Source: an optimization exercise on an open RTL-to-GDS flow (aim: small area). Production flows keep margins and buffers that such runs may drop. At most, simulation tests tie the RTL to the original design; equivalence was not proved. The series may have gaps, and a smaller design here may also do less where the tests do not look. The RTL of runs 1 and 2 was laid out without a check of its function.

run_1/m1.png
(1 px per um)
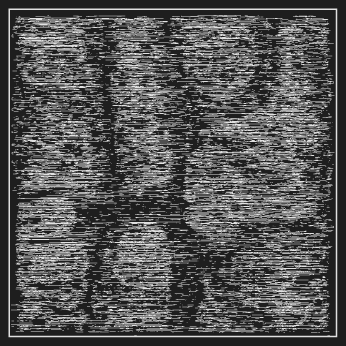
run_1/m2.png
(1.5 px per um)
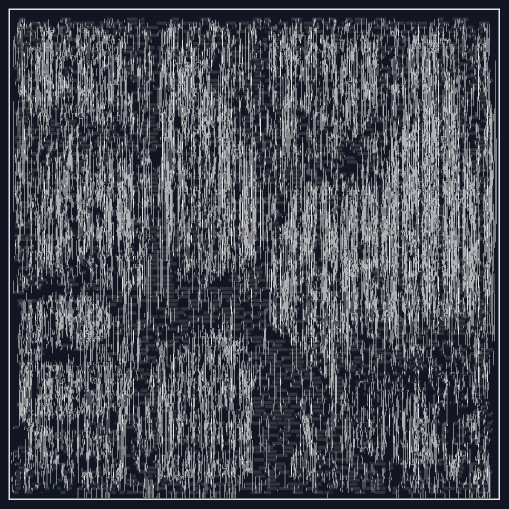
run_1/m3.png
(2 px per um)
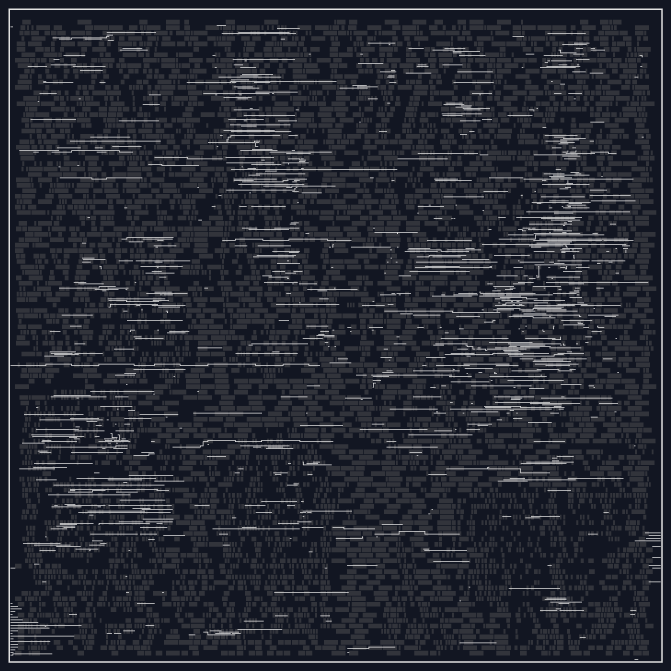
run_1/m4.png
(2 px per um)
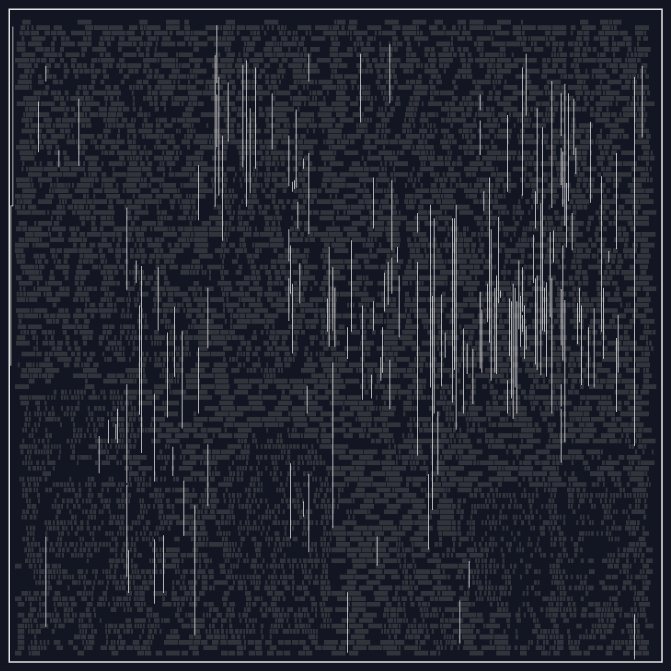
--- flow/design.v: outline only ---
// module Posit_div_N32_ES6_PIPE12: 3769 lines
// module posit_dec: 17 lines
// module recip_tab: 267 lines
module Posit_div_N32_ES6_PIPE12(clk, in1, in2, start, out, inf, zero, done);
  // ...
==> flow/flow/run.sh <==
#!/bin/bash
# Standard ORFS layout, with one extra netlist pass between synthesis and floorplan:
# flow/polar.py flips the polarity of full-adder cells (FA(~a,~b,~c) = ~FA(a,b,c))
# where that removes inverters.  Registers and everything else are left as synthesized.
set -euo pipefail
WH=$(grep -o 'WORK_HOME=[^ ]*' standard.sh | head -1 | cut -d= -f2)
R=$WH/results/sky130hd/Posit_div_N32_ES6_PIPE12/base
bash standard.sh "$R/1_2_yosys.v" > synth_make.log 2>&1
cp "$R/1_2_yosys.v" "$R/1_2_yosys.std.v"
python3 flow/polar.py "$R/1_2_yosys.std.v" "$R/1_2_yosys.pol.v" > polar.log 2>&1
cp "$R/1_2_yosys.pol.v" "$R/1_2_yosys.v"
bash standard.sh > layout_make.log 2>&1
==> flow/flow/polar.py <==
#!/usr/bin/env python3
"""Remove inverters around sky130 full adders by flipping adder polarity.

A full adder is self-dual: FA(~a,~b,~c) = (~sum, ~cout).  For each fa cell we may
feed it the complements of its inputs and take the complements of its outputs;
this is done greedily whenever it reduces the number of inverters.
usage: polar.py in.v out.v
"""
import re, sys
from collections import defaultdict

src = open(sys.argv[1]).read()
cell_re = re.compile(r'^(\s*)(sky130_fd_sc_hd__\w+)\s+(\S+)\s*\((.*?)\);\s*$', re.S | re.M)
pin_re = re.compile(r'\.(\w+)\(\s*([^()]*?)\s*\)')

OUTPINS = {'X', 'Y', 'Q', 'Q_N', 'SUM', 'COUT', 'HI', 'LO'}
cells = {}      # name -> [type, {pin: net}]
order = []
pieces = []
pos = 0
for m in cell_re.finditer(src):
    pieces.append(src[pos:m.start()])
    pieces.append(('CELL', m.group(3)))
    pos = m.end()
    pins = dict(pin_re.findall(m.group(4)))
    cells[m.group(3)] = [m.group(2), pins]
    order.append(m.group(3))
pieces.append(src[pos:])
# nets used outside cells (assigns, ports) are external
ext = set()
for p in pieces:
    if isinstance(p, str):
        for line in p.split('\n'):
            l = line.strip()
            if l.startswith('assign') or l.startswith('output') or l.startswith('input'):
                for tok in re.findall(r'\\\S+|[A-Za-z_][\w$]*(?:\[\d+\])?', l):
                    ext.add(tok)
                    ext.add(re.sub(r'\[\d+\]$', '', tok))

def is_ext(net):
    return net in ext or re.sub(r'\[\d+\]$', '', net) in ext

driver = {}
loads = defaultdict(set)
def rebuild():
    driver.clear(); loads.clear()
    for c, (t, pins) in cells.items():
        for p, n in pins.items():
            if p in OUTPINS: driver[n] = (c, p)
            else: loads[n].add((c, p))
rebuild()

def is_inv(c): return cells[c][0].startswith('sky130_fd_sc_hd__inv_')
newid = [0]
newnets = []
def new_net():
    newid[0] += 1
    n = f"_pol{newid[0]}_"
    newnets.append(n)
    return n
def inv_of(net):
    """an existing inverter driven by net, if any"""
    for c, p in loads.get(net, ()):
        if is_inv(c): return c
    return None
def add_inv(a, y):
    newid[0] += 1
    c = f"_polinv{newid[0]}_"
    cells[c] = ['sky130_fd_sc_hd__inv_1', {'A': a, 'Y': y}]
    order.append(c)
    driver[y] = (c, 'Y'); loads[a].add((c, 'A'))
    return c
def del_cell(c):
    t, pins = cells.pop(c)
    for p, n in pins.items():
        if p in OUTPINS: driver.pop(n, None)
        else: loads[n].discard((c, p))
def connect(c, p, net):
    old = cells[c][1][p]
    if p in OUTPINS: driver.pop(old, None); driver[net] = (c, p)
    else: loads[old].discard((c, p)); loads[net].add((c, p))
    cells[c][1][p] = net

XSWAP = {'sky130_fd_sc_hd__xor2_1': 'sky130_fd_sc_hd__xnor2_1',
         'sky130_fd_sc_hd__xnor2_1': 'sky130_fd_sc_hd__xor2_1'}
def is_x(c): return cells[c][0] in XSWAP
def xswap(c):
    t, pins = cells[c]
    nt = XSWAP[t]
    cells[c][0] = nt
    if 'X' in pins: pins['Y'] = pins.pop('X'); driver[pins['Y']] = (c, 'Y')
    elif 'Y' in pins: pins['X'] = pins.pop('Y'); driver[pins['X']] = (c, 'X')
def free_compl_driver(n):
    """driver cell whose type can be swapped to complement net n for free"""
    d = driver.get(n)
    if d and is_x(d[0]) and len(loads[n]) == 1 and not is_ext(n): return d[0]
    return None

def gain(f):
    pins = cells[f][1]
    g = 0
    for p in ('A', 'B', 'CIN'):
        n = pins[p]
        d = driver.get(n)
        if d and is_inv(d[0]):
            # complement available for free; inverter removable if only load
            if len(loads[n]) == 1 and not is_ext(n): g += 1
        elif free_compl_driver(n):
            pass
        else:
            if inv_of(n) is None: g -= 1
    for p in ('SUM', 'COUT'):
        n = pins[p]
        ld = loads.get(n, set())
        invl = [c for c, q in ld if is_inv(c)]
        xl = [c for c, q in ld if is_x(c)]
        other = len(ld) - len(invl) - len(xl)
        g += len(invl)
        if other > 0 or is_ext(n): g -= 1
    return g

def flip(f):
    pins = cells[f][1]
    for p in ('A', 'B', 'CIN'):
        n = pins[p]
        d = driver.get(n)
        if d and is_inv(d[0]):
            src_net = cells[d[0]][1]['A']
            connect(f, p, src_net)
            if not loads[n] and not is_ext(n): del_cell(d[0])
        elif free_compl_driver(n):
            xswap(free_compl_driver(n))
        else:
            i = inv_of(n)
            if i is None:
                y = new_net(); add_inv(n, y)
            else:
                y = cells[i][1]['Y']
            connect(f, p, y)
    for p in ('SUM', 'COUT'):
        n = pins[p]
        phys = new_net()
        connect(f, p, phys)
        for c, q in list(loads.get(n, ())):
            if is_inv(c):
                y = cells[c][1]['Y']
                for c2, q2 in list(loads.get(y, ())):
                    connect(c2, q2, phys)
                if is_ext(y):
                    # keep a buffer-free path: y must still be driven -> keep inverter off phys? use buf
                    cells[c][1]['A'] = phys; loads[n].discard((c, 'A')); loads[phys].add((c, 'A'))
                    cells[c][0] = 'sky130_fd_sc_hd__buf_1'
                else:
                    del_cell(c)
            elif is_x(c):
                xswap(c)
                connect(c, q, phys)
        if loads.get(n) or is_ext(n):
            add_inv(phys, n)

fas = [c for c in order if cells[c][0].startswith('sky130_fd_sc_hd__fa_')]
ninv0 = sum(1 for c in cells if is_inv(c))
total = 0
for it in range(20):
    changed = 0
    for f in fas:
        if f in cells and gain(f) > 0:
            flip(f); changed += 1
    total += changed
    if not changed: break
# cleanup: absorb remaining inverters into xor/xnor cells
for c in list(cells):
    if c not in cells or not is_inv(c): continue
    a = cells[c][1]['A']; y = cells[c][1]['Y']
    if is_ext(y): continue
    d = free_compl_driver(a)
    if d:
        xswap(d)
        for c2, q2 in list(loads.get(y, ())): connect(c2, q2, a)
        del_cell(c); continue
    ld = list(loads.get(y, ()))
    if ld and all(is_x(c2) for c2, q2 in ld) and len(set(c2 for c2, q2 in ld)) == len(ld):
        for c2, q2 in ld:
            xswap(c2)
            connect(c2, q2, a)
        del_cell(c)
ninv1 = sum(1 for c in cells if is_inv(c))
sys.stderr.write(f"polar: flipped {total} adders, inverters {ninv0} -> {ninv1}\n")

# write out
out = []
first_cell = True
for p in pieces:
    if isinstance(p, str):
        out.append(p)
    else:
        c = p[1]
        if first_cell:
            first_cell = False
            out.append("".join(f"  wire {n};\n" for n in newnets))
            # new cells
            for c2 in order:
                if c2.startswith('_polinv') and c2 in cells:
                    t, pins = cells[c2]
                    out.append(f"  {t} {c2} (\n" + ",\n".join(f"    .{k}({v}{' ' if v.startswith(chr(92)) else ''})" for k, v in pins.items()) + "\n  );\n")
        if c in cells:
            t, pins = cells[c]
            out.append(f"  {t} {c} (\n" + ",\n".join(f"    .{k}({v}{' ' if v.startswith(chr(92)) else ''})" for k, v in pins.items()) + "\n  );")
        else:
            out.append("")
open(sys.argv[2], 'w').write("".join(out))
==> flow/standard.sh <==
#!/bin/bash
# synth_recipe.tcl (not shown) runs the flow's synth.tcl, then flattens the netlist and writes it again
# the make line also repeats each setting of config.mk as NAME=value (left out here)
make -C /OpenROAD-flow-scripts/flow DESIGN_CONFIG=/design/flow/config.mk WORK_HOME=/design/flow/orfs CLKGATE_MAP_FILE= SYNTH_SCRIPT=/design/flow/synth_recipe.tcl "${@:-finish}"
==> flow/config.mk <==
export PLATFORM = sky130hd
export DESIGN_NAME = Posit_div_N32_ES6_PIPE12
export DESIGN_NICKNAME = Posit_div_N32_ES6_PIPE12
export VERILOG_FILES = /design/flow/design.v
export SDC_FILE = /design/flow/constraint.sdc
export NUM_CORES = 4
export LEC_CHECK = 0
export ABC_AREA = 1
export CAP_MARGIN = 20
export CORE_MARGIN = 2
export CORE_UTILIZATION = 55
export CTS_BUF_LIST = sky130_fd_sc_hd__clkbuf_8
export SLEW_MARGIN = 20
==> flow/constraint.sdc <==
create_clock -name core_clock -period 9.0 [get_ports {clk}]
set_input_delay 1.8000 -clock core_clock [delete_from_list [all_inputs] [get_ports {clk}]]
set_output_delay 1.8000 -clock core_clock [all_outputs]
set_load 0.01 [all_outputs]
==> notes.md, run 1 <==
----------------------------------------------------
[Die]
  Placement Rows ... 117
  Starting utilization of the core area ... 55.7%
  Die span in x ... 326 um
  Die Footprint ... 106000 sq um
  Placeable core region ... 102000 sq um
  Die boundary height ... 326 um
  Top-level port count ... 101

[Place]
  Dpl ws ... 0.460 ns
  Final RePlAce weighted congestion ... 0.948
  Sum of net half-perimeters after detailed placement ... 126000 um

[Hold path]
  Hold-critical path depth ... 0
  Path class of the lowest-slack min-delay path ... flip-flop to flip-flop

[STA]
  Number of failing setup endpoints in the final timing report ... 0
  Setup clock skew after layout ... 0.0454 ns
  Highest achievable clock rate ... 120 MHz
  Final count of pins violating max slew ... 0
  Period utilization ... 92.3%
  Actual slew at the worst max-slew pin ... 1.03 ns
  Total Negative Setup Slacks ... 0 ns
  Setup repair after global routing missed its margin ... true
  Final Hold Violating Endpoints ... 0
  Minimum period implied by the final worst setup slack ... 8.31 ns
  Post-Route Hold Slack ... 0.284 ns

[Setup path]
  Worst EP arrival ... 8.88 ns
  Startpoint type of the worst setup path ... flip-flop
  Critical path start-end classification ... flip-flop to flip-flop
  Slowest cell on the critical path ... sky130_fd_sc_hd__nand2_1
  Depth of the worst register-to-register path ... 32
  Critical path fanouts, max ... 25
  Endpoint type of the worst setup path ... flip-flop
  Crit path largest cell delay ... 0.67 ns
  Data required time at the worst endpoint ... 9.57 ns

[Finish]
  Multi-input logic area ... 43500 sq um
  Flip-flop count of the largest register, all copies and words added ... 29
  Commonest cells after routing, fill and taps aside ... sky130_fd_sc_hd__nand2_1 (1012), sky130_fd_sc_hd__inv_1 (735), sky130_fd_sc_hd__fa_1 (691)
  Fill cell count ... 9668
  Final #Nets ... 8033
  Most common cell after layout, fill and taps aside ... sky130_fd_sc_hd__nand2_1
  P&R area growth vs syn ... 7.39%
  Share of cells above drive strength 1 ... 6.07%

[Clock tree]
  Count of instances resized after the clock tree is built ... 1
  Maximum clock path buffer count ... 3
  CTS hold repair buffers ... 0
  Clock Sink Count ... 451
  Clock-pin transition on the worst setup and hold timing paths ... 0.08 ns
  CTS tree ... done
  Source-to-sink clock delay at the later pin of the worst-skew pair ... 0.71 ns
  Library cell used as clock root buffer ... sky130_fd_sc_hd__clkbuf_8
  Total CTS buffers ... 77
  # Post-CTS Setup Buffers ... 0

[Yosys]
  Post-synthesis area per instance ... 8.21 sq um
  Post-synthesis cell area ... 56900 sq um
  Instance count of the mapped netlist ... 6936
  Total of warnings raised by yosys ... 3

[Routing]
  Final wirelength ... 162000 um
  Pre-Repair DR Iteration Count ... 8
  Vias per inst ... 5.75
  Met2 layer wire length in the routed design ... 77600 um
  Final routed DRC violation total ... 0
  Final routed wire length divided by cell count ... 19.4 um
  ANT nets after route ... 0
  Sum of met3 wire segment lengths after detailed routing ... 9810 um
  Uppermost signal routing layer after detailed routing ... met4
  Detailed-route wire length on metal 1 ... 68100 um

[GRT]
  Pin count of the biggest net entering global routing ... 50
  Total overflow reported by the global router ... 0
  Vias in the first global route ... 48100
  Number of antenna violations at the first check in global routing ... 1
  Global-route wire length before repair ... 262000 um
  Aggregate global-route resource usage ... 30.4%

[Flow run]
  Maximum capacitance violations ... 0

[Run status]
  Outcome ... finished clean

----------------------------------------------------
## Picture notes: m1.png
The wires run mostly horizontal. The layer carries 68.1 mm of wire. The longest straight run is 58.4 um. 7444 nets have wire on it.

## Picture notes: m2.png
The layer holds 48% of the routed length. The layer carries 77.6 mm of wire. 6545 nets have wire on it.

## Picture notes: m3.png
The layer holds 6.1% of the routed length. The longest straight run is 82.8 um. The layer carries 9810 um of wire. 532 nets have wire on it. The wires run mostly horizontal.

## Picture notes: m4.png
The layer carries 6310 um of wire. The wires run mostly vertical. The layer holds 3.9% of the routed length.

run 1: layout make-up:
cell class	count	share of cell area [%]
Antenna cell	2	0.00819
Tap cell	1368	2.80
Inverter	809	4.99
Clock inverter	44	0.663
Multi-Input combinational cell	5327	71.2
Sequential cell	451	14.8
Timing Repair Buffer	244	3.46
Clock buffer	94	2.12
run 1: critical path: cells and delay by family (launching register included):
family / cells / cell delay, ns
compound gates: 9 / 2.26
xor+xnor: 1 / 0.21
fa+ha+maj: 6 / 2.68
buf+inv: 2 / 0.45
flops: 1 / 0.38
simple gates: 14 / 2.20
run 1: through the flow:
stage	cells	cell area [sq um]
after global routing	8339	61100
after detailed placement	8199	59300
after floorplan	6937	56900
after CTS	8337	61000
final	8339	61100
after global placement	8199	59300
run 1: metal layers:
layer | global-route usage (%) | vias to the layer above
li1 | - | 22800
met1 | 39.8 | 23000
met2 | 51.5 | 1705
met3 | 3.87 | 370
met4 | 11.3 | 0
met5 | 0 | -
run_1/critical_path.png
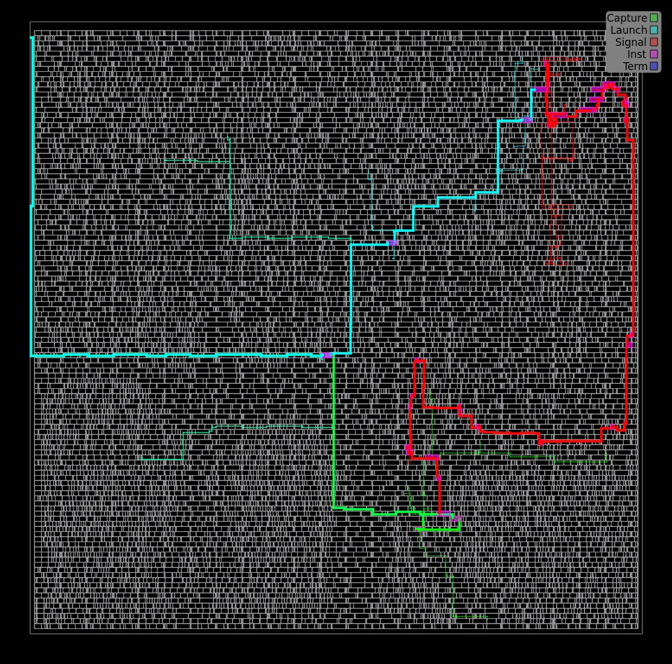

## Run 2: what changed since run 1
--- a/flow/config.mk
+++ b/flow/config.mk
@@ -9,5 +9,4 @@
 export CAP_MARGIN = 20
 export CORE_MARGIN = 2
 export CORE_UTILIZATION = 55
-export CTS_BUF_LIST = sky130_fd_sc_hd__clkbuf_8
 export SLEW_MARGIN = 20
run_2/critical_path.png
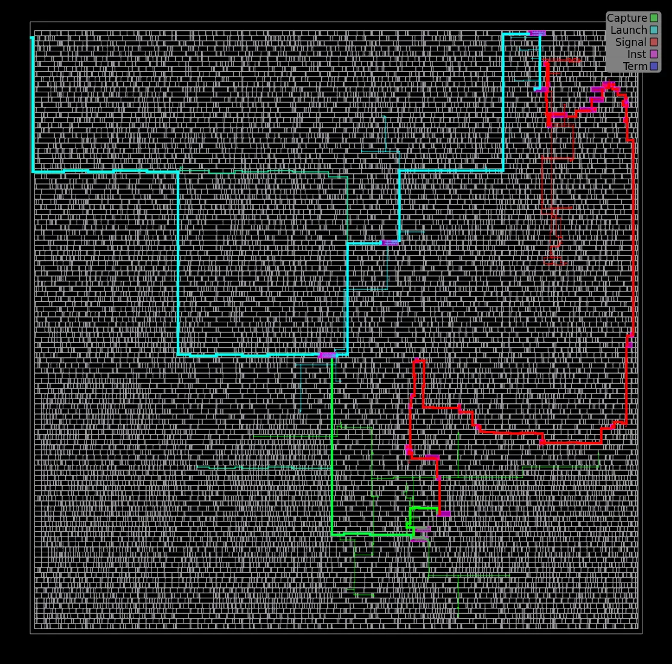
Total Negative Setup Slacks: 0 ns
final setup slack of the worst path: 0.736 ns

run_2/m4.png
(2 px per um)
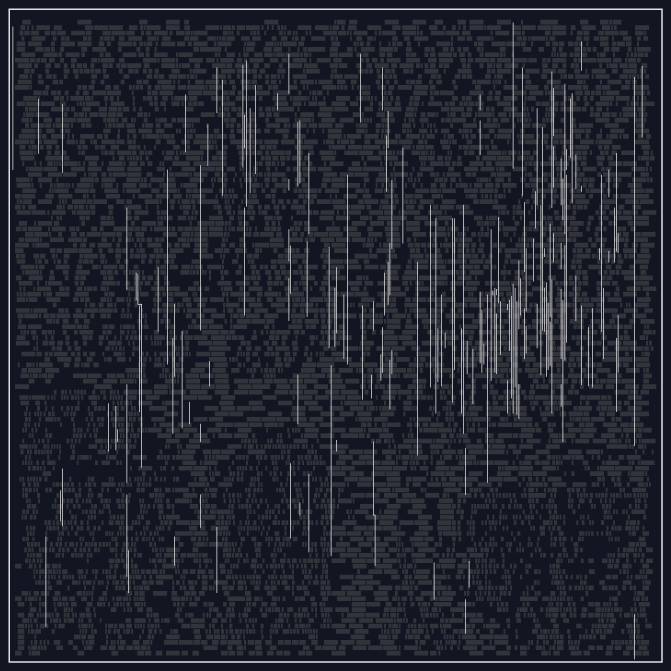
The longest straight run is 184 um. The wires run mostly vertical.

==> run 2 against run 1 <==
Effect of this change:
- global-route usage down 0.060 points
- wire length about the same
- setup slack better by 0.045 ns
- cell count down 0.53%
- register-to-register slack better by 0.04 ns
- maximum frequency up 0.54%
- highest routed layer unchanged
==> notes.md, run 2 <==
----------------------------------------------------
[Setup path]
  Depth of the critical timing path with buffers and inverters included ... 32
  Slowest cell on the critical path ... sky130_fd_sc_hd__nand2_1
  Startpoint type of the worst setup path ... flip-flop
  Worst Path Buf+Inv ... 2
  Critical path start-end classification ... flip-flop to flip-flop
  Endpoint type of the worst setup path ... flip-flop
  Depth of the worst register-to-register path ... 32
  Worst path top cell family by delay ... adder cells
  Crit path largest cell delay ... 0.66 ns
  Worst EP arrival ... 8.81 ns
  Critical path fanouts, max ... 25
  Minimum setup slack among reg-to-reg paths ... 0.74 ns
  Data required time at the worst endpoint ... 9.54 ns

[STA]
  Setup repair after global routing missed its margin ... true
  Final Hold Violating Endpoints ... 0
  Setup clock skew after layout ... 0.0497 ns
  Final count of pins violating max slew ... 0
  Number of failing setup endpoints in the final timing report ... 0
  Max-slew headroom ... 31.8%
  Period utilization ... 91.8%
  Highest achievable clock rate ... 121 MHz
  Actual slew at the worst max-slew pin ... 1.02 ns
  Minimum period implied by the final worst setup slack ... 8.26 ns

[Finish]
  P&R area growth vs syn ... 7.65%
  Fill cell count ... 9590
  Commonest cells after routing, fill and taps aside ... sky130_fd_sc_hd__nand2_1 (1012), sky130_fd_sc_hd__inv_1 (721), sky130_fd_sc_hd__fa_1 (691)
  Flip-flop count of the largest register, all copies and words added ... 29
  Area of all placed cells without fillers ... 61300 sq um
  Multi-input logic area ... 43500 sq um
  Final #Nets ... 8008
  ANT cells ... 0
  Share of cells above drive strength 1 ... 5.62%
  Final Util ... 60.0%
  Non-filler instance count after layout ... 8295
  Sequential cell area ... 9030 sq um
  Most common cell after layout, fill and taps aside ... sky130_fd_sc_hd__nand2_1

[Hold path]
  Path class of the lowest-slack min-delay path ... flip-flop to flip-flop
  Hold-critical path depth ... 0

[Die]
  Die boundary height ... 326 um
  Die span in x ... 326 um
  Starting utilization of the core area ... 55.7%
  Die Footprint ... 106000 sq um
  Top-level port count ... 101
  Placement Rows ... 117
  Placeable core region ... 102000 sq um

[Routing]
  Starting DRT DRC Count ... 3821
  Vias per inst ... 5.77
  Pre-Repair DR Iteration Count ... 8
  ANT nets after route ... 0
  Routed vias ... 47800
  Final routed DRC violation total ... 0
  Final routed wire length divided by cell count ... 19.5 um
  Final wirelength ... 162000 um

[Flow run]
  Maximum capacitance violations ... 0

[Yosys]
  Post-synthesis area per instance ... 8.21 sq um
  Total of warnings raised by yosys ... 3
  Instance count of the mapped netlist ... 6936
  Post-synthesis cell area ... 56900 sq um

[GRT]
  Total overflow reported by the global router ... 0
  Vias in the first global route ... 47900
  Number of antenna violations at the first check in global routing ... 0
  Aggregate global-route resource usage ... 30.4%
  Pin count of the biggest net entering global routing ... 50
  Global-route wire length before repair ... 261000 um

[Place]
  Sum of net half-perimeters after detailed placement ... 126000 um
  Count of input and output buffers ... 100
  Final RePlAce weighted congestion ... 0.948
  Placed cells ... 8199
  Post-DP Area ... 59300 sq um

[Clock tree]
  Count of H-tree levels built during CTS ... 2
  Count of instances resized after the clock tree is built ... 0
  Total CTS buffers ... 52
  Source-to-sink clock delay at the later pin of the worst-skew pair ... 0.68 ns
  Library cell used as clock root buffer ... sky130_fd_sc_hd__clkbuf_16
  Clock Sink Count ... 451
  CTS tree ... done
  Maximum clock path buffer count ... 3
  # Post-CTS Setup Buffers ... 0
  Clock-pin transition on the worst setup and hold timing paths ... 0.08 ns
  CTS hold repair buffers ... 0

[Run status]
  Outcome ... finished clean

----------------------------------------------------
run_2/ir_map.png
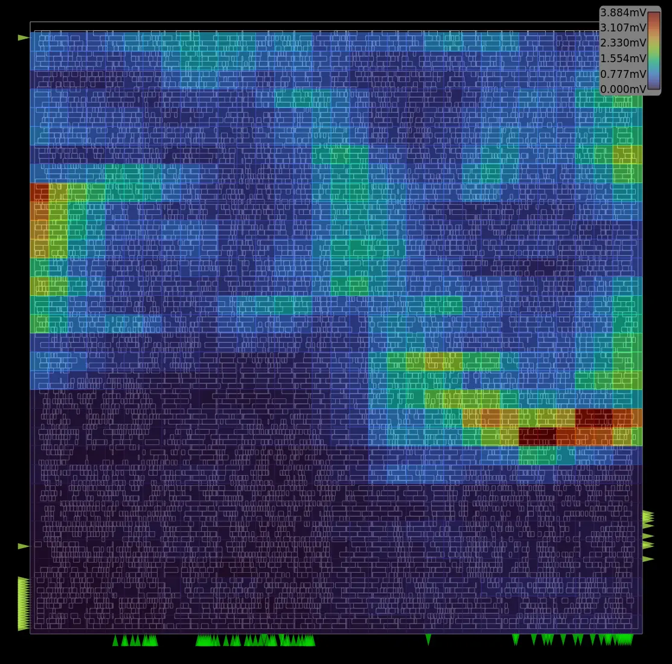

## run 2: through the flow
stage	hold slack (ns)	setup slack, ns	TNS [ns]
6_report	0.280	0.736	0
5_1_grt	0.283	-0.104	-0.104
4_1_cts	0.275	0.0412	0
3_5_place_dp	0.312	0.460	0
3_3_place_gp	0.310	0.590	0
2_1_floorplan	0.310	1.44	0
## run 2: worst register-to-register path: cells and delay by family, from the launching register on
kind / cells / cell delay, ns
xor+xnor: 1 / 0.21
compound gates: 9 / 2.25
flops: 1 / 0.38
buf+inv: 2 / 0.45
fa+ha+maj: 6 / 2.68
simple gates: 14 / 2.21
## run 2: final cells by class
| class | count | area share, % |
|---|---|---|
| multi-input combinational | 5327 | 71.0 |
| sequential | 451 | 14.7 |
| inverter | 809 | 4.98 |
| timing repair buffer | 244 | 3.45 |
| tap | 1368 | 2.79 |
| clock buffer | 64 | 2.30 |
| clock inverter | 32 | 0.737 |
## run 2: layer usage
layer / share of wire [%] / global-route usage [%] / wire, um / vias up
li1: - / - / - / 22700
met1: 42 / 39.9 / 68200 / 23000
met2: 48 / 51.7 / 77800 / 1691
met3: 5.9 / 3.60 / 9600 / 363
met4: 3.8 / 10.7 / 6210 / 0
met5: 0 / 0 / 0 / -
run_2/m1.png
(1 px per um)
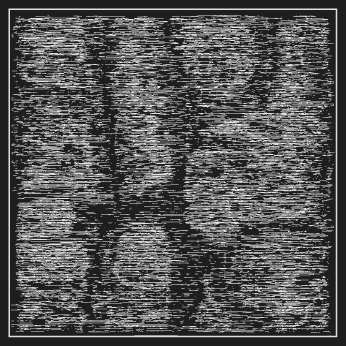

--- run 3: outline of the changes from run 2 ---
flow/design.v: 4054 -> 4249 lines; modules unchanged: 2
  Posit_div_N32_ES6_PIPE12: edited, 3769 -> 3964 lines
--- a/flow/flow/polar.py
+++ b/flow/flow/polar.py
@@ -159,14 +159,26 @@
             add_inv(phys, n)
 
+import random, copy
+random.seed(1)
 fas = [c for c in order if cells[c][0].startswith('sky130_fd_sc_hd__fa_')]
 ninv0 = sum(1 for c in cells if is_inv(c))
 total = 0
-for it in range(20):
+def ninv(): return sum(1 for c in cells if is_inv(c))
+def snapshot(): return (copy.deepcopy(cells), list(order), list(newnets), newid[0])
+best = (ninv(), snapshot())
+for it in range(200):
     changed = 0
-    for f in fas:
-        if f in cells and gain(f) > 0:
+    fl = list(fas); random.shuffle(fl)
+    for f in fl:
+        if f not in cells: continue
+        g = gain(f)
+        if g > 0 or (g == 0 and it < 180 and random.random() < 0.3):
             flip(f); changed += 1
     total += changed
+    n = ninv()
+    if n < best[0]: best = (n, snapshot())
     if not changed: break
+cells, order, newnets, newid[0] = best[1][0], best[1][1], best[1][2], best[1][3]
+rebuild()
 # cleanup: absorb remaining inverters into xor/xnor cells
 for c in list(cells):
--- a/flow/config.mk
+++ b/flow/config.mk
@@ -7,6 +7,7 @@
 export LEC_CHECK = 0
 export ABC_AREA = 1
-export CAP_MARGIN = 20
+export CAP_MARGIN = 5
 export CORE_MARGIN = 2
-export CORE_UTILIZATION = 55
-export SLEW_MARGIN = 20
+export CORE_UTILIZATION = 65
+export CTS_BUF_LIST = sky130_fd_sc_hd__clkbuf_8
+export SLEW_MARGIN = 5
run_3/m1.png
(1 px per um)
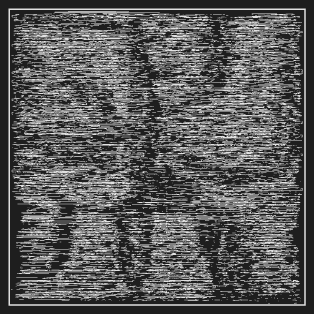
The layer holds 41% of the routed length. The layer carries 61.7 mm of wire. The wires run mostly horizontal. 7085 nets have wire on it. The longest straight run is 62.1 um.

run_3/critical_path.png
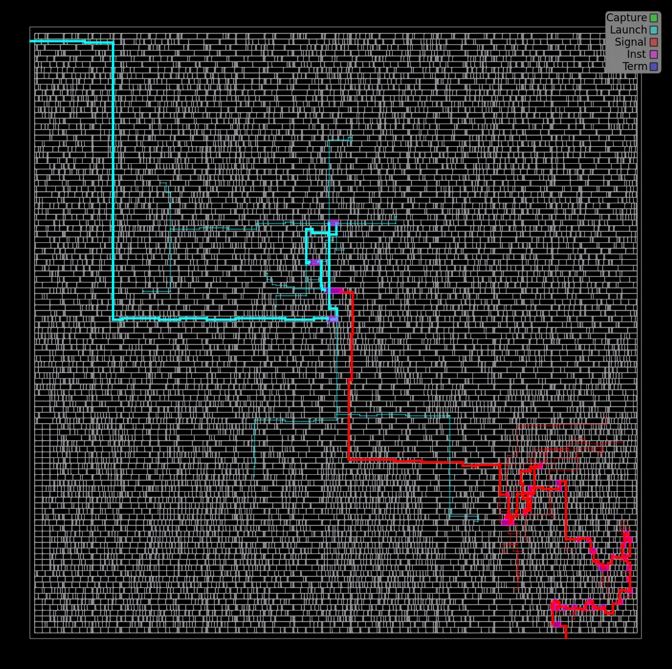
minimum period implied by the final worst setup slack: 8.26 ns
non-filler instance count after layout: 7770
final setup slack of the worst path: 0.740 ns
Final Util: 69.7%

==> run 3 against run 2 <==
Effect of this change:
- largest cell class unchanged
- register-to-register slack gained 0.15 ns
- non-clock buffer count shrank 17
- highest routed layer is now met5
- wire length shrank 6.9%
- hold slack gained 0.017 ns
- area after synthesis shrank 3.9%
- first-iteration DRC count grew 5.0%
- utilization grew 9.7 points
==> notes.md, run 3 <==
----------------------------------------------------
[STA]
  Final Hold Violating Endpoints ... 0
  Final count of pins violating max slew ... 0
  Actual slew at the worst max-slew pin ... 1.08 ns
  Setup clock skew after layout ... 0.0644 ns
  Post-Route Hold Slack ... 0.297 ns
  Highest achievable clock rate ... 121 MHz
  Setup repair after global routing missed its margin ... false
  Total Negative Setup Slacks ... 0 ns
  Number of failing setup endpoints in the final timing report ... 0
  Period utilization ... 91.8%
  Max-slew headroom ... 27.5%

[Setup path]
  Critical path start-end classification ... flip-flop to primary output
  Worst EP arrival ... 6.46 ns
  Data required time at the worst endpoint ... 7.20 ns
  Endpoint type of the worst setup path ... primary output
  Depth of the critical timing path with buffers and inverters included ... 33
  Startpoint type of the worst setup path ... flip-flop
  Worst Path Buf+Inv ... 3
  Crit path largest cell delay ... 0.55 ns
  Depth of the worst register-to-register path ... 35
  Worst path top cell family by delay ... simple AND/OR/NAND/NOR gates
  Critical path fanouts, max ... 28
  Slowest cell on the critical path ... sky130_fd_sc_hd__clkdlybuf4s50_1
  Minimum setup slack among reg-to-reg paths ... 0.89 ns

[Routing]
  Pre-Repair DR Iteration Count ... 9
  Starting DRT DRC Count ... 4012
  Final wirelength ... 151000 um
  ANT nets after route ... 0
  Routed vias ... 47200
  Vias per inst ... 6.07
  Final routed wire length divided by cell count ... 19.4 um
  Final routed DRC violation total ... 0

[Place]
  Final RePlAce weighted congestion ... 0.974
  Sum of net half-perimeters after detailed placement ... 117000 um
  Count of input and output buffers ... 100
  Dpl ws ... 1.07 ns
  Post-DP Area ... 56500 sq um

[Run status]
  Outcome ... finished clean

[GRT]
  Total overflow reported by the global router ... 0
  Aggregate global-route resource usage ... 34.9%
  Vias in the first global route ... 46300
  Global-route wire length before repair ... 244000 um
  Pin count of the biggest net entering global routing ... 49
  Number of antenna violations at the first check in global routing ... 5

[Finish]
  Share of cells above drive strength 1 ... 6.35%
  Commonest cells after routing, fill and taps aside ... sky130_fd_sc_hd__nand2_1 (887), sky130_fd_sc_hd__xor2_1 (697), sky130_fd_sc_hd__o22ai_1 (667)
  Fill cell count ... 6962
  P&R area growth vs syn ... 6.40%
  Final #Nets ... 7640
  Area of all placed cells without fillers ... 58200 sq um
  Sequential cell area ... 9030 sq um
  Multi-input logic area ... 41600 sq um
  Most common cell after layout, fill and taps aside ... sky130_fd_sc_hd__nand2_1
  Flip-flop count of the largest register, all copies and words added ... 29

[Clock tree]
  Maximum clock path buffer count ... 3
  Library cell used as clock root buffer ... sky130_fd_sc_hd__clkbuf_8
  Source-to-sink clock delay at the later pin of the worst-skew pair ... 0.71 ns
  # Post-CTS Setup Buffers ... 0
  CTS tree ... done
  Total CTS buffers ... 78
  Count of H-tree levels built during CTS ... 3
  Count of instances resized after the clock tree is built ... 0
  Clock Sink Count ... 451
  CTS hold repair buffers ... 0
  Clock-pin transition on the worst setup and hold timing paths ... 0.09 ns

[Die]
  Placeable core region ... 83600 sq um
  Placement Rows ... 106
  Die boundary height ... 294 um
  Starting utilization of the core area ... 65.5%
  Die span in x ... 294 um
  Die Footprint ... 86500 sq um
  Top-level port count ... 101

[Hold path]
  Hold-critical path depth ... 0
  Path class of the lowest-slack min-delay path ... flip-flop to flip-flop

[Yosys]
  Post-synthesis area per instance ... 8.20 sq um
  Post-synthesis cell area ... 54700 sq um
  Total of warnings raised by yosys ... 3
  Instance count of the mapped netlist ... 6671

[Flow run]
  Maximum capacitance violations ... 0

----------------------------------------------------
run_3/m2.png
(1.5 px per um)
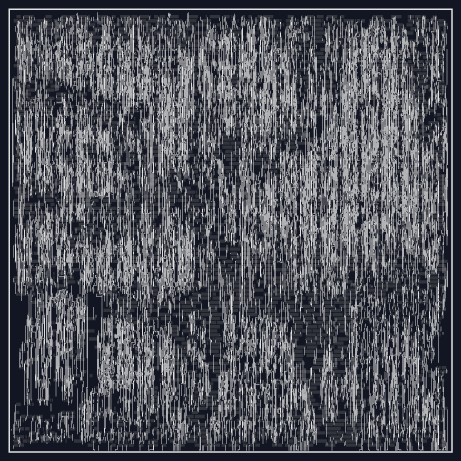
6358 nets have wire on it. The layer holds 46% of the routed length. The longest straight run is 103 um. The wires run mostly vertical.

[run 3: metrics by stage]
stage / utilization [%] / std cells
floorplan: - / 6672
global placement: 67.7 / 7630
detailed placement: 67.7 / 7630
CTS: 69.7 / 7768
global route: 69.7 / 7770
finish: 69.7 / 7770
[run 3: cell type report]
type | instances | share of cell area, %
Antenna cell | 1 | 0.00430
Clock inverter | 48 | 0.729
Inverter | 706 | 4.56
Sequential cell | 451 | 15.5
Tap cell | 1080 | 2.32
Clock buffer | 90 | 2.13
Timing Repair Buffer | 227 | 3.36
Multi-Input combinational cell | 5167 | 71.4
[run 3: layer usage]
layer	global-route usage [%]	up-vias	part of all wire, %
met5	0	-	0.027
li1	-	22200	-
met1	46.0	22300	41
met3	5.69	493	8.3
met2	56.9	2208	46
met4	15.2	6	4.5
run_3/m4.png
(2 px per um)
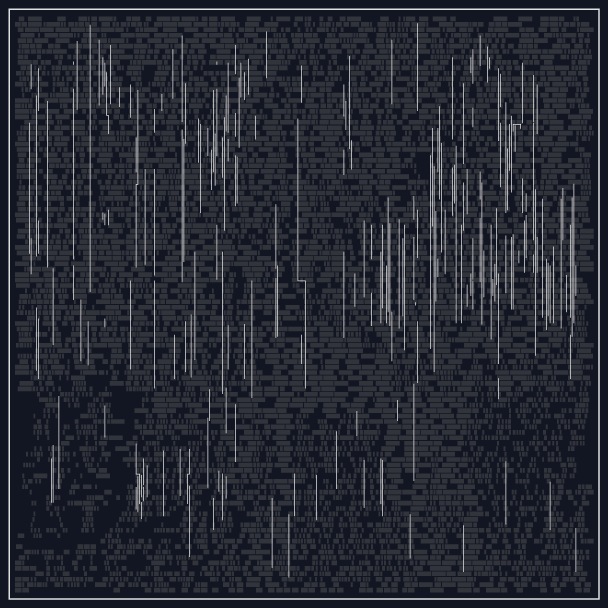

## Run 4: what changed since run 3
--- a/flow/config.mk
+++ b/flow/config.mk
@@ -6,8 +6,8 @@
 export NUM_CORES = 4
 export LEC_CHECK = 0
 export ABC_AREA = 1
-export CAP_MARGIN = 5
+export CAP_MARGIN = 20
 export CORE_MARGIN = 2
-export CORE_UTILIZATION = 65
+export CORE_UTILIZATION = 55
 export CTS_BUF_LIST = sky130_fd_sc_hd__clkbuf_8
-export SLEW_MARGIN = 5
+export SLEW_MARGIN = 20
run_4/m4.png
(2 px per um)
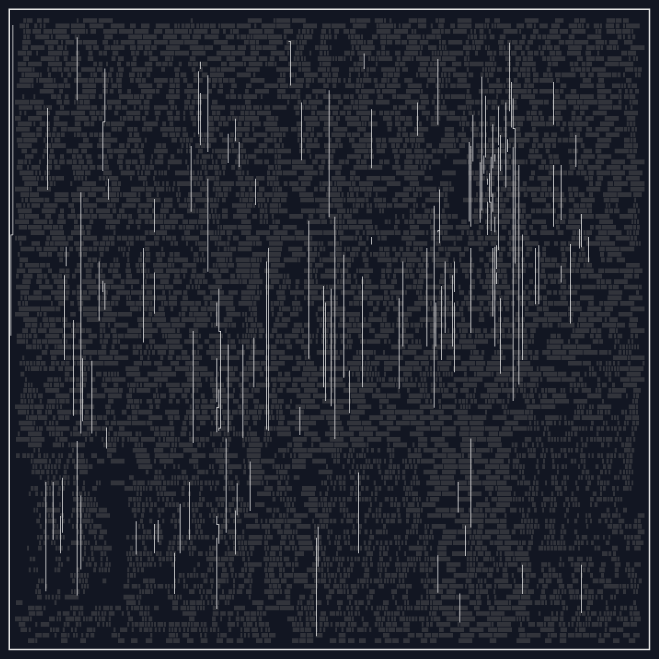
The layer holds 3.0% of the routed length. 110 nets have wire on it. The layer carries 4660 um of wire. The longest straight run is 127 um.

run_4/critical_path.png
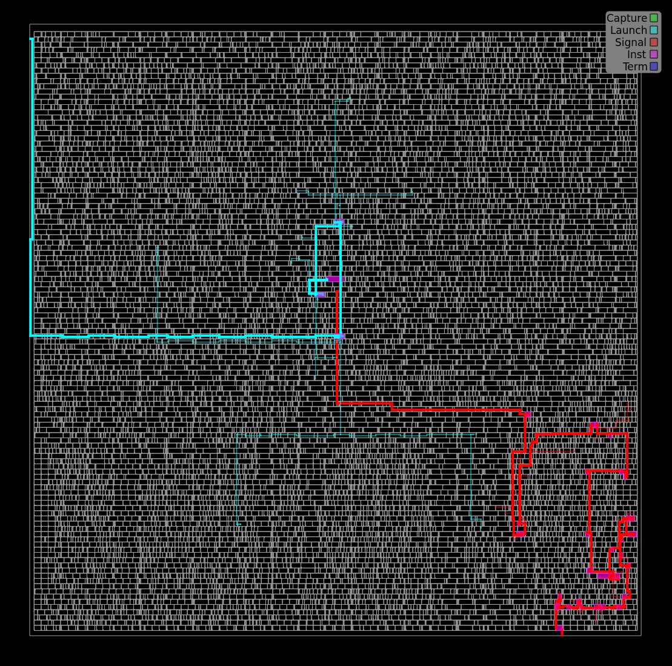
non-filler instance count after layout: 8007
Final Util: 59.7%
minimum period implied by the final worst setup slack: 8.17 ns

==> run 4 against run 3 <==
Effect of this change:
- critical endpoint unchanged
- sequential cell count unchanged
- via count is 1.6% lower
- area after synthesis unchanged
- critical path type unchanged
- first-iteration DRC count grew 1.4%
- hold slack improved by 0.015 ns
- die area is 18% higher
- clock skew shrank 0.0094 ns
- still clean on timing, DRC and antenna
- utilization fell by 10 points
- final area grew 1.1%
- critical path depth is 1 higher
==> notes.md, run 4 <==
----------------------------------------------------
[GRT]
  Pin count of the biggest net entering global routing ... 49
  Gr busiest metal ... met2
  Vias in the first global route ... 45800
  Aggregate global-route resource usage ... 30.6%
  Number of antenna violations at the first check in global routing ... 5
  Total overflow reported by the global router ... 0
  Global-route wire length before repair ... 251000 um
  Met3 Usage GRT ... 4.19%
  Met1 track demand over resource in global routing ... 41.8%
  Met2 GRT Util ... 50.3%

[Finish]
  Area of all placed cells without fillers ... 58900 sq um
  Share of cells above drive strength 1 ... 6.91%
  Final #Nets ... 7662
  Flip-flop count of the largest register, all copies and words added ... 29
  Fill cell count ... 9148
  Most common cell after layout, fill and taps aside ... sky130_fd_sc_hd__nand2_1
  Commonest cells after routing, fill and taps aside ... sky130_fd_sc_hd__nand2_1 (887), sky130_fd_sc_hd__xor2_1 (697), sky130_fd_sc_hd__o22ai_1 (667)
  P&R area growth vs syn ... 7.57%

[STA]
  Period utilization ... 90.8%
  Post-Route Hold Slack ... 0.312 ns
  Max-slew headroom ... 28.6%
  Final count of pins violating max slew ... 0
  Total Negative Setup Slacks ... 0 ns
  Actual slew at the worst max-slew pin ... 1.04 ns
  Highest achievable clock rate ... 122 MHz
  Number of failing setup endpoints in the final timing report ... 0
  Final Hold Violating Endpoints ... 0
  Final setup slack of the worst path ... 0.828 ns
  Setup clock skew after layout ... 0.0550 ns

[Setup path]
  Critical path fanouts, max ... 16
  Crit path largest cell delay ... 0.55 ns
  Worst EP arrival ... 6.37 ns
  Slowest cell on the critical path ... sky130_fd_sc_hd__clkdlybuf4s50_1
  Depth of the worst register-to-register path ... 35
  Data required time at the worst endpoint ... 7.20 ns
  Worst Path Buf+Inv ... 4
  Endpoint type of the worst setup path ... primary output
  Depth of the critical timing path with buffers and inverters included ... 34
  Most common cell on crit path ... sky130_fd_sc_hd__nor2_2
  Startpoint type of the worst setup path ... flip-flop
  Worst path top cell family by delay ... simple AND/OR/NAND/NOR gates
  Minimum setup slack among reg-to-reg paths ... 1.26 ns
  Critical path start-end classification ... flip-flop to primary output

[Die]
  Placement Rows ... 115
  Top-level port count ... 101
  Die Footprint ... 102000 sq um
  Die boundary height ... 319 um
  Starting utilization of the core area ... 55.5%
  Placeable core region ... 98600 sq um
  Die span in x ... 319 um

[Place]
  Count of input and output buffers ... 100
  Post-DP Area ... 56900 sq um
  Placed cells ... 7854
  Dpl ws ... 1.02 ns
  Final RePlAce weighted congestion ... 0.951
  Sum of net half-perimeters after detailed placement ... 121000 um

[Routing]
  Routed vias ... 46400
  Vias per inst ... 5.79
  Final wirelength ... 155000 um
  Sum of met3 wire segment lengths after detailed routing ... 10600 um
  Pre-Repair DR Iteration Count ... 6
  Final routed DRC violation total ... 0
  Detailed-route wire length on metal 1 ... 67700 um
  ANT nets after route ... 0
  Final routed wire length divided by cell count ... 19.4 um
  Uppermost signal routing layer after detailed routing ... met5
  Starting DRT DRC Count ... 4069
  Met2 layer wire length in the routed design ... 72400 um

[Clock tree]
  Total CTS buffers ... 81
  Library cell used as clock root buffer ... sky130_fd_sc_hd__clkbuf_8
  CTS tree ... done
  Clock-pin transition on the worst setup and hold timing paths ... 0.06 ns
  Source-to-sink clock delay at the later pin of the worst-skew pair ... 0.74 ns
  Maximum clock path buffer count ... 3
  Count of H-tree levels built during CTS ... 3
  Clock Sink Count ... 451

[Hold path]
  Path class of the lowest-slack min-delay path ... flip-flop to flip-flop
  Hold-critical path depth ... 0

[Yosys]
  Post-synthesis cell area ... 54700 sq um
  Total of warnings raised by yosys ... 3
  Instance count of the mapped netlist ... 6671
  Post-synthesis area per instance ... 8.20 sq um

[Run status]
  Outcome ... finished clean

[Flow run]
  Maximum capacitance violations ... 0

----------------------------------------------------
run_4/m1.png
(1 px per um)
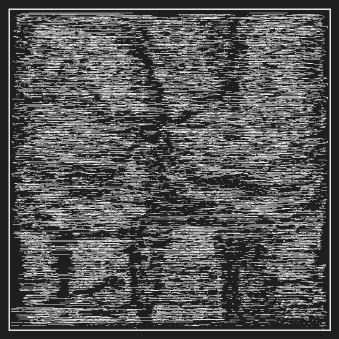
The layer carries 67.7 mm of wire. 7106 nets have wire on it. The wires run mostly horizontal. The longest straight run is 104 um.

[run 4: cell type report]
class	instances	area, sq um	share of cell area, %
Multi-Input combinational cell	5167	41600	70.6
Sequential cell	451	9030	15.3
Inverter	706	2660	4.52
Timing Repair Buffer	246	2100	3.57
Tap cell	1287	1610	2.74
Clock buffer	105	1450	2.46
Clock inverter	44	433	0.736
Antenna cell	1	2.50	0.00425
[run 4: worst reg2reg max path: cells and delay by family (launching register included)]
kind                     cells  cell delay [ns]
adder cells (fa/ha/maj)      5             2.24
AO/OA/AOI/OAI               15             3.03
flip-flops                   1             0.39
AND/OR/NAND/NOR              9             1.21
buffers and inverters        4             0.44
XOR/XNOR                     2             0.38
[run 4: what timing repair did]
action                     4_1_cts  5_1_grt
resized for setup                0        3
hold buffers                     0        0
buffers inserted                 0        2
setup endpoints to repair        0        5
run_4/ir_map.png
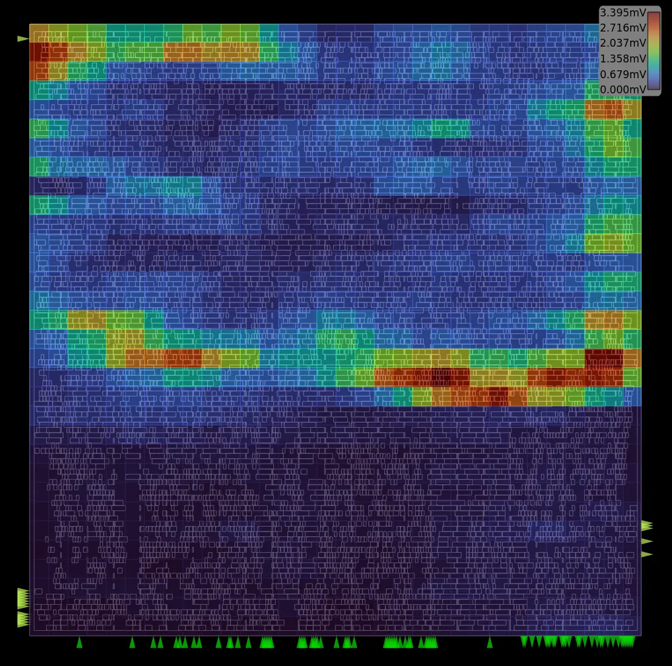

## Run 5: what changed since run 4
--- a/flow/flow/polar.py
+++ b/flow/flow/polar.py
@@ -50,7 +50,7 @@
             else: loads[n].add((c, p))
 rebuild()
 
-def is_inv(c): return cells[c][0].startswith('sky130_fd_sc_hd__inv_')
+def is_inv(c): return cells[c][0].startswith(('sky130_fd_sc_hd__inv_', 'sky130_fd_sc_hd__clkinv_'))
 newid = [0]
 newnets = []
 def new_net():
--- a/flow/config.mk
+++ b/flow/config.mk
@@ -6,8 +6,9 @@
 export NUM_CORES = 4
 export LEC_CHECK = 0
 export ABC_AREA = 1
-export CAP_MARGIN = 20
+export CAP_MARGIN = 5
 export CORE_MARGIN = 2
-export CORE_UTILIZATION = 55
-export CTS_BUF_LIST = sky130_fd_sc_hd__clkbuf_8
-export SLEW_MARGIN = 20
+export CORE_UTILIZATION = 65
+export CTS_BUF_LIST = sky130_fd_sc_hd__clkbuf_4
+export CTS_CLUSTER_SIZE = 24
+export SLEW_MARGIN = 5
run_5/ir_map.png
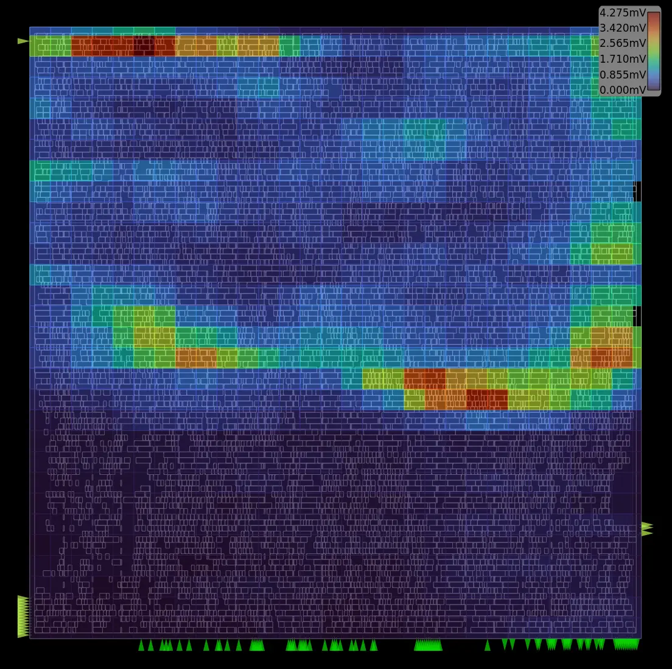

run_5/critical_path.png
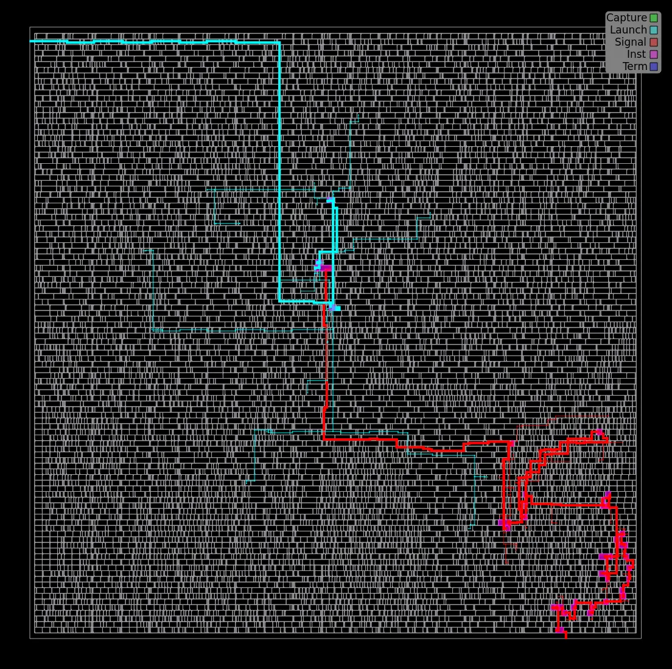
non-filler instance count after layout: 7849
final setup slack of the worst path: 0.642 ns

==> run 5 against run 4 <==
Effect of this change:
- still clean on timing, DRC and antenna
- final area shrank 0.98%
- first-iteration DRC count grew 10%
- cell count shrank 2.0%
- clock-buffer cell count grew 58
- wire length shrank 2.7%
- non-clock buffer count shrank 8
- synthesized cell count is essentially flat
- maximum frequency shrank 2.2%
- critical path type unchanged
- highest routed layer unchanged
==> notes.md, run 5 <==
----------------------------------------------------
[Run status]
  Outcome ... finished clean

[Die]
  Top-level port count ... 101
  Starting utilization of the core area ... 65.6%
  Die span in x ... 294 um
  Placeable core region ... 83400 sq um
  Die boundary height ... 294 um
  Placement Rows ... 106
  Die Footprint ... 86500 sq um

[Hold path]
  Hold-critical path depth ... 0
  Path class of the lowest-slack min-delay path ... flip-flop to flip-flop

[Place]
  Sum of net half-perimeters after detailed placement ... 117000 um
  Placed cells ... 7627
  Count of input and output buffers ... 100
  Final RePlAce weighted congestion ... 0.973

[Clock tree]
  CTS hold repair buffers ... 0
  CTS tree ... done
  Count of H-tree levels built during CTS ... 3
  Clock-pin transition on the worst setup and hold timing paths ... 0.07 ns
  Library cell used as clock root buffer ... sky130_fd_sc_hd__clkbuf_4
  Maximum clock path buffer count ... 3
  Total CTS buffers ... 111
  Source-to-sink clock delay at the later pin of the worst-skew pair ... 1.00 ns
  Clock Sink Count ... 451

[Setup path]
  Minimum setup slack among reg-to-reg paths ... 1.00 ns
  Critical path start-end classification ... flip-flop to primary output
  Crit path largest cell delay ... 0.55 ns
  Worst EP arrival ... 6.56 ns
  Depth of the worst register-to-register path ... 35
  Critical path fanouts, max ... 28
  Startpoint type of the worst setup path ... flip-flop
  Slowest cell on the critical path ... sky130_fd_sc_hd__clkdlybuf4s50_1
  Worst path top cell family by delay ... simple AND/OR/NAND/NOR gates
  Depth of the critical timing path with buffers and inverters included ... 33
  Endpoint type of the worst setup path ... primary output
  Data required time at the worst endpoint ... 7.20 ns
  Worst Path Buf+Inv ... 3

[GRT]
  Total overflow reported by the global router ... 0
  Aggregate global-route resource usage ... 34.9%
  Vias in the first global route ... 46500
  Pin count of the biggest net entering global routing ... 49
  Number of antenna violations at the first check in global routing ... 5
  Global-route wire length before repair ... 243000 um

[Routing]
  Final routed DRC violation total ... 0
  Starting DRT DRC Count ... 4477
  Final wirelength ... 151000 um
  Vias per inst ... 6.06
  Final routed wire length divided by cell count ... 19.3 um
  Routed vias ... 47600
  ANT nets after route ... 0
  Pre-Repair DR Iteration Count ... 6

[STA]
  Number of failing setup endpoints in the final timing report ... 0
  Setup clock skew after layout ... 0.0776 ns
  Final count of pins violating max slew ... 0
  Actual slew at the worst max-slew pin ... 1.12 ns
  Minimum period implied by the final worst setup slack ... 8.36 ns
  Setup repair after global routing missed its margin ... false
  Max-slew headroom ... 25.0%
  Period utilization ... 92.9%
  Final Hold Violating Endpoints ... 0
  Highest achievable clock rate ... 120 MHz
  Total Negative Setup Slacks ... 0 ns

[Finish]
  Most common cell after layout, fill and taps aside ... sky130_fd_sc_hd__nand2_1
  Final #Nets ... 7679
  Final Util ... 69.9%
  Share of cells above drive strength 1 ... 7.42%
  Commonest cells after routing, fill and taps aside ... sky130_fd_sc_hd__nand2_1 (887), sky130_fd_sc_hd__xor2_1 (707), sky130_fd_sc_hd__o22ai_1 (667)
  Flip-flop count of the largest register, all copies and words added ... 29
  P&R area growth vs syn ... 6.54%

[Flow run]
  Maximum capacitance violations ... 0

[Yosys]
  Post-synthesis cell area ... 54700 sq um
  Instance count of the mapped netlist ... 6666
  Total of warnings raised by yosys ... 3
  Post-synthesis area per instance ... 8.21 sq um

----------------------------------------------------
run_5/m4.png
(2 px per um)
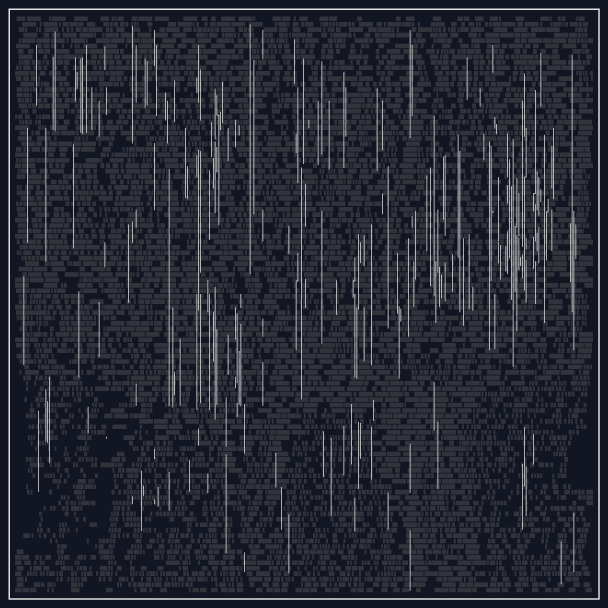
The layer carries 6930 um of wire. The layer holds 4.6% of the routed length. The longest straight run is 129 um. 178 nets have wire on it. The wires run mostly vertical.

run 5: cell type report:
class	count	area, sq um
diodes	7	17.5
repair buffers	238	2040
inverters	701	2640
fillers	6966	25100
multi-input cells	5167	41600
well taps	1080	1350
clock buffers	163	1220
clock inverters	42	399
flip-flops and latches	451	9030
run 5: through the flow:
stage	hold slack, ns	cell area [sq um]	worst slack, ns
5_1_grt	0.270	58300	0.0182
2_1_floorplan	0.310	54700	1.71
3_5_place_dp	0.312	56500	0.728
6_report	0.261	58300	0.642
3_3_place_gp	0.309	56500	0.741
4_1_cts	0.288	58200	0.159
run 5: repair_timing:
item	in CTS	in global routing
buffers inserted	0	9
gates resized for setup	1	5
setup endpoints to repair	1	5
endpoints found under the hold margin	0	0
gates cloned	0	1
pin swaps	0	0
run 5: layer usage:
layer | wire, um | track usage, % | vias up
li1 | - | - | 22300
met1 | 61800 | 45.8 | 22500
met2 | 69400 | 56.5 | 2273
met3 | 13100 | 6.06 | 502
met4 | 6930 | 15.6 | 2
met5 | 12 | 0 | -
run_5/m3.png
(2 px per um)
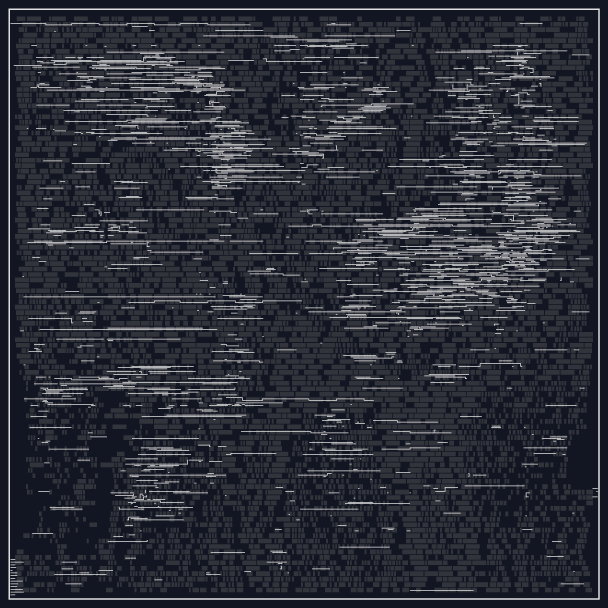

## Run 6: what changed since run 5
==> flow/flow/run.sh (replaced) <==
#!/bin/bash
# Standard ORFS layout with two changes to synthesis-level logic optimisation:
#  1. synthesis runs with ABC_AREA's script minus its buffering and gate sizing
#     (flow/abc_area.script); the layout's repair steps size and buffer afterwards;
#  2. flow/polar.py flips the polarity of full-adder cells (FA(~a,~b,~c) = ~FA(a,b,c))
#     where that removes inverters.
# Registers are left exactly as the standard synthesis makes them.
set -euo pipefail
WH=$(grep -o 'WORK_HOME=[^ ]*' standard.sh | head -1 | cut -d= -f2)
R=$WH/results/sky130hd/Posit_div_N32_ES6_PIPE12/base
rm -rf myscripts
cp -r "$FLOW_HOME/scripts" myscripts
cp flow/abc_area.script myscripts/abc_area.script
bash standard.sh SCRIPTS_DIR="$PWD/myscripts" "$R/1_2_yosys.v" > synth_make.log 2>&1
cp "$R/1_2_yosys.v" "$R/1_2_yosys.std.v"
python3 flow/polar.py "$R/1_2_yosys.std.v" "$R/1_2_yosys.pol.v" > polar.log 2>&1
cp "$R/1_2_yosys.pol.v" "$R/1_2_yosys.v"
bash standard.sh > layout_make.log 2>&1
==> flow/flow/abc_area.script (new file) <==
strash
dch
map -B 0.9
topo
--- a/flow/config.mk
+++ b/flow/config.mk
@@ -9,6 +9,5 @@
 export CAP_MARGIN = 5
 export CORE_MARGIN = 2
 export CORE_UTILIZATION = 65
-export CTS_BUF_LIST = sky130_fd_sc_hd__clkbuf_4
-export CTS_CLUSTER_SIZE = 24
+export CTS_BUF_LIST = sky130_fd_sc_hd__clkbuf_8
 export SLEW_MARGIN = 5
run_6/m3.png
(2 px per um)
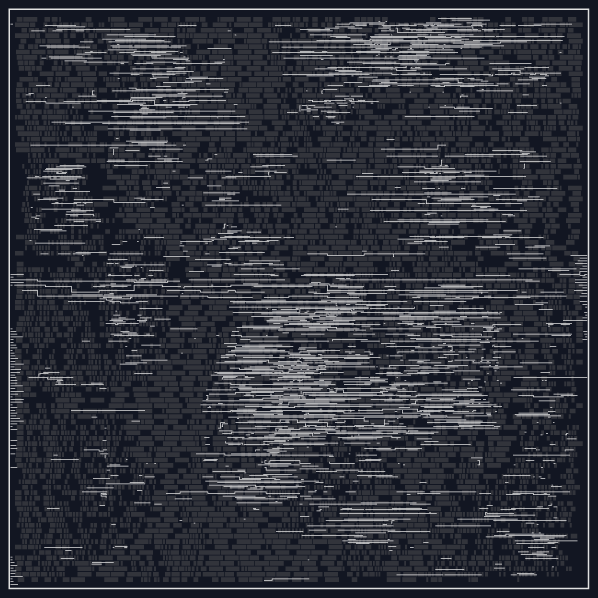
The wires run mostly horizontal. The longest straight run is 105 um. The layer carries 17500 um of wire. 764 nets have wire on it.

run_6/ir_map.png
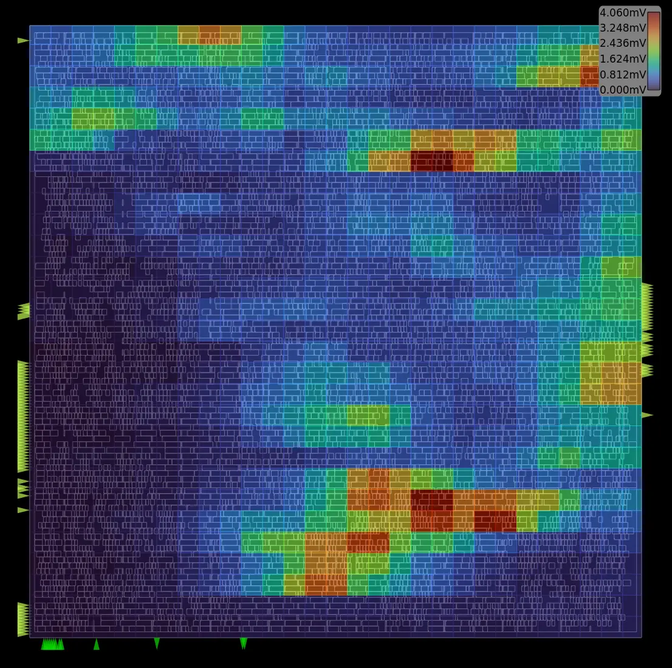

run_6/critical_path.png
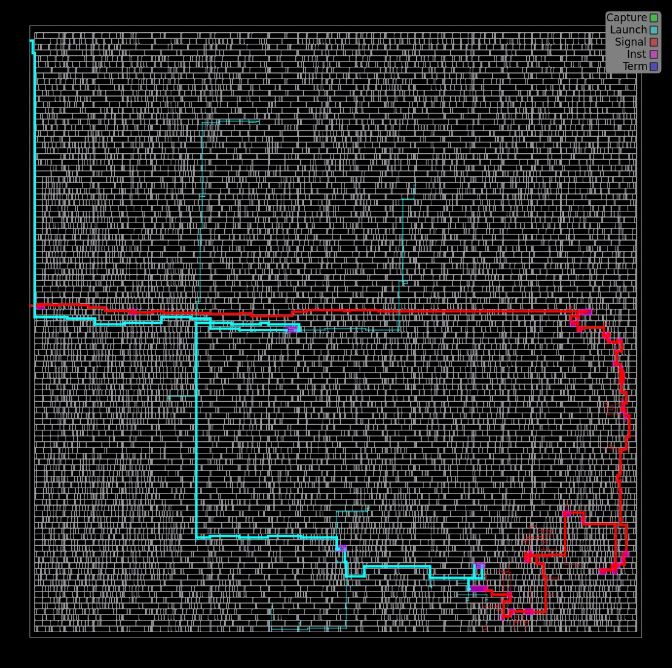
non-filler instance count after layout: 7757
Final Util: 72.2%

==> run 6 against run 5 <==
Effect of this change:
- still clean
- area after synthesis down 3.5%
- hold slack better by 0.043 ns
- via count up 0.69%
- wire length up 4.9%
- setup slack worse by 0.18 ns
- first-iteration DRC count up 11%
- critical path type unchanged
==> notes.md, run 6 <==
----------------------------------------------------
[GRT]
  Global-route wire length before repair ... 250000 um
  Vias in the first global route ... 46600
  Gr busiest metal ... met2
  Met3 Usage GRT ... 9.34%
  Number of antenna violations at the first check in global routing ... 4
  Aggregate global-route resource usage ... 37.9%
  Pin count of the biggest net entering global routing ... 51
  Met1 track demand over resource in global routing ... 50.8%
  Total overflow reported by the global router ... 0
  Met2 GRT Util ... 59.0%

[Clock tree]
  # Post-CTS Setup Buffers ... 0
  Library cell used as clock root buffer ... sky130_fd_sc_hd__clkbuf_8
  Clock Sink Count ... 451
  Maximum clock path buffer count ... 3
  Source-to-sink clock delay at the later pin of the worst-skew pair ... 0.71 ns
  Count of H-tree levels built during CTS ... 3
  CTS hold repair buffers ... 0
  CTS tree ... done
  Total CTS buffers ... 72
  Clock-pin transition on the worst setup and hold timing paths ... 0.08 ns

[Yosys]
  Instance count of the mapped netlist ... 6297
  Post-synthesis area per instance ... 8.38 sq um
  Post-synthesis cell area ... 52800 sq um
  Total of warnings raised by yosys ... 3

[Die]
  Placement Rows ... 104
  Die Footprint ... 83500 sq um
  Placeable core region ... 80400 sq um
  Die boundary height ... 289 um
  Starting utilization of the core area ... 65.6%
  Die span in x ... 289 um
  Top-level port count ... 101

[Finish]
  P&R area growth vs syn ... 10.1%
  Commonest cells after routing, fill and taps aside ... sky130_fd_sc_hd__nand2_1 (906), sky130_fd_sc_hd__xor2_1 (677), sky130_fd_sc_hd__o22ai_1 (667)
  Most common cell after layout, fill and taps aside ... sky130_fd_sc_hd__nand2_1
  Flip-flop count of the largest register, all copies and words added ... 29
  Share of cells above drive strength 1 ... 6.05%
  Final #Nets ... 7649

[Setup path]
  Critical path start-end classification ... flip-flop to primary output
  Worst Path Buf+Inv ... 5
  Depth of the worst register-to-register path ... 34
  Endpoint type of the worst setup path ... primary output
  Crit path largest cell delay ... 0.53 ns
  Worst path top cell family by delay ... simple AND/OR/NAND/NOR gates
  Depth of the critical timing path with buffers and inverters included ... 31
  Critical path fanouts, max ... 20
  Worst EP arrival ... 6.74 ns
  Most common cell on crit path ... sky130_fd_sc_hd__nand2_1
  Minimum setup slack among reg-to-reg paths ... 0.55 ns
  Data required time at the worst endpoint ... 7.20 ns
  Slowest cell on the critical path ... sky130_fd_sc_hd__clkdlybuf4s50_1
  Startpoint type of the worst setup path ... flip-flop

[Flow run]
  Maximum capacitance violations ... 0

[Routing]
  Sum of met3 wire segment lengths after detailed routing ... 17500 um
  Final wirelength ... 159000 um
  Pre-Repair DR Iteration Count ... 9
  Routed vias ... 47900
  Detailed-route wire length on metal 1 ... 63500 um
  Starting DRT DRC Count ... 4949
  Uppermost signal routing layer after detailed routing ... met5
  Vias per inst ... 6.18
  Final routed wire length divided by cell count ... 20.4 um
  ANT nets after route ... 0
  Met2 layer wire length in the routed design ... 70700 um
  Final routed DRC violation total ... 0

[Hold path]
  Hold-critical path depth ... 0
  Path class of the lowest-slack min-delay path ... flip-flop to flip-flop

[STA]
  Period utilization ... 94.8%
  Setup repair after global routing missed its margin ... false
  Max-slew headroom ... 22.1%
  Minimum period implied by the final worst setup slack ... 8.54 ns
  Highest achievable clock rate ... 117 MHz
  Total Negative Setup Slacks ... 0 ns
  Actual slew at the worst max-slew pin ... 1.16 ns
  Final count of pins violating max slew ... 0
  Setup clock skew after layout ... 0.0493 ns
  Number of failing setup endpoints in the final timing report ... 0
  Post-Route Hold Slack ... 0.304 ns
  Final Hold Violating Endpoints ... 0

[Place]
  Final RePlAce weighted congestion ... 0.989
  Count of input and output buffers ... 100
  Sum of net half-perimeters after detailed placement ... 123000 um
  Placed cells ... 7625

[Run status]
  Outcome ... finished clean

----------------------------------------------------
-- run 6: cell type report --
cell class | count | area [sq um]
tap | 1060 | 1330
multi-input combinational | 5166 | 41300
timing repair buffer | 268 | 2300
sequential | 451 | 9030
fill | 6431 | 22300
clock buffer | 87 | 1200
antenna | 2 | 5.00
clock inverter | 42 | 349
inverter | 681 | 2570
-- run 6: metrics by stage --
stage                     utilization, %  setup slack (ns)  instance area [sq um]
final                               72.2             0.464                  58100
after global routing                72.2            0.0333                  58100
after CTS                           72.1            0.0676                  58000
after detailed placement            70.2             0.255                  56400
after global placement              70.2             0.356                  56400
after floorplan                        -            -0.158                  52800
-- run 6: what timing repair did --
action | in CTS | in global routing
setup endpoints to repair | 5 | 7
gates cloned | 0 | 1
gates resized for setup | 7 | 30
pin swaps | 0 | 1
run_6/m4.png
(2 px per um)
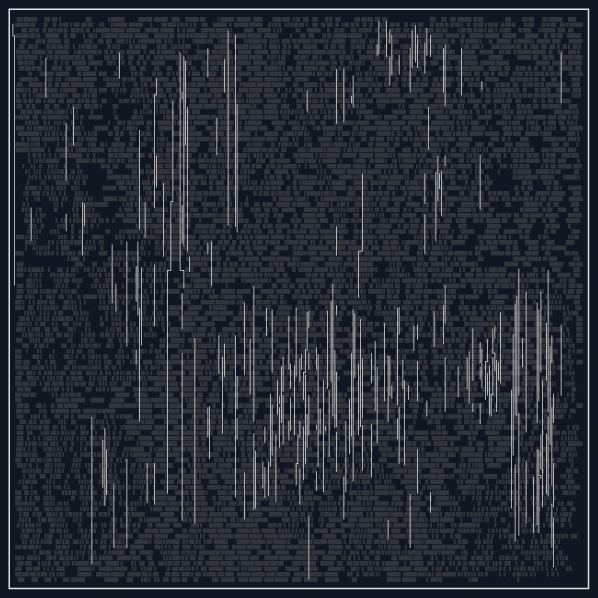

## Run 7: what changed since run 6
--- a/flow/flow/run.sh
+++ b/flow/flow/run.sh
@@ -1,7 +1,7 @@
 #!/bin/bash
 # Standard ORFS layout with two changes to synthesis-level logic optimisation:
-#  1. synthesis runs with ABC_AREA's script minus its buffering and gate sizing
-#     (flow/abc_area.script); the layout's repair steps size and buffer afterwards;
+#  1. synthesis runs with an area-only ABC script (flow/abc_area.script: no buffering or
+#     gate upsizing in ABC; the layout's repair steps size and buffer afterwards);
 #  2. flow/polar.py flips the polarity of full-adder cells (FA(~a,~b,~c) = ~FA(a,b,c))
 #     where that removes inverters.
 # Registers are left exactly as the standard synthesis makes them.
==> flow/flow/abc_area.script (replaced) <==
strash
dch -f
map -a
mfs2
strash
dch -f
map -a
topo
--- a/flow/flow/polar.py
+++ b/flow/flow/polar.py
@@ -50,7 +50,7 @@
             else: loads[n].add((c, p))
 rebuild()
 
-def is_inv(c): return cells[c][0].startswith(('sky130_fd_sc_hd__inv_', 'sky130_fd_sc_hd__clkinv_'))
+def is_inv(c): return cells[c][0].startswith('sky130_fd_sc_hd__inv_')
 newid = [0]
 newnets = []
 def new_net():
--- a/flow/config.mk
+++ b/flow/config.mk
@@ -6,8 +6,8 @@
 export NUM_CORES = 4
 export LEC_CHECK = 0
 export ABC_AREA = 1
-export CAP_MARGIN = 5
+export CAP_MARGIN = 20
 export CORE_MARGIN = 2
-export CORE_UTILIZATION = 65
+export CORE_UTILIZATION = 55
 export CTS_BUF_LIST = sky130_fd_sc_hd__clkbuf_8
-export SLEW_MARGIN = 5
+export SLEW_MARGIN = 20
run_7/m4.png
(2 px per um)
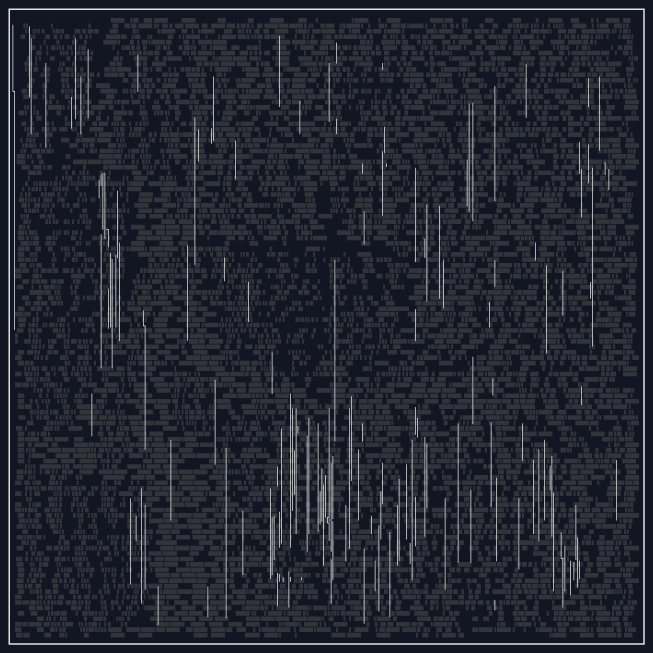
The layer carries 4860 um of wire. The wires run mostly vertical. The longest straight run is 119 um. The layer holds 3.0% of the routed length. 129 nets have wire on it.

run_7/critical_path.png
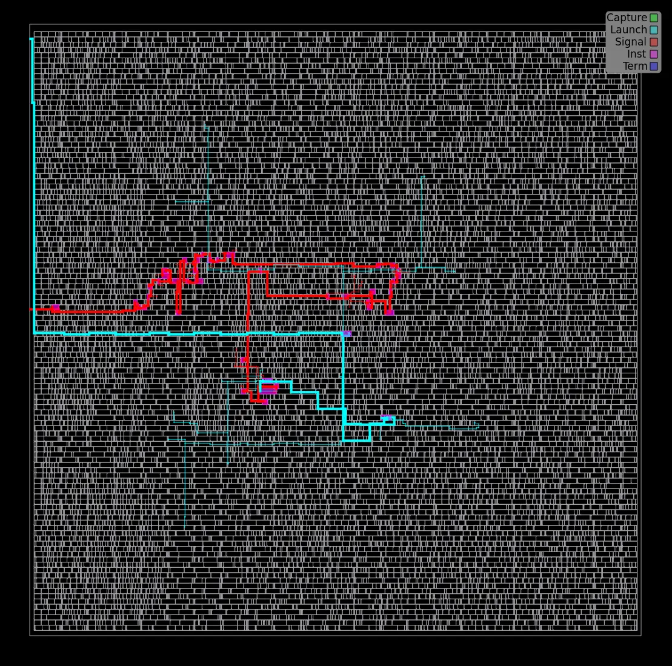
minimum period implied by the final worst setup slack: 8.64 ns
Final Util: 63.2%
final setup slack of the worst path: 0.361 ns
non-filler instance count after layout: 8463

run_7/m2.png
(1.5 px per um)
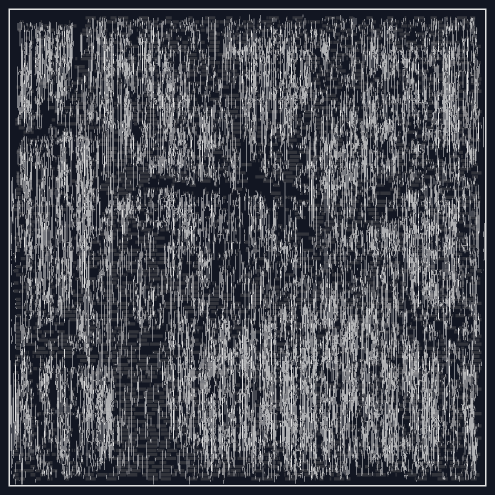
The wires run mostly vertical. The longest straight run is 73.4 um. The layer carries 72.7 mm of wire.

==> run 7 against run 6 <==
Effect of this change:
- still clean on timing, DRC and antenna
- final area up 5.3%
- critical path depth up 6
- setup slack worse by 0.10 ns
- die area up 20%
- register-to-register slack about the same
- cell count up 9.1%
==> notes.md, run 7 <==
----------------------------------------------------
[Run status]
  Outcome ... finished clean

[GRT]
  Global-route wire length before repair ... 256000 um
  Met3 Usage GRT ... 6.11%
  Pin count of the biggest net entering global routing ... 49
  Aggregate global-route resource usage ... 32.3%
  Number of antenna violations at the first check in global routing ... 4
  Total overflow reported by the global router ... 0
  Met1 track demand over resource in global routing ... 44.0%
  Vias in the first global route ... 47600
  Met2 GRT Util ... 52.2%
  Gr busiest metal ... met2

[Finish]
  Fill cell count ... 8830
  Most common cell after layout, fill and taps aside ... sky130_fd_sc_hd__clkinv_1
  P&R area growth vs syn ... 13.8%
  Final #Nets ... 8133
  Flip-flop count of the largest register, all copies and words added ... 29
  Share of cells above drive strength 1 ... 9.10%
  Commonest cells after routing, fill and taps aside ... sky130_fd_sc_hd__clkinv_1 (1125), sky130_fd_sc_hd__xor2_1 (846), sky130_fd_sc_hd__nand2_1 (711)
  Area of all placed cells without fillers ... 61200 sq um

[Die]
  Top-level port count ... 101
  Placeable core region ... 96900 sq um
  Die boundary height ... 317 um
  Die Footprint ... 100000 sq um
  Placement Rows ... 114
  Starting utilization of the core area ... 55.5%
  Die span in x ... 317 um

[Clock tree]
  Total CTS buffers ... 78
  CTS tree ... done
  Clock-pin transition on the worst setup and hold timing paths ... 0.06 ns
  Source-to-sink clock delay at the later pin of the worst-skew pair ... 0.74 ns
  Clock Sink Count ... 451
  Count of H-tree levels built during CTS ... 3
  Maximum clock path buffer count ... 3
  Library cell used as clock root buffer ... sky130_fd_sc_hd__clkbuf_8

[Place]
  Count of input and output buffers ... 100
  Final RePlAce weighted congestion ... 0.949
  Post-DP Area ... 58800 sq um
  Sum of net half-perimeters after detailed placement ... 129000 um
  Dpl ws ... -0.146 ns

[STA]
  Highest achievable clock rate ... 116 MHz
  Max-slew headroom ... 29.1%
  Final Hold Violating Endpoints ... 0
  Setup repair after global routing missed its margin ... true
  Setup clock skew after layout ... 0.0494 ns
  Actual slew at the worst max-slew pin ... 1.06 ns
  Number of failing setup endpoints in the final timing report ... 0
  Final count of pins violating max slew ... 0
  Post-Route Hold Slack ... 0.317 ns
  Total Negative Setup Slacks ... 0 ns
  Period utilization ... 96.0%

[Yosys]
  Most repeated cell in the gate-level netlist after synthesis ... sky130_fd_sc_hd__clkinv_1
  Area share of the leading cell type in the synthesized netlist ... 22.0%
  Most used DFF post-synth ... sky130_fd_sc_hd__dfxtp_1
  Async set-or-reset flop fraction in the synthesized netlist ... 0%
  Instance count of the mapped netlist ... 6613
  Yosys top cell by area ... sky130_fd_sc_hd__fa_1
  Unique cell type count in the Yosys netlist ... 45
  Top cells by area in the synthesized netlist ... sky130_fd_sc_hd__fa_1 (22%), sky130_fd_sc_hd__dfxtp_1 (17%), sky130_fd_sc_hd__xor2_1 (14%), sky130_fd_sc_hd__ha_1 (8.2%), sky130_fd_sc_hd__clkinv_1 (8.0%)
  Sequential cell area fraction in the yosys report ... 16.8%
  Post-synthesis cell area ... 53800 sq um
  Ranking of synthesized cells by instance count ... sky130_fd_sc_hd__clkinv_1 (1144), sky130_fd_sc_hd__xor2_1 (846), sky130_fd_sc_hd__nand2_1 (720), sky130_fd_sc_hd__o22ai_1 (669), sky130_fd_sc_hd__fa_1 (592)
  Synthesis-stage register bit count ... 451
  Post-synthesis area per instance ... 8.13 sq um
  Total of warnings raised by yosys ... 3
  Number of synthesized flops with an enable pin ... 0

[Routing]
  Final wirelength ... 161000 um
  ANT nets after route ... 0
  Final routed wire length divided by cell count ... 19.0 um
  Vias per inst ... 5.69
  Met2 layer wire length in the routed design ... 72700 um
  Pre-Repair DR Iteration Count ... 8
  Detailed-route wire length on metal 1 ... 69800 um
  Uppermost signal routing layer after detailed routing ... met5
  Routed vias ... 48100
  Sum of met3 wire segment lengths after detailed routing ... 13200 um
  Starting DRT DRC Count ... 3898
  Final routed DRC violation total ... 0

[Setup path]
  Depth of the worst register-to-register path ... 51
  Crit path largest cell delay ... 0.61 ns
  Minimum setup slack among reg-to-reg paths ... 0.56 ns
  Endpoint type of the worst setup path ... primary output
  Most common cell on crit path ... sky130_fd_sc_hd__nand2_1
  Critical path fanouts, max ... 11
  Slowest cell on the critical path ... sky130_fd_sc_hd__clkdlybuf4s50_1
  Critical path start-end classification ... flip-flop to primary output
  Startpoint type of the worst setup path ... flip-flop
  Worst EP arrival ... 6.84 ns
  Data required time at the worst endpoint ... 7.20 ns

[Hold path]
  Hold-critical path depth ... 0
  Path class of the lowest-slack min-delay path ... flip-flop to flip-flop

[Flow run]
  Maximum capacitance violations ... 0

----------------------------------------------------
run 7: cell type report:
cell class	instances	area, sq um	area share, %
clock inverter	40	477	0.779
inverter	1144	4310	7.04
clock buffer	100	1380	2.25
antenna	3	7.51	0.0123
timing repair buffer	430	3560	5.81
sequential	451	9050	14.8
multi-input combinational	5019	40800	66.7
tap	1276	1600	2.61
run 7: cell families after synthesis:
family | Yosys count | synth area share (%)
buffers and inverters | 1144 | 7.99
DFF | 451 | 16.8
adders and majority gates | 943 | 30.2
AOI/OAI and AO/OA | 1565 | 17.0
muxes | 29 | 0.540
and+or+nand+nor | 1480 | 11.2
other | 1 | 0.00698
xor gates and xnor gates | 1000 | 16.3
run 7: critical path: cells and delay by family, from the launching register on:
kind | cells | cell delay (ns)
AND/OR/NAND/NOR | 26 | 3.41
flip-flops | 1 | 0.37
AO/OA/AOI/OAI | 6 | 0.86
buffers and inverters | 5 | 1.46
run 7: timing repair:
action,4_1_cts,5_1_grt
hold buffers,0,0
pin swaps,2,23
setup buffers,2,17
setup endpoints to repair,10,24
gates resized for setup,20,149
run 7: metrics by stage:
stage	cells
floorplan	6614
global placement	8301
detailed placement	8301
CTS	8443
global route	8463
finish	8463
run_7/ir_map.png
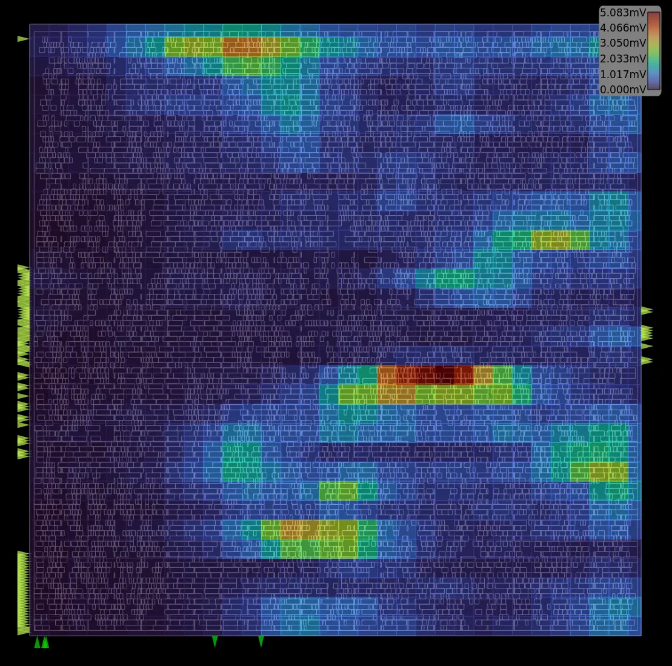

==> run 8: too many edits to list; what changed since run 7 <==
flow/design.v: 4249 -> 4210 lines; modules unchanged: 2
  Posit_div_N32_ES6_PIPE12: edited, 3964 -> 3925 lines
==> flow/flow/run.sh (replaced) <==
#!/bin/bash
# Standard ORFS layout, with one extra netlist pass between synthesis and floorplan:
# flow/polar.py flips the polarity of full-adder cells (FA(~a,~b,~c) = ~FA(a,b,c))
# where that removes inverters.  Registers and everything else are left as synthesized.
set -euo pipefail
WH=$(grep -o 'WORK_HOME=[^ ]*' standard.sh | head -1 | cut -d= -f2)
R=$WH/results/sky130hd/Posit_div_N32_ES6_PIPE12/base
bash standard.sh "$R/1_2_yosys.v" > synth_make.log 2>&1
cp "$R/1_2_yosys.v" "$R/1_2_yosys.std.v"
python3 flow/polar.py "$R/1_2_yosys.std.v" "$R/1_2_yosys.pol.v" > polar.log 2>&1
cp "$R/1_2_yosys.pol.v" "$R/1_2_yosys.v"
bash standard.sh > layout_make.log 2>&1
--- a/flow/flow/polar.py
+++ b/flow/flow/polar.py
@@ -51,5 +51,5 @@
 rebuild()
 
-def is_inv(c): return cells[c][0].startswith('sky130_fd_sc_hd__inv_')
+def is_inv(c): return cells[c][0].startswith(('sky130_fd_sc_hd__inv_', 'sky130_fd_sc_hd__clkinv_'))
 newid = [0]
 newnets = []
--- a/flow/config.mk
+++ b/flow/config.mk
@@ -7,7 +7,7 @@
 export LEC_CHECK = 0
 export ABC_AREA = 1
-export CAP_MARGIN = 20
+export CAP_MARGIN = 5
 export CORE_MARGIN = 2
-export CORE_UTILIZATION = 55
+export CORE_UTILIZATION = 65
 export CTS_BUF_LIST = sky130_fd_sc_hd__clkbuf_8
-export SLEW_MARGIN = 20
+export SLEW_MARGIN = 5
removed: flow/flow/abc_area.script
run_8/ir_map.png
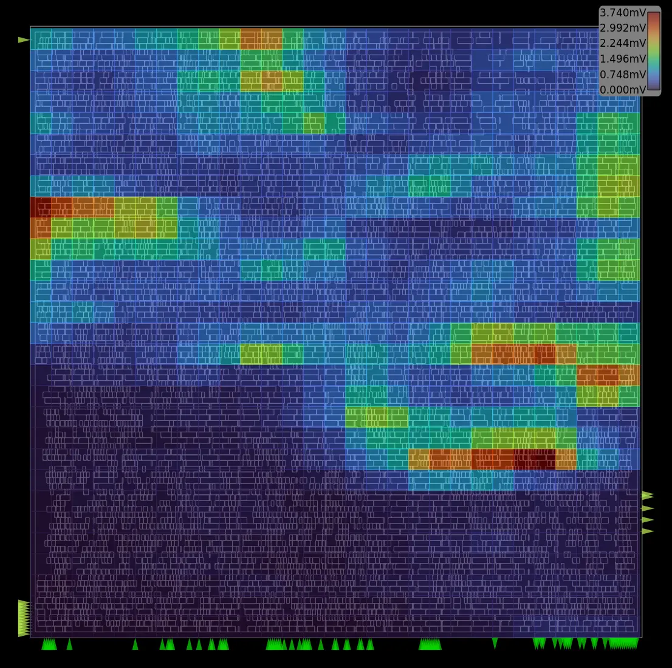

run_8/m3.png
(2 px per um)
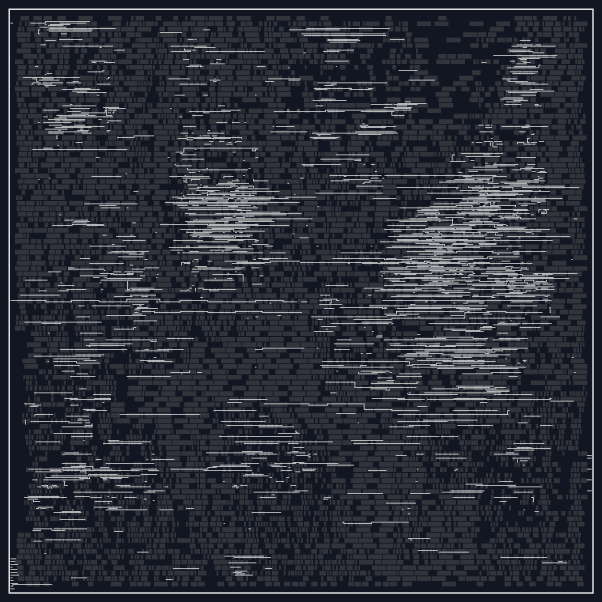
653 nets have wire on it. The wires run mostly horizontal. The layer carries 13700 um of wire. The longest straight run is 84.4 um. The layer holds 9.0% of the routed length.

==> run 8 against run 7 <==
Effect of this change:
- wire length decreased by 4.9%
- maximum frequency up 5.8%
- clock skew is 0.0036 ns lower
- global-route usage up 3.4 points
- utilization increased by 6.7 points
- via count down 2.3%
- clock-buffer cell count fell by 13
==> notes.md, run 8 <==
----------------------------------------------------
[Run status]
  Outcome ... finished clean

[Clock tree]
  Source-to-sink clock delay at the later pin of the worst-skew pair ... 0.68 ns
  Library cell used as clock root buffer ... sky130_fd_sc_hd__clkbuf_8
  Clock Sink Count ... 442
  Total CTS buffers ... 73
  Maximum clock path buffer count ... 3
  CTS hold repair buffers ... 0
  Count of H-tree levels built during CTS ... 3
  CTS tree ... done
  # Post-CTS Setup Buffers ... 0
  Clock-pin transition on the worst setup and hold timing paths ... 0.08 ns
  Count of instances resized after the clock tree is built ... 0

[Yosys]
  Post-synthesis area per instance ... 8.11 sq um
  Total of warnings raised by yosys ... 3
  Post-synthesis cell area ... 53600 sq um
  Instance count of the mapped netlist ... 6608

[Die]
  Starting utilization of the core area ... 65.5%
  Die Footprint ... 84700 sq um
  Die span in x ... 291 um
  Placeable core region ... 81800 sq um
  Placement Rows ... 105
  Die boundary height ... 291 um
  Top-level port count ... 101

[STA]
  Minimum period implied by the final worst setup slack ... 8.17 ns
  Final count of pins violating max slew ... 0
  Max-slew headroom ... 15.2%
  Number of failing setup endpoints in the final timing report ... 0
  Period utilization ... 90.8%
  Final Hold Violating Endpoints ... 0
  Total Negative Setup Slacks ... 0 ns
  Highest achievable clock rate ... 122 MHz
  Actual slew at the worst max-slew pin ... 1.27 ns
  Setup repair after global routing missed its margin ... false
  Setup clock skew after layout ... 0.0457 ns

[Setup path]
  Worst path top cell family by delay ... compound AO/OA/AOI/OAI gates
  Endpoint type of the worst setup path ... flip-flop
  Worst EP arrival ... 8.67 ns
  Data required time at the worst endpoint ... 9.50 ns
  Crit path largest cell delay ... 0.65 ns
  Worst Path Buf+Inv ... 3
  Depth of the worst register-to-register path ... 25
  Slowest cell on the critical path ... sky130_fd_sc_hd__o21ai_0
  Most common cell on crit path ... sky130_fd_sc_hd__fa_1
  Depth of the critical timing path with buffers and inverters included ... 25
  Critical path start-end classification ... flip-flop to flip-flop
  Startpoint type of the worst setup path ... flip-flop
  Critical path fanouts, max ... 15
  Minimum setup slack among reg-to-reg paths ... 0.83 ns

[GRT]
  Aggregate global-route resource usage ... 35.7%
  Total overflow reported by the global router ... 0
  Pin count of the biggest net entering global routing ... 54
  Vias in the first global route ... 46600
  Number of antenna violations at the first check in global routing ... 2
  Global-route wire length before repair ... 246000 um

[Finish]
  Fill cell count ... 6774
  Flip-flop count of the largest register, all copies and words added ... 29
  Final #Nets ... 7579
  P&R area growth vs syn ... 6.78%
  Final Util ... 69.9%
  Share of cells above drive strength 1 ... 5.72%
  Most common cell after layout, fill and taps aside ... sky130_fd_sc_hd__nand2_1
  Commonest cells after routing, fill and taps aside ... sky130_fd_sc_hd__nand2_1 (930), sky130_fd_sc_hd__xor2_1 (682), sky130_fd_sc_hd__o22ai_1 (639)

[Routing]
  Uppermost signal routing layer after detailed routing ... met5
  Final wirelength ... 153000 um
  Pre-Repair DR Iteration Count ... 7
  Routed vias ... 47000
  Final routed DRC violation total ... 0
  ANT nets after route ... 0
  Starting DRT DRC Count ... 4710
  Vias per inst ... 6.11
  Met2 layer wire length in the routed design ... 71600 um
  Sum of met3 wire segment lengths after detailed routing ... 13700 um
  Final routed wire length divided by cell count ... 19.8 um
  Detailed-route wire length on metal 1 ... 60800 um

[Flow run]
  Maximum capacitance violations ... 0

[Hold path]
  Path class of the lowest-slack min-delay path ... flip-flop to flip-flop
  Hold-critical path depth ... 0

[Place]
  Count of input and output buffers ... 100
  Sum of net half-perimeters after detailed placement ... 117000 um
  Final RePlAce weighted congestion ... 0.996

----------------------------------------------------
run_8/m4.png
(2 px per um)
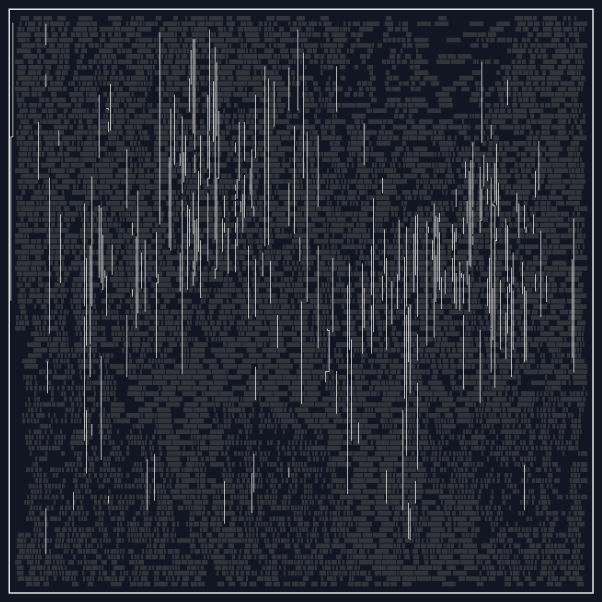
181 nets have wire on it. The layer holds 4.3% of the routed length. The layer carries 6550 um of wire.

-- run 8: routing by layer --
layer  vias to the layer above  global-route usage, %
met5                         -                      0
met4                         2                   14.7
met3                       514                   6.79
met2                      2361                   59.4
met1                     22200                   45.7
li1                      21900                      -
-- run 8: cell type report --
type	instances	area, sq um	area share (%)
multi-input cells	5144	40900	71.4
well taps	1070	1340	2.34
flip-flops and latches	442	8850	15.5
diodes	5	12.5	0.0219
clock buffers	87	1200	2.09
clock inverters	40	368	0.643
repair buffers	231	1990	3.48
repair inverters	1	5.00	0.00875
inverters	684	2580	4.51
-- run 8: through the flow --
stage | hold WS (ns) | worst slack, ns | cell area [sq um] | instances
final | 0.294 | 0.832 | 57200 | 7704
after detailed placement | 0.312 | 0.881 | 55500 | 7560
after global placement | 0.310 | 0.991 | 55500 | 7560
after floorplan | 0.310 | 1.68 | 53600 | 6608
after CTS | 0.288 | 0.159 | 57000 | 7687
after global routing | 0.295 | 0.0376 | 57200 | 7703
run_8/critical_path.png
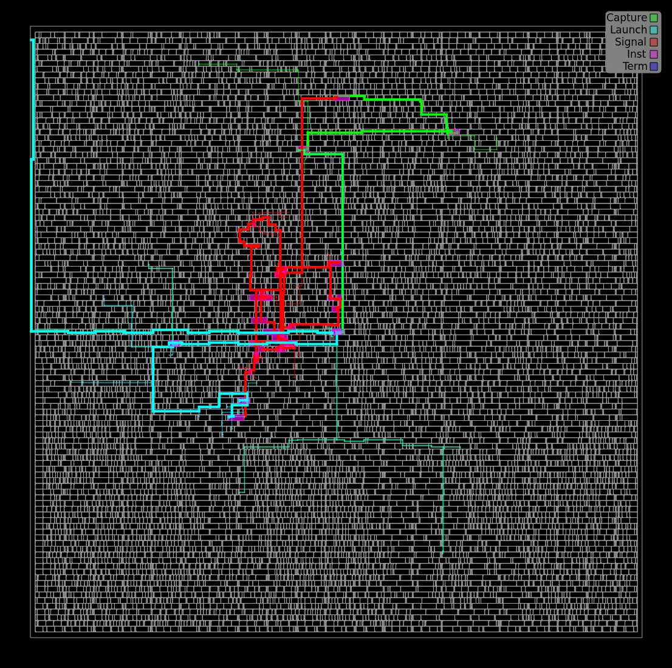

## Run 9: what changed since run 8
--- a/flow/design.v
+++ b/flow/design.v
@@ -42,7 +42,7 @@
 wire [12:0] de = {r1, x1_r1[5:0]} - {r2, x2_r1[5:0]} - 13'd1 + {12'd0, m2z};
 wire [8:0] t_tab;
 recip_tab tab(.addr(m_r1[22:15]), .dout(t_tab));
-wire [8:0] t = t_tab;
+wire [8:0] t = {1'b1, t_tab[7:0]};
 wire L1_w0 = m_r1[0] & ~(1'b0 & 1'b0);
 wire L1_w1 = 1'b0 ^ 1'b0;
 wire L1_w2 = (m_r1[0] & ~1'b0 & ~1'b0) | (~m_r1[0] & 1'b0 & 1'b0);
run_9/critical_path.png
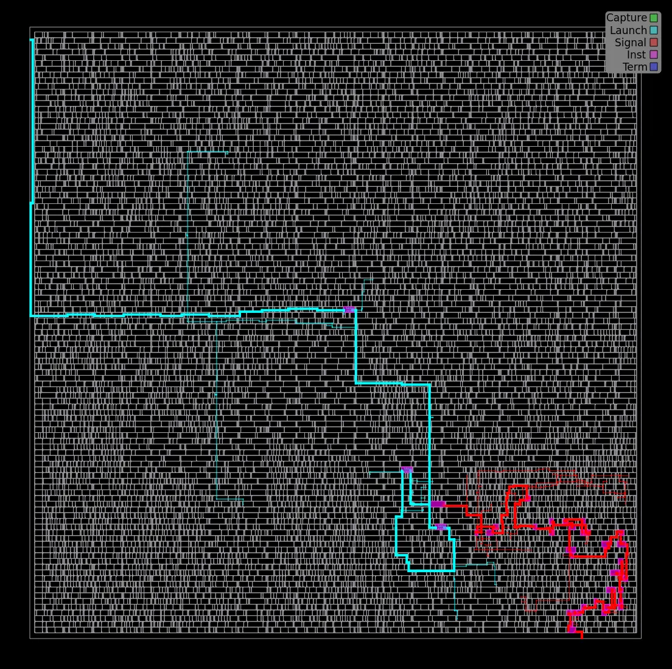
non-filler instance count after layout: 7616
minimum period implied by the final worst setup slack: 8.30 ns

run_9/m2.png
(1.5 px per um)
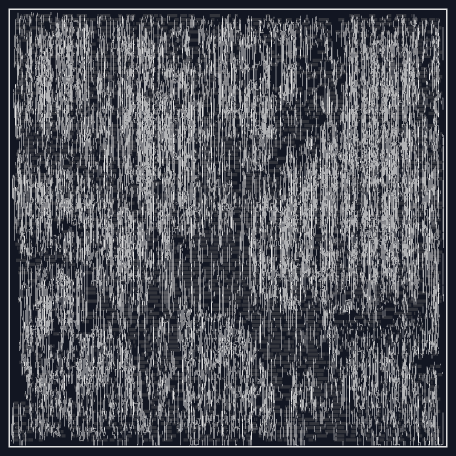
The wires run mostly vertical. 6218 nets have wire on it. The longest straight run is 75.1 um. The layer holds 47% of the routed length.

run_9/m3.png
(2 px per um)
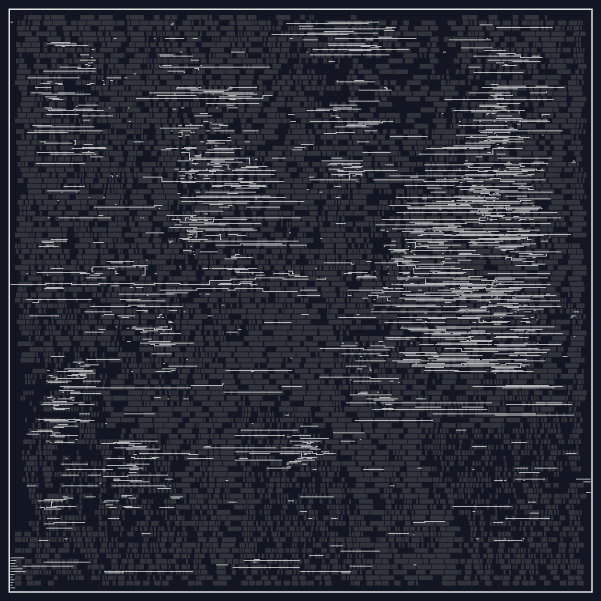
The layer holds 8.6% of the routed length. The wires run mostly horizontal. The layer carries 12800 um of wire.

==> run 9 against run 8 <==
Effect of this change:
- still clean on timing, DRC and antenna
- wire length fell by 3.1%
- sequential cell count fell by 1
- global-route usage fell by 0.83 points
- utilization fell by 0.17 points
- clock skew rose by 0.0089 ns
- first-iteration DRC count fell by 7.7%
- die area fell by 0.30%
- largest cell class unchanged
==> notes.md, run 9 <==
----------------------------------------------------
[Clock tree]
  Count of H-tree levels built during CTS ... 3
  Library cell used as clock root buffer ... sky130_fd_sc_hd__clkbuf_8
  Total CTS buffers ... 74
  Maximum clock path buffer count ... 3
  CTS tree ... done
  CTS hold repair buffers ... 0
  Clock Sink Count ... 441
  Clock-pin transition on the worst setup and hold timing paths ... 0.06 ns
  Source-to-sink clock delay at the later pin of the worst-skew pair ... 0.69 ns

[STA]
  Actual slew at the worst max-slew pin ... 1.29 ns
  Final count of pins violating max slew ... 0
  Setup clock skew after layout ... 0.0547 ns
  Final Hold Violating Endpoints ... 0
  Period utilization ... 92.2%
  Highest achievable clock rate ... 121 MHz
  Max-slew headroom ... 13.5%
  Number of failing setup endpoints in the final timing report ... 0
  Final setup slack of the worst path ... 0.705 ns
  Post-Route Hold Slack ... 0.280 ns

[Finish]
  ANT cells ... 1
  Number of inverters outside the clock class in the layout ... 656
  Relative area of non-clock buffer cells in the final design ... 3.29%
  Largest cell class by area ... multi-input gates
  Proportion of cell area occupied by multi-input gates ... 71.5%
  Total of plain and repair buffers excluding clock buffers ... 215
  Commonest cells after routing, fill and taps aside ... sky130_fd_sc_hd__nand2_1 (940), sky130_fd_sc_hd__xor2_1 (695), sky130_fd_sc_hd__o22ai_1 (619)
  Sequential share of cell area ... 15.5%
  Clock buffer cells ... 91
  Most common cell after layout, fill and taps aside ... sky130_fd_sc_hd__nand2_1
  Seq Cell Count ... 441
  P&R area growth vs syn ... 6.67%
  Share of cells above drive strength 1 ... 6.28%
  Sequential cell area ... 8830 sq um
  Fill cell count ... 6859
  Total number of multi-input combinational cells ... 5097
  Flip-flop count of the largest register, all copies and words added ... 29
  Relative area of clock buffers and inverters in the final design ... 3.04%
  Final #Nets ... 7486
  Area of all placed cells without fillers ... 57000 sq um
  Multi-input logic area ... 40700 sq um

[Hold path]
  Path class of the lowest-slack min-delay path ... flip-flop to flip-flop
  Hold-critical path depth ... 0

[Routing]
  Pre-Repair DR Iteration Count ... 8
  Final wirelength ... 148000 um
  Routed vias ... 46200
  Final routed DRC violation total ... 0
  ANT nets after route ... 0
  Vias per inst ... 6.06
  Final routed wire length divided by cell count ... 19.4 um
  Starting DRT DRC Count ... 4346

[Place]
  Final RePlAce weighted congestion ... 0.979
  Post-DP Area ... 55200 sq um
  Placed cells ... 7478
  Sum of net half-perimeters after detailed placement ... 113000 um
  Count of input and output buffers ... 100
  Dpl ws ... 1.17 ns

[Die]
  Die Footprint ... 84500 sq um
  Die boundary height ... 291 um
  Placeable core region ... 81700 sq um
  Count of inserted tapcells ... 1070
  Placement Rows ... 105
  Top-level port count ... 101
  Die span in x ... 291 um
  Starting utilization of the core area ... 65.4%

[Yosys]
  Total of warnings raised by yosys ... 3
  Instance count of the mapped netlist ... 6535
  Post-synthesis cell area ... 53400 sq um
  Post-synthesis area per instance ... 8.17 sq um

[GRT]
  Total overflow reported by the global router ... 0
  Aggregate global-route resource usage ... 34.9%
  Global-route wire length before repair ... 240000 um
  Number of antenna violations at the first check in global routing ... 3
  Pin count of the biggest net entering global routing ... 58
  Vias in the first global route ... 45600

[Setup path]
  Depth of the worst register-to-register path ... 29
  Crit path largest cell delay ... 0.55 ns
  Worst EP arrival ... 6.50 ns
  Minimum setup slack among reg-to-reg paths ... 1.17 ns
  Data required time at the worst endpoint ... 7.20 ns
  Slowest cell on the critical path ... sky130_fd_sc_hd__dfxtp_2
  Startpoint type of the worst setup path ... flip-flop
  Critical path start-end classification ... flip-flop to primary output
  Worst path top cell family by delay ... simple AND/OR/NAND/NOR gates
  Most common cell on crit path ... sky130_fd_sc_hd__nand2_2
  Worst Path Buf+Inv ... 4
  Critical path fanouts, max ... 33
  Endpoint type of the worst setup path ... primary output
  Depth of the critical timing path with buffers and inverters included ... 36

[Run status]
  Outcome ... finished clean

[Flow run]
  Maximum capacitance violations ... 0

----------------------------------------------------
-- run 9: worst register-to-register path: cells and delay by family, from the launching register on --
kind / cells / cell delay (ns)
adder cells (fa/ha/maj): 6 / 2.69
AO/OA/AOI/OAI: 9 / 2.18
buffers and inverters: 5 / 0.80
flip-flops: 1 / 0.39
XOR/XNOR: 1 / 0.20
AND/OR/NAND/NOR: 8 / 1.45
-- run 9: stage by stage --
stage          setup TNS, ns  utilization [%]
2_1_floorplan              0                -
3_3_place_gp               0             67.6
3_5_place_dp               0             67.6
4_1_cts                    0             69.7
5_1_grt             -0.00308             69.7
6_report                   0             69.7
-- run 9: metal layers --
layer  GRT usage [%]  wire length [um]  up-vias
met1            44.9             59300    21900
li1                -                 -    21600
met5               0                13        -
met2            57.9             69200     2208
met4            14.9              6620        2
met3            6.17             12800      468
-- run 9: repair_timing --
item                                    4_1_cts  5_1_grt
buffers inserted                              0        0
endpoints found under the setup margin        0        3
resized for setup                             0        3
run_9/m4.png
(2 px per um)
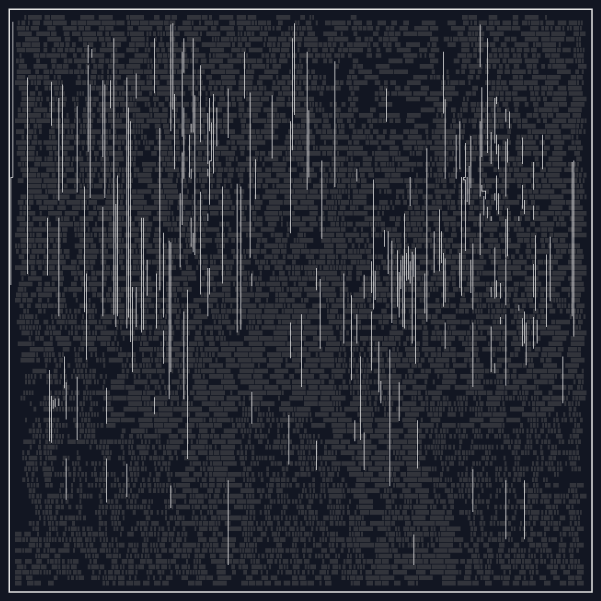

--- run 10: outline of the changes from run 9 ---
flow/design.v: 4210 -> 3939 lines; modules unchanged: 2
  Posit_div_N32_ES6_PIPE12: edited, 3925 -> 3654 lines
run_10/m4.png
(2 px per um)
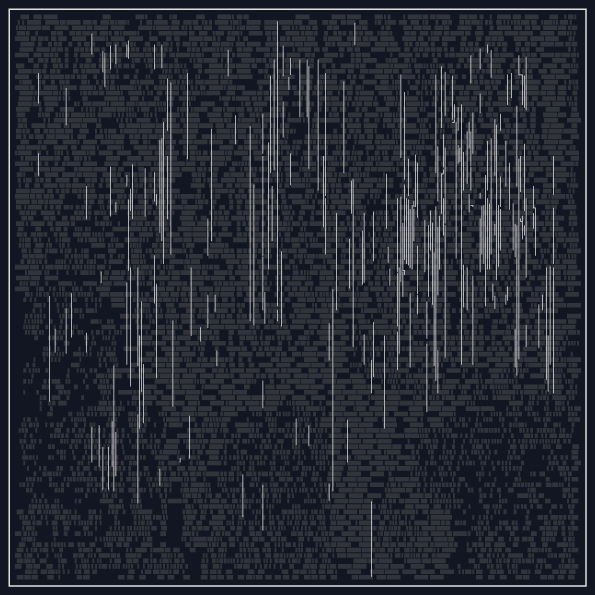
The layer holds 4.6% of the routed length. The layer carries 6520 um of wire. 173 nets have wire on it. The longest straight run is 142 um.

run_10/m2.png
(1.5 px per um)
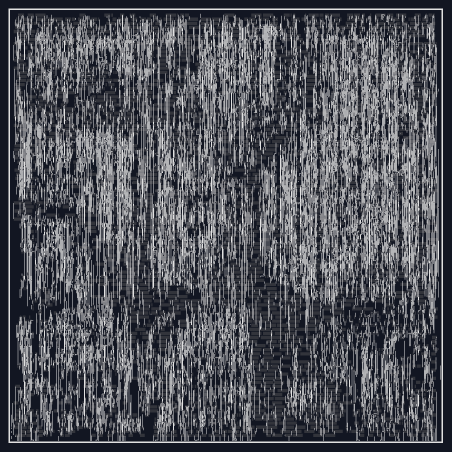
The layer carries 65.8 mm of wire. The longest straight run is 70.0 um.

run_10/m3.png
(2 px per um)
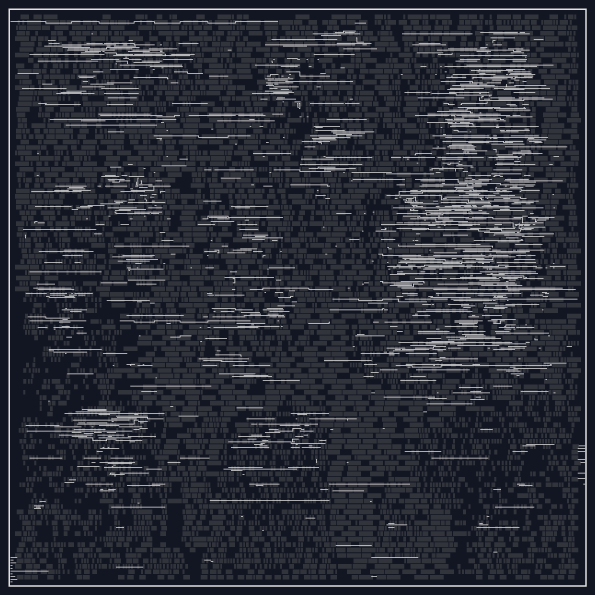
The layer carries 11800 um of wire. The layer holds 8.4% of the routed length. The wires run mostly horizontal. 575 nets have wire on it.

==> run 10 against run 9 <==
Effect of this change:
- still clean on timing, DRC and antenna
- clock skew decreased by 0.018 ns
- utilization decreased by 0.33 points
- non-clock buffer count increased by 5
- via count decreased by 3.2%
- wire length decreased by 4.6%
- setup slack improved by 0.0021 ns
- die area decreased by 2.0%
- synthesized cell count decreased by 2.1%
==> notes.md, run 10 <==
----------------------------------------------------
[Run status]
  Outcome ... finished clean

[Clock tree]
  Count of instances resized after the clock tree is built ... 0
  CTS hold repair buffers ... 0
  Maximum clock path buffer count ... 3
  Source-to-sink clock delay at the later pin of the worst-skew pair ... 0.69 ns
  # Post-CTS Setup Buffers ... 0
  Clock-pin transition on the worst setup and hold timing paths ... 0.05 ns
  Count of H-tree levels built during CTS ... 3
  Library cell used as clock root buffer ... sky130_fd_sc_hd__clkbuf_8
  CTS tree ... done
  Total CTS buffers ... 75
  Clock Sink Count ... 470

[Finish]
  Share of cells above drive strength 1 ... 6.25%
  Most common cell after layout, fill and taps aside ... sky130_fd_sc_hd__nand2_1
  Non-filler instance count after layout ... 7477
  Final #Nets ... 7310
  Commonest cells after routing, fill and taps aside ... sky130_fd_sc_hd__nand2_1 (959), sky130_fd_sc_hd__xor2_1 (660), sky130_fd_sc_hd__o22ai_1 (584)
  Flip-flop count of the largest register, all copies and words added ... 29
  Area of all placed cells without fillers ... 55600 sq um
  P&R area growth vs syn ... 6.33%
  Fill cell count ... 6756

[Place]
  Sum of net half-perimeters after detailed placement ... 108000 um
  Dpl ws ... 0.888 ns
  Count of input and output buffers ... 100
  Placed cells ... 7349
  Post-DP Area ... 54100 sq um
  Final RePlAce weighted congestion ... 0.965

[Die]
  Top-level port count ... 101
  Placeable core region ... 80200 sq um
  Die span in x ... 288 um
  Die Footprint ... 82800 sq um
  Placement Rows ... 104
  Starting utilization of the core area ... 65.3%
  Die boundary height ... 288 um

[STA]
  Max-slew headroom ... 17.4%
  Highest achievable clock rate ... 121 MHz
  Number of failing setup endpoints in the final timing report ... 0
  Setup clock skew after layout ... 0.0362 ns
  Minimum period implied by the final worst setup slack ... 8.29 ns
  Final count of pins violating max slew ... 0
  Final setup slack of the worst path ... 0.707 ns
  Actual slew at the worst max-slew pin ... 1.23 ns
  Period utilization ... 92.1%
  Final Hold Violating Endpoints ... 0

[Routing]
  Final routed DRC violation total ... 0
  Routed vias ... 44700
  Vias per inst ... 5.98
  Pre-Repair DR Iteration Count ... 6
  ANT nets after route ... 0
  Final routed wire length divided by cell count ... 18.9 um
  Final wirelength ... 141000 um
  Starting DRT DRC Count ... 4149

[Setup path]
  Critical path fanouts, max ... 46
  Depth of the worst register-to-register path ... 41
  Slowest cell on the critical path ... sky130_fd_sc_hd__clkdlybuf4s50_1
  Startpoint type of the worst setup path ... flip-flop
  Depth of the critical timing path with buffers and inverters included ... 36
  Minimum setup slack among reg-to-reg paths ... 0.91 ns
  Data required time at the worst endpoint ... 7.20 ns
  Worst Path Buf+Inv ... 7
  Worst EP arrival ... 6.49 ns
  Endpoint type of the worst setup path ... primary output
  Most common cell on crit path ... sky130_fd_sc_hd__nand2_2
  Worst path top cell family by delay ... simple AND/OR/NAND/NOR gates
  Critical path start-end classification ... flip-flop to primary output
  Crit path largest cell delay ... 0.55 ns

[GRT]
  Total overflow reported by the global router ... 0
  Met3 Usage GRT ... 6.08%
  Aggregate global-route resource usage ... 34.2%
  Met1 track demand over resource in global routing ... 44.1%
  Global-route wire length before repair ... 229000 um
  Vias in the first global route ... 44000
  Number of antenna violations at the first check in global routing ... 2
  Pin count of the biggest net entering global routing ... 54
  Met2 GRT Util ... 56.7%
  Gr busiest metal ... met2

[Hold path]
  Path class of the lowest-slack min-delay path ... flip-flop to flip-flop
  Hold-critical path depth ... 0

[Yosys]
  Instance count of the mapped netlist ... 6398
  Total of warnings raised by yosys ... 3
  Post-synthesis area per instance ... 8.18 sq um
  Post-synthesis cell area ... 52300 sq um

[Flow run]
  Maximum capacitance violations ... 0

----------------------------------------------------
==> run 10: final cells by class <==
class / instances / area [sq um] / share of cell area, %
clock inverters: 39 / 289 / 0.520
repair buffers: 220 / 1910 / 3.43
diodes: 2 / 5.00 / 0.00900
flip-flops and latches: 470 / 9410 / 16.9
multi-input cells: 4959 / 39100 / 70.3
clock buffers: 87 / 1200 / 2.15
inverters: 640 / 2400 / 4.32
well taps: 1060 / 1330 / 2.38
==> run 10: per-stage QoR <==
stage	hold slack (ns)	TNS [ns]	util [%]
finish	0.297	0	69.4
global route	0.316	-0.0129	69.4
CTS	0.296	0	69.4
detailed placement	0.312	0	67.5
global placement	0.310	0	67.5
floorplan	0.310	0	-
==> run 10: worst register-to-register path: cells and delay by family (launching register included) <==
kind | cells | cell delay (ns)
simple gates | 14 | 1.29
flops | 1 | 0.60
compound gates | 16 | 2.92
buf+inv | 4 | 0.57
fa+ha+maj | 5 | 2.27
xor+xnor | 2 | 0.34
==> run 10: layer usage <==
layer	vias up	wire [um]
met5	-	0
li1	21100	-
met2	2058	65800
met3	509	11800
met1	21000	57000
met4	0	6520

==> notes/layouts.md <==
Pictures saved along the way, in no particular order.

The metal 3 layer.
(2 px per um)
panel A
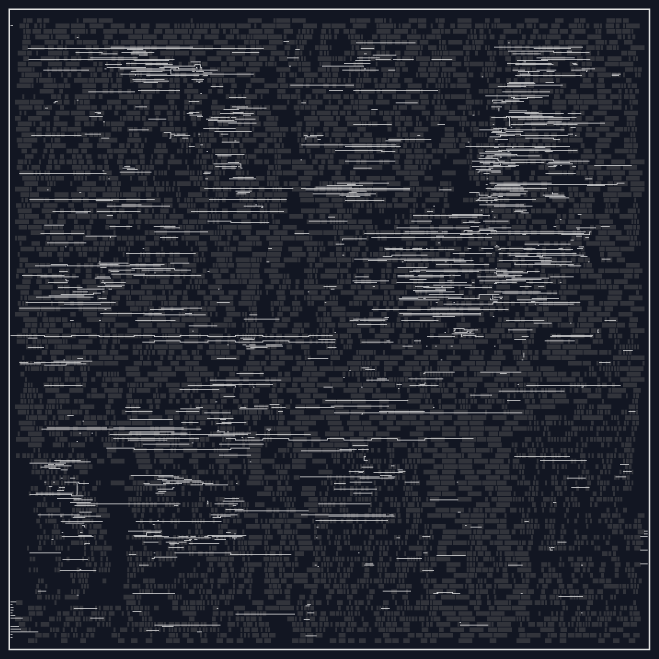
panel B
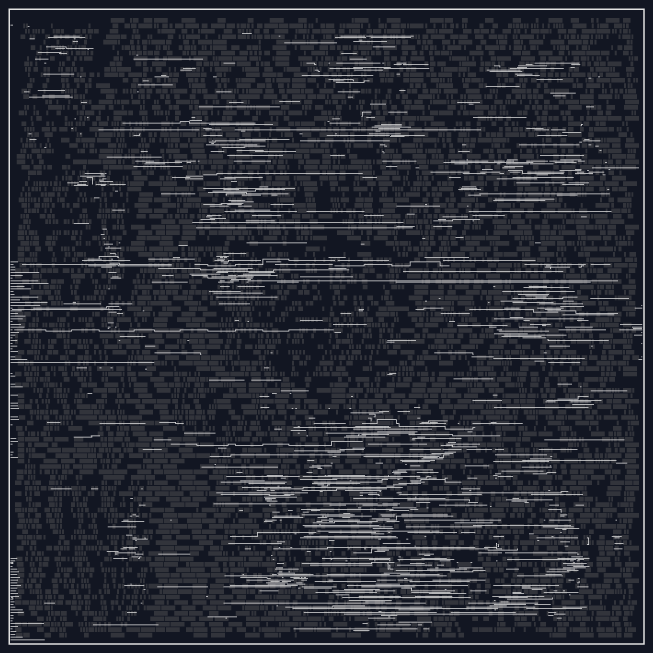
panel C
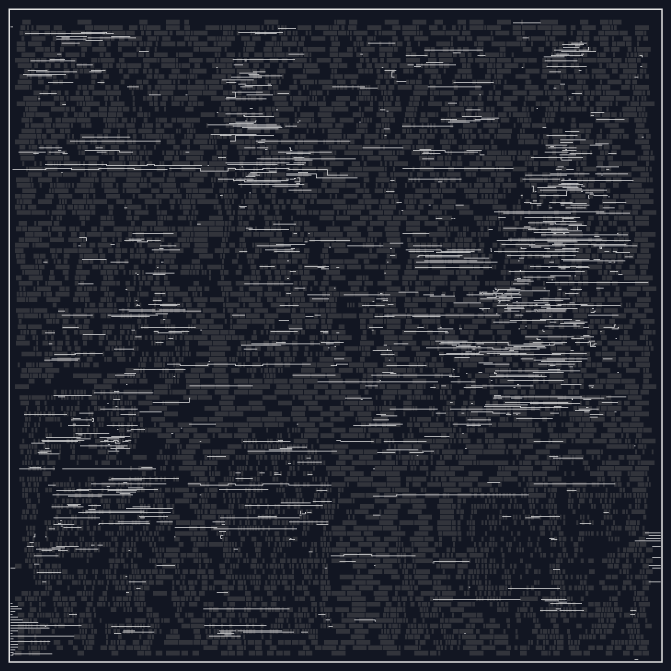
panel A: run 4
panel B: run 7
panel C: run 2

Key to panel A:
The layer carries 10600 um of wire. The layer holds 6.9% of the routed length. 529 nets have wire on it. The longest straight run is 118 um. The wires run mostly horizontal.


==> layout pictures side by side <==
Metal 2.
(1.5 px per um)
image #1
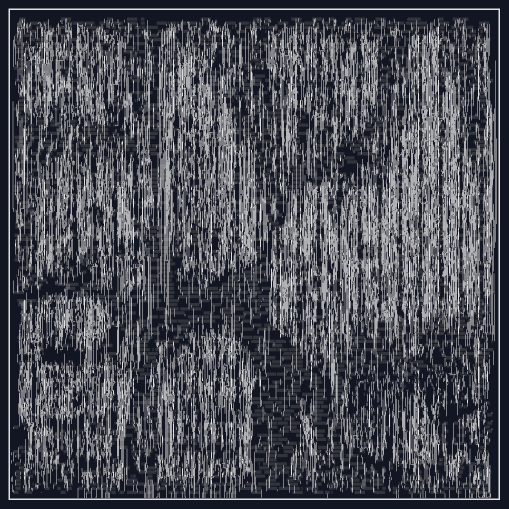
image #2
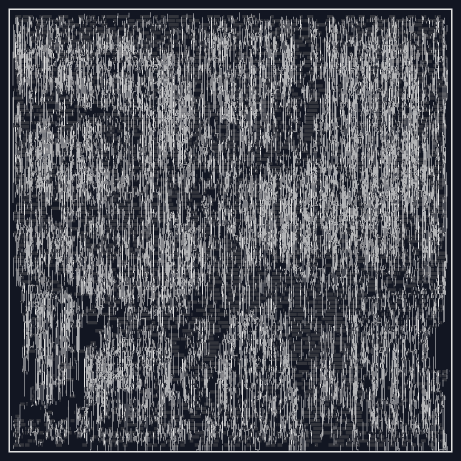
image #3
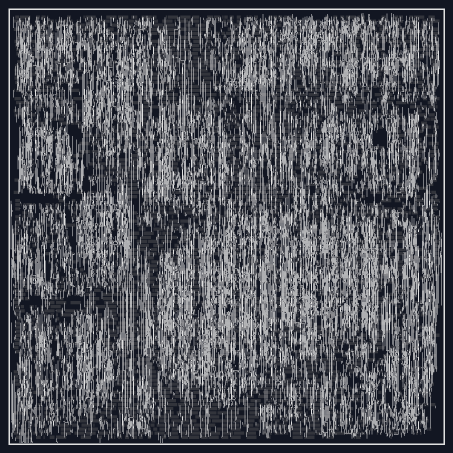
image #4
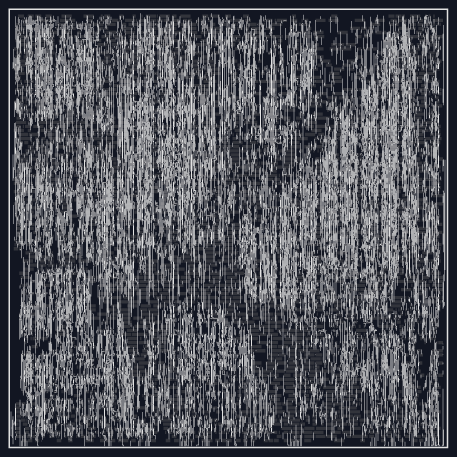
| from | picture |
|---|---|
| run 2 | image #1 |
| run 5 | image #2 |
| run 6 | image #3 |
| run 8 | image #4 |
- largest die: image #1

[what the ideal ports hide]
Ports are ideal in the flow. The routed layouts listed here were re-timed in OpenROAD.
Step 1 sets driving cells, clkbuf_16 on the clock port and buf_2 on the other inputs (assumed; they add their load-dependent delay and slew).
Step 2 times the ports against the registers' clock, not the clock port: input delays grow and output delays shrink by t, the midpoint of the rising clock arrivals with the driver on.
a / b / c = ideal ports / drivers / drivers and shift; a / b = the first two.
| run | t, ns | setup WS [ns] | worst setup path after step 2 | slew at the worst register clock pin (ns) |
|---|---|---|---|---|
| run 1 | 0.750 | 0.691 / 0.663 / 0.404 | input to register | 0.08 / 0.08 |
| run 2 | 0.721 | 0.736 / 0.699 / 0.366 | input to register | 0.08 / 0.08 |
| run 3 | 0.749 | 0.740 / 0.672 / 0.894 | register to register | 0.09 / 0.09 |
| run 4 | 0.782 | 0.828 / 0.760 / 1.052 | input to register | 0.09 / 0.09 |
| run 5 | 1.028 | 0.642 / 0.574 / 0.622 | input to register | 0.09 / 0.09 |
| run 6 | 0.738 | 0.464 / 0.403 / 0.550 | register to register | 0.08 / 0.08 |
| run 7 | 0.782 | 0.361 / 0.292 / 0.116 | input to register | 0.07 / 0.07 |
| run 8 | 0.726 | 0.832 / 0.771 / 0.748 | input to register | 0.08 / 0.08 |
| run 9 | 0.732 | 0.705 / 0.638 / 1.085 | input to register | 0.07 / 0.07 |
| run 10 | 0.741 | 0.707 / 0.637 / 0.714 | input to register | 0.07 / 0.07 |
After both steps every run listed still meets setup and hold. The setup slack of run 2, which loses most, moves by -0.037 ns with the drivers and by -0.370 ns with both steps.
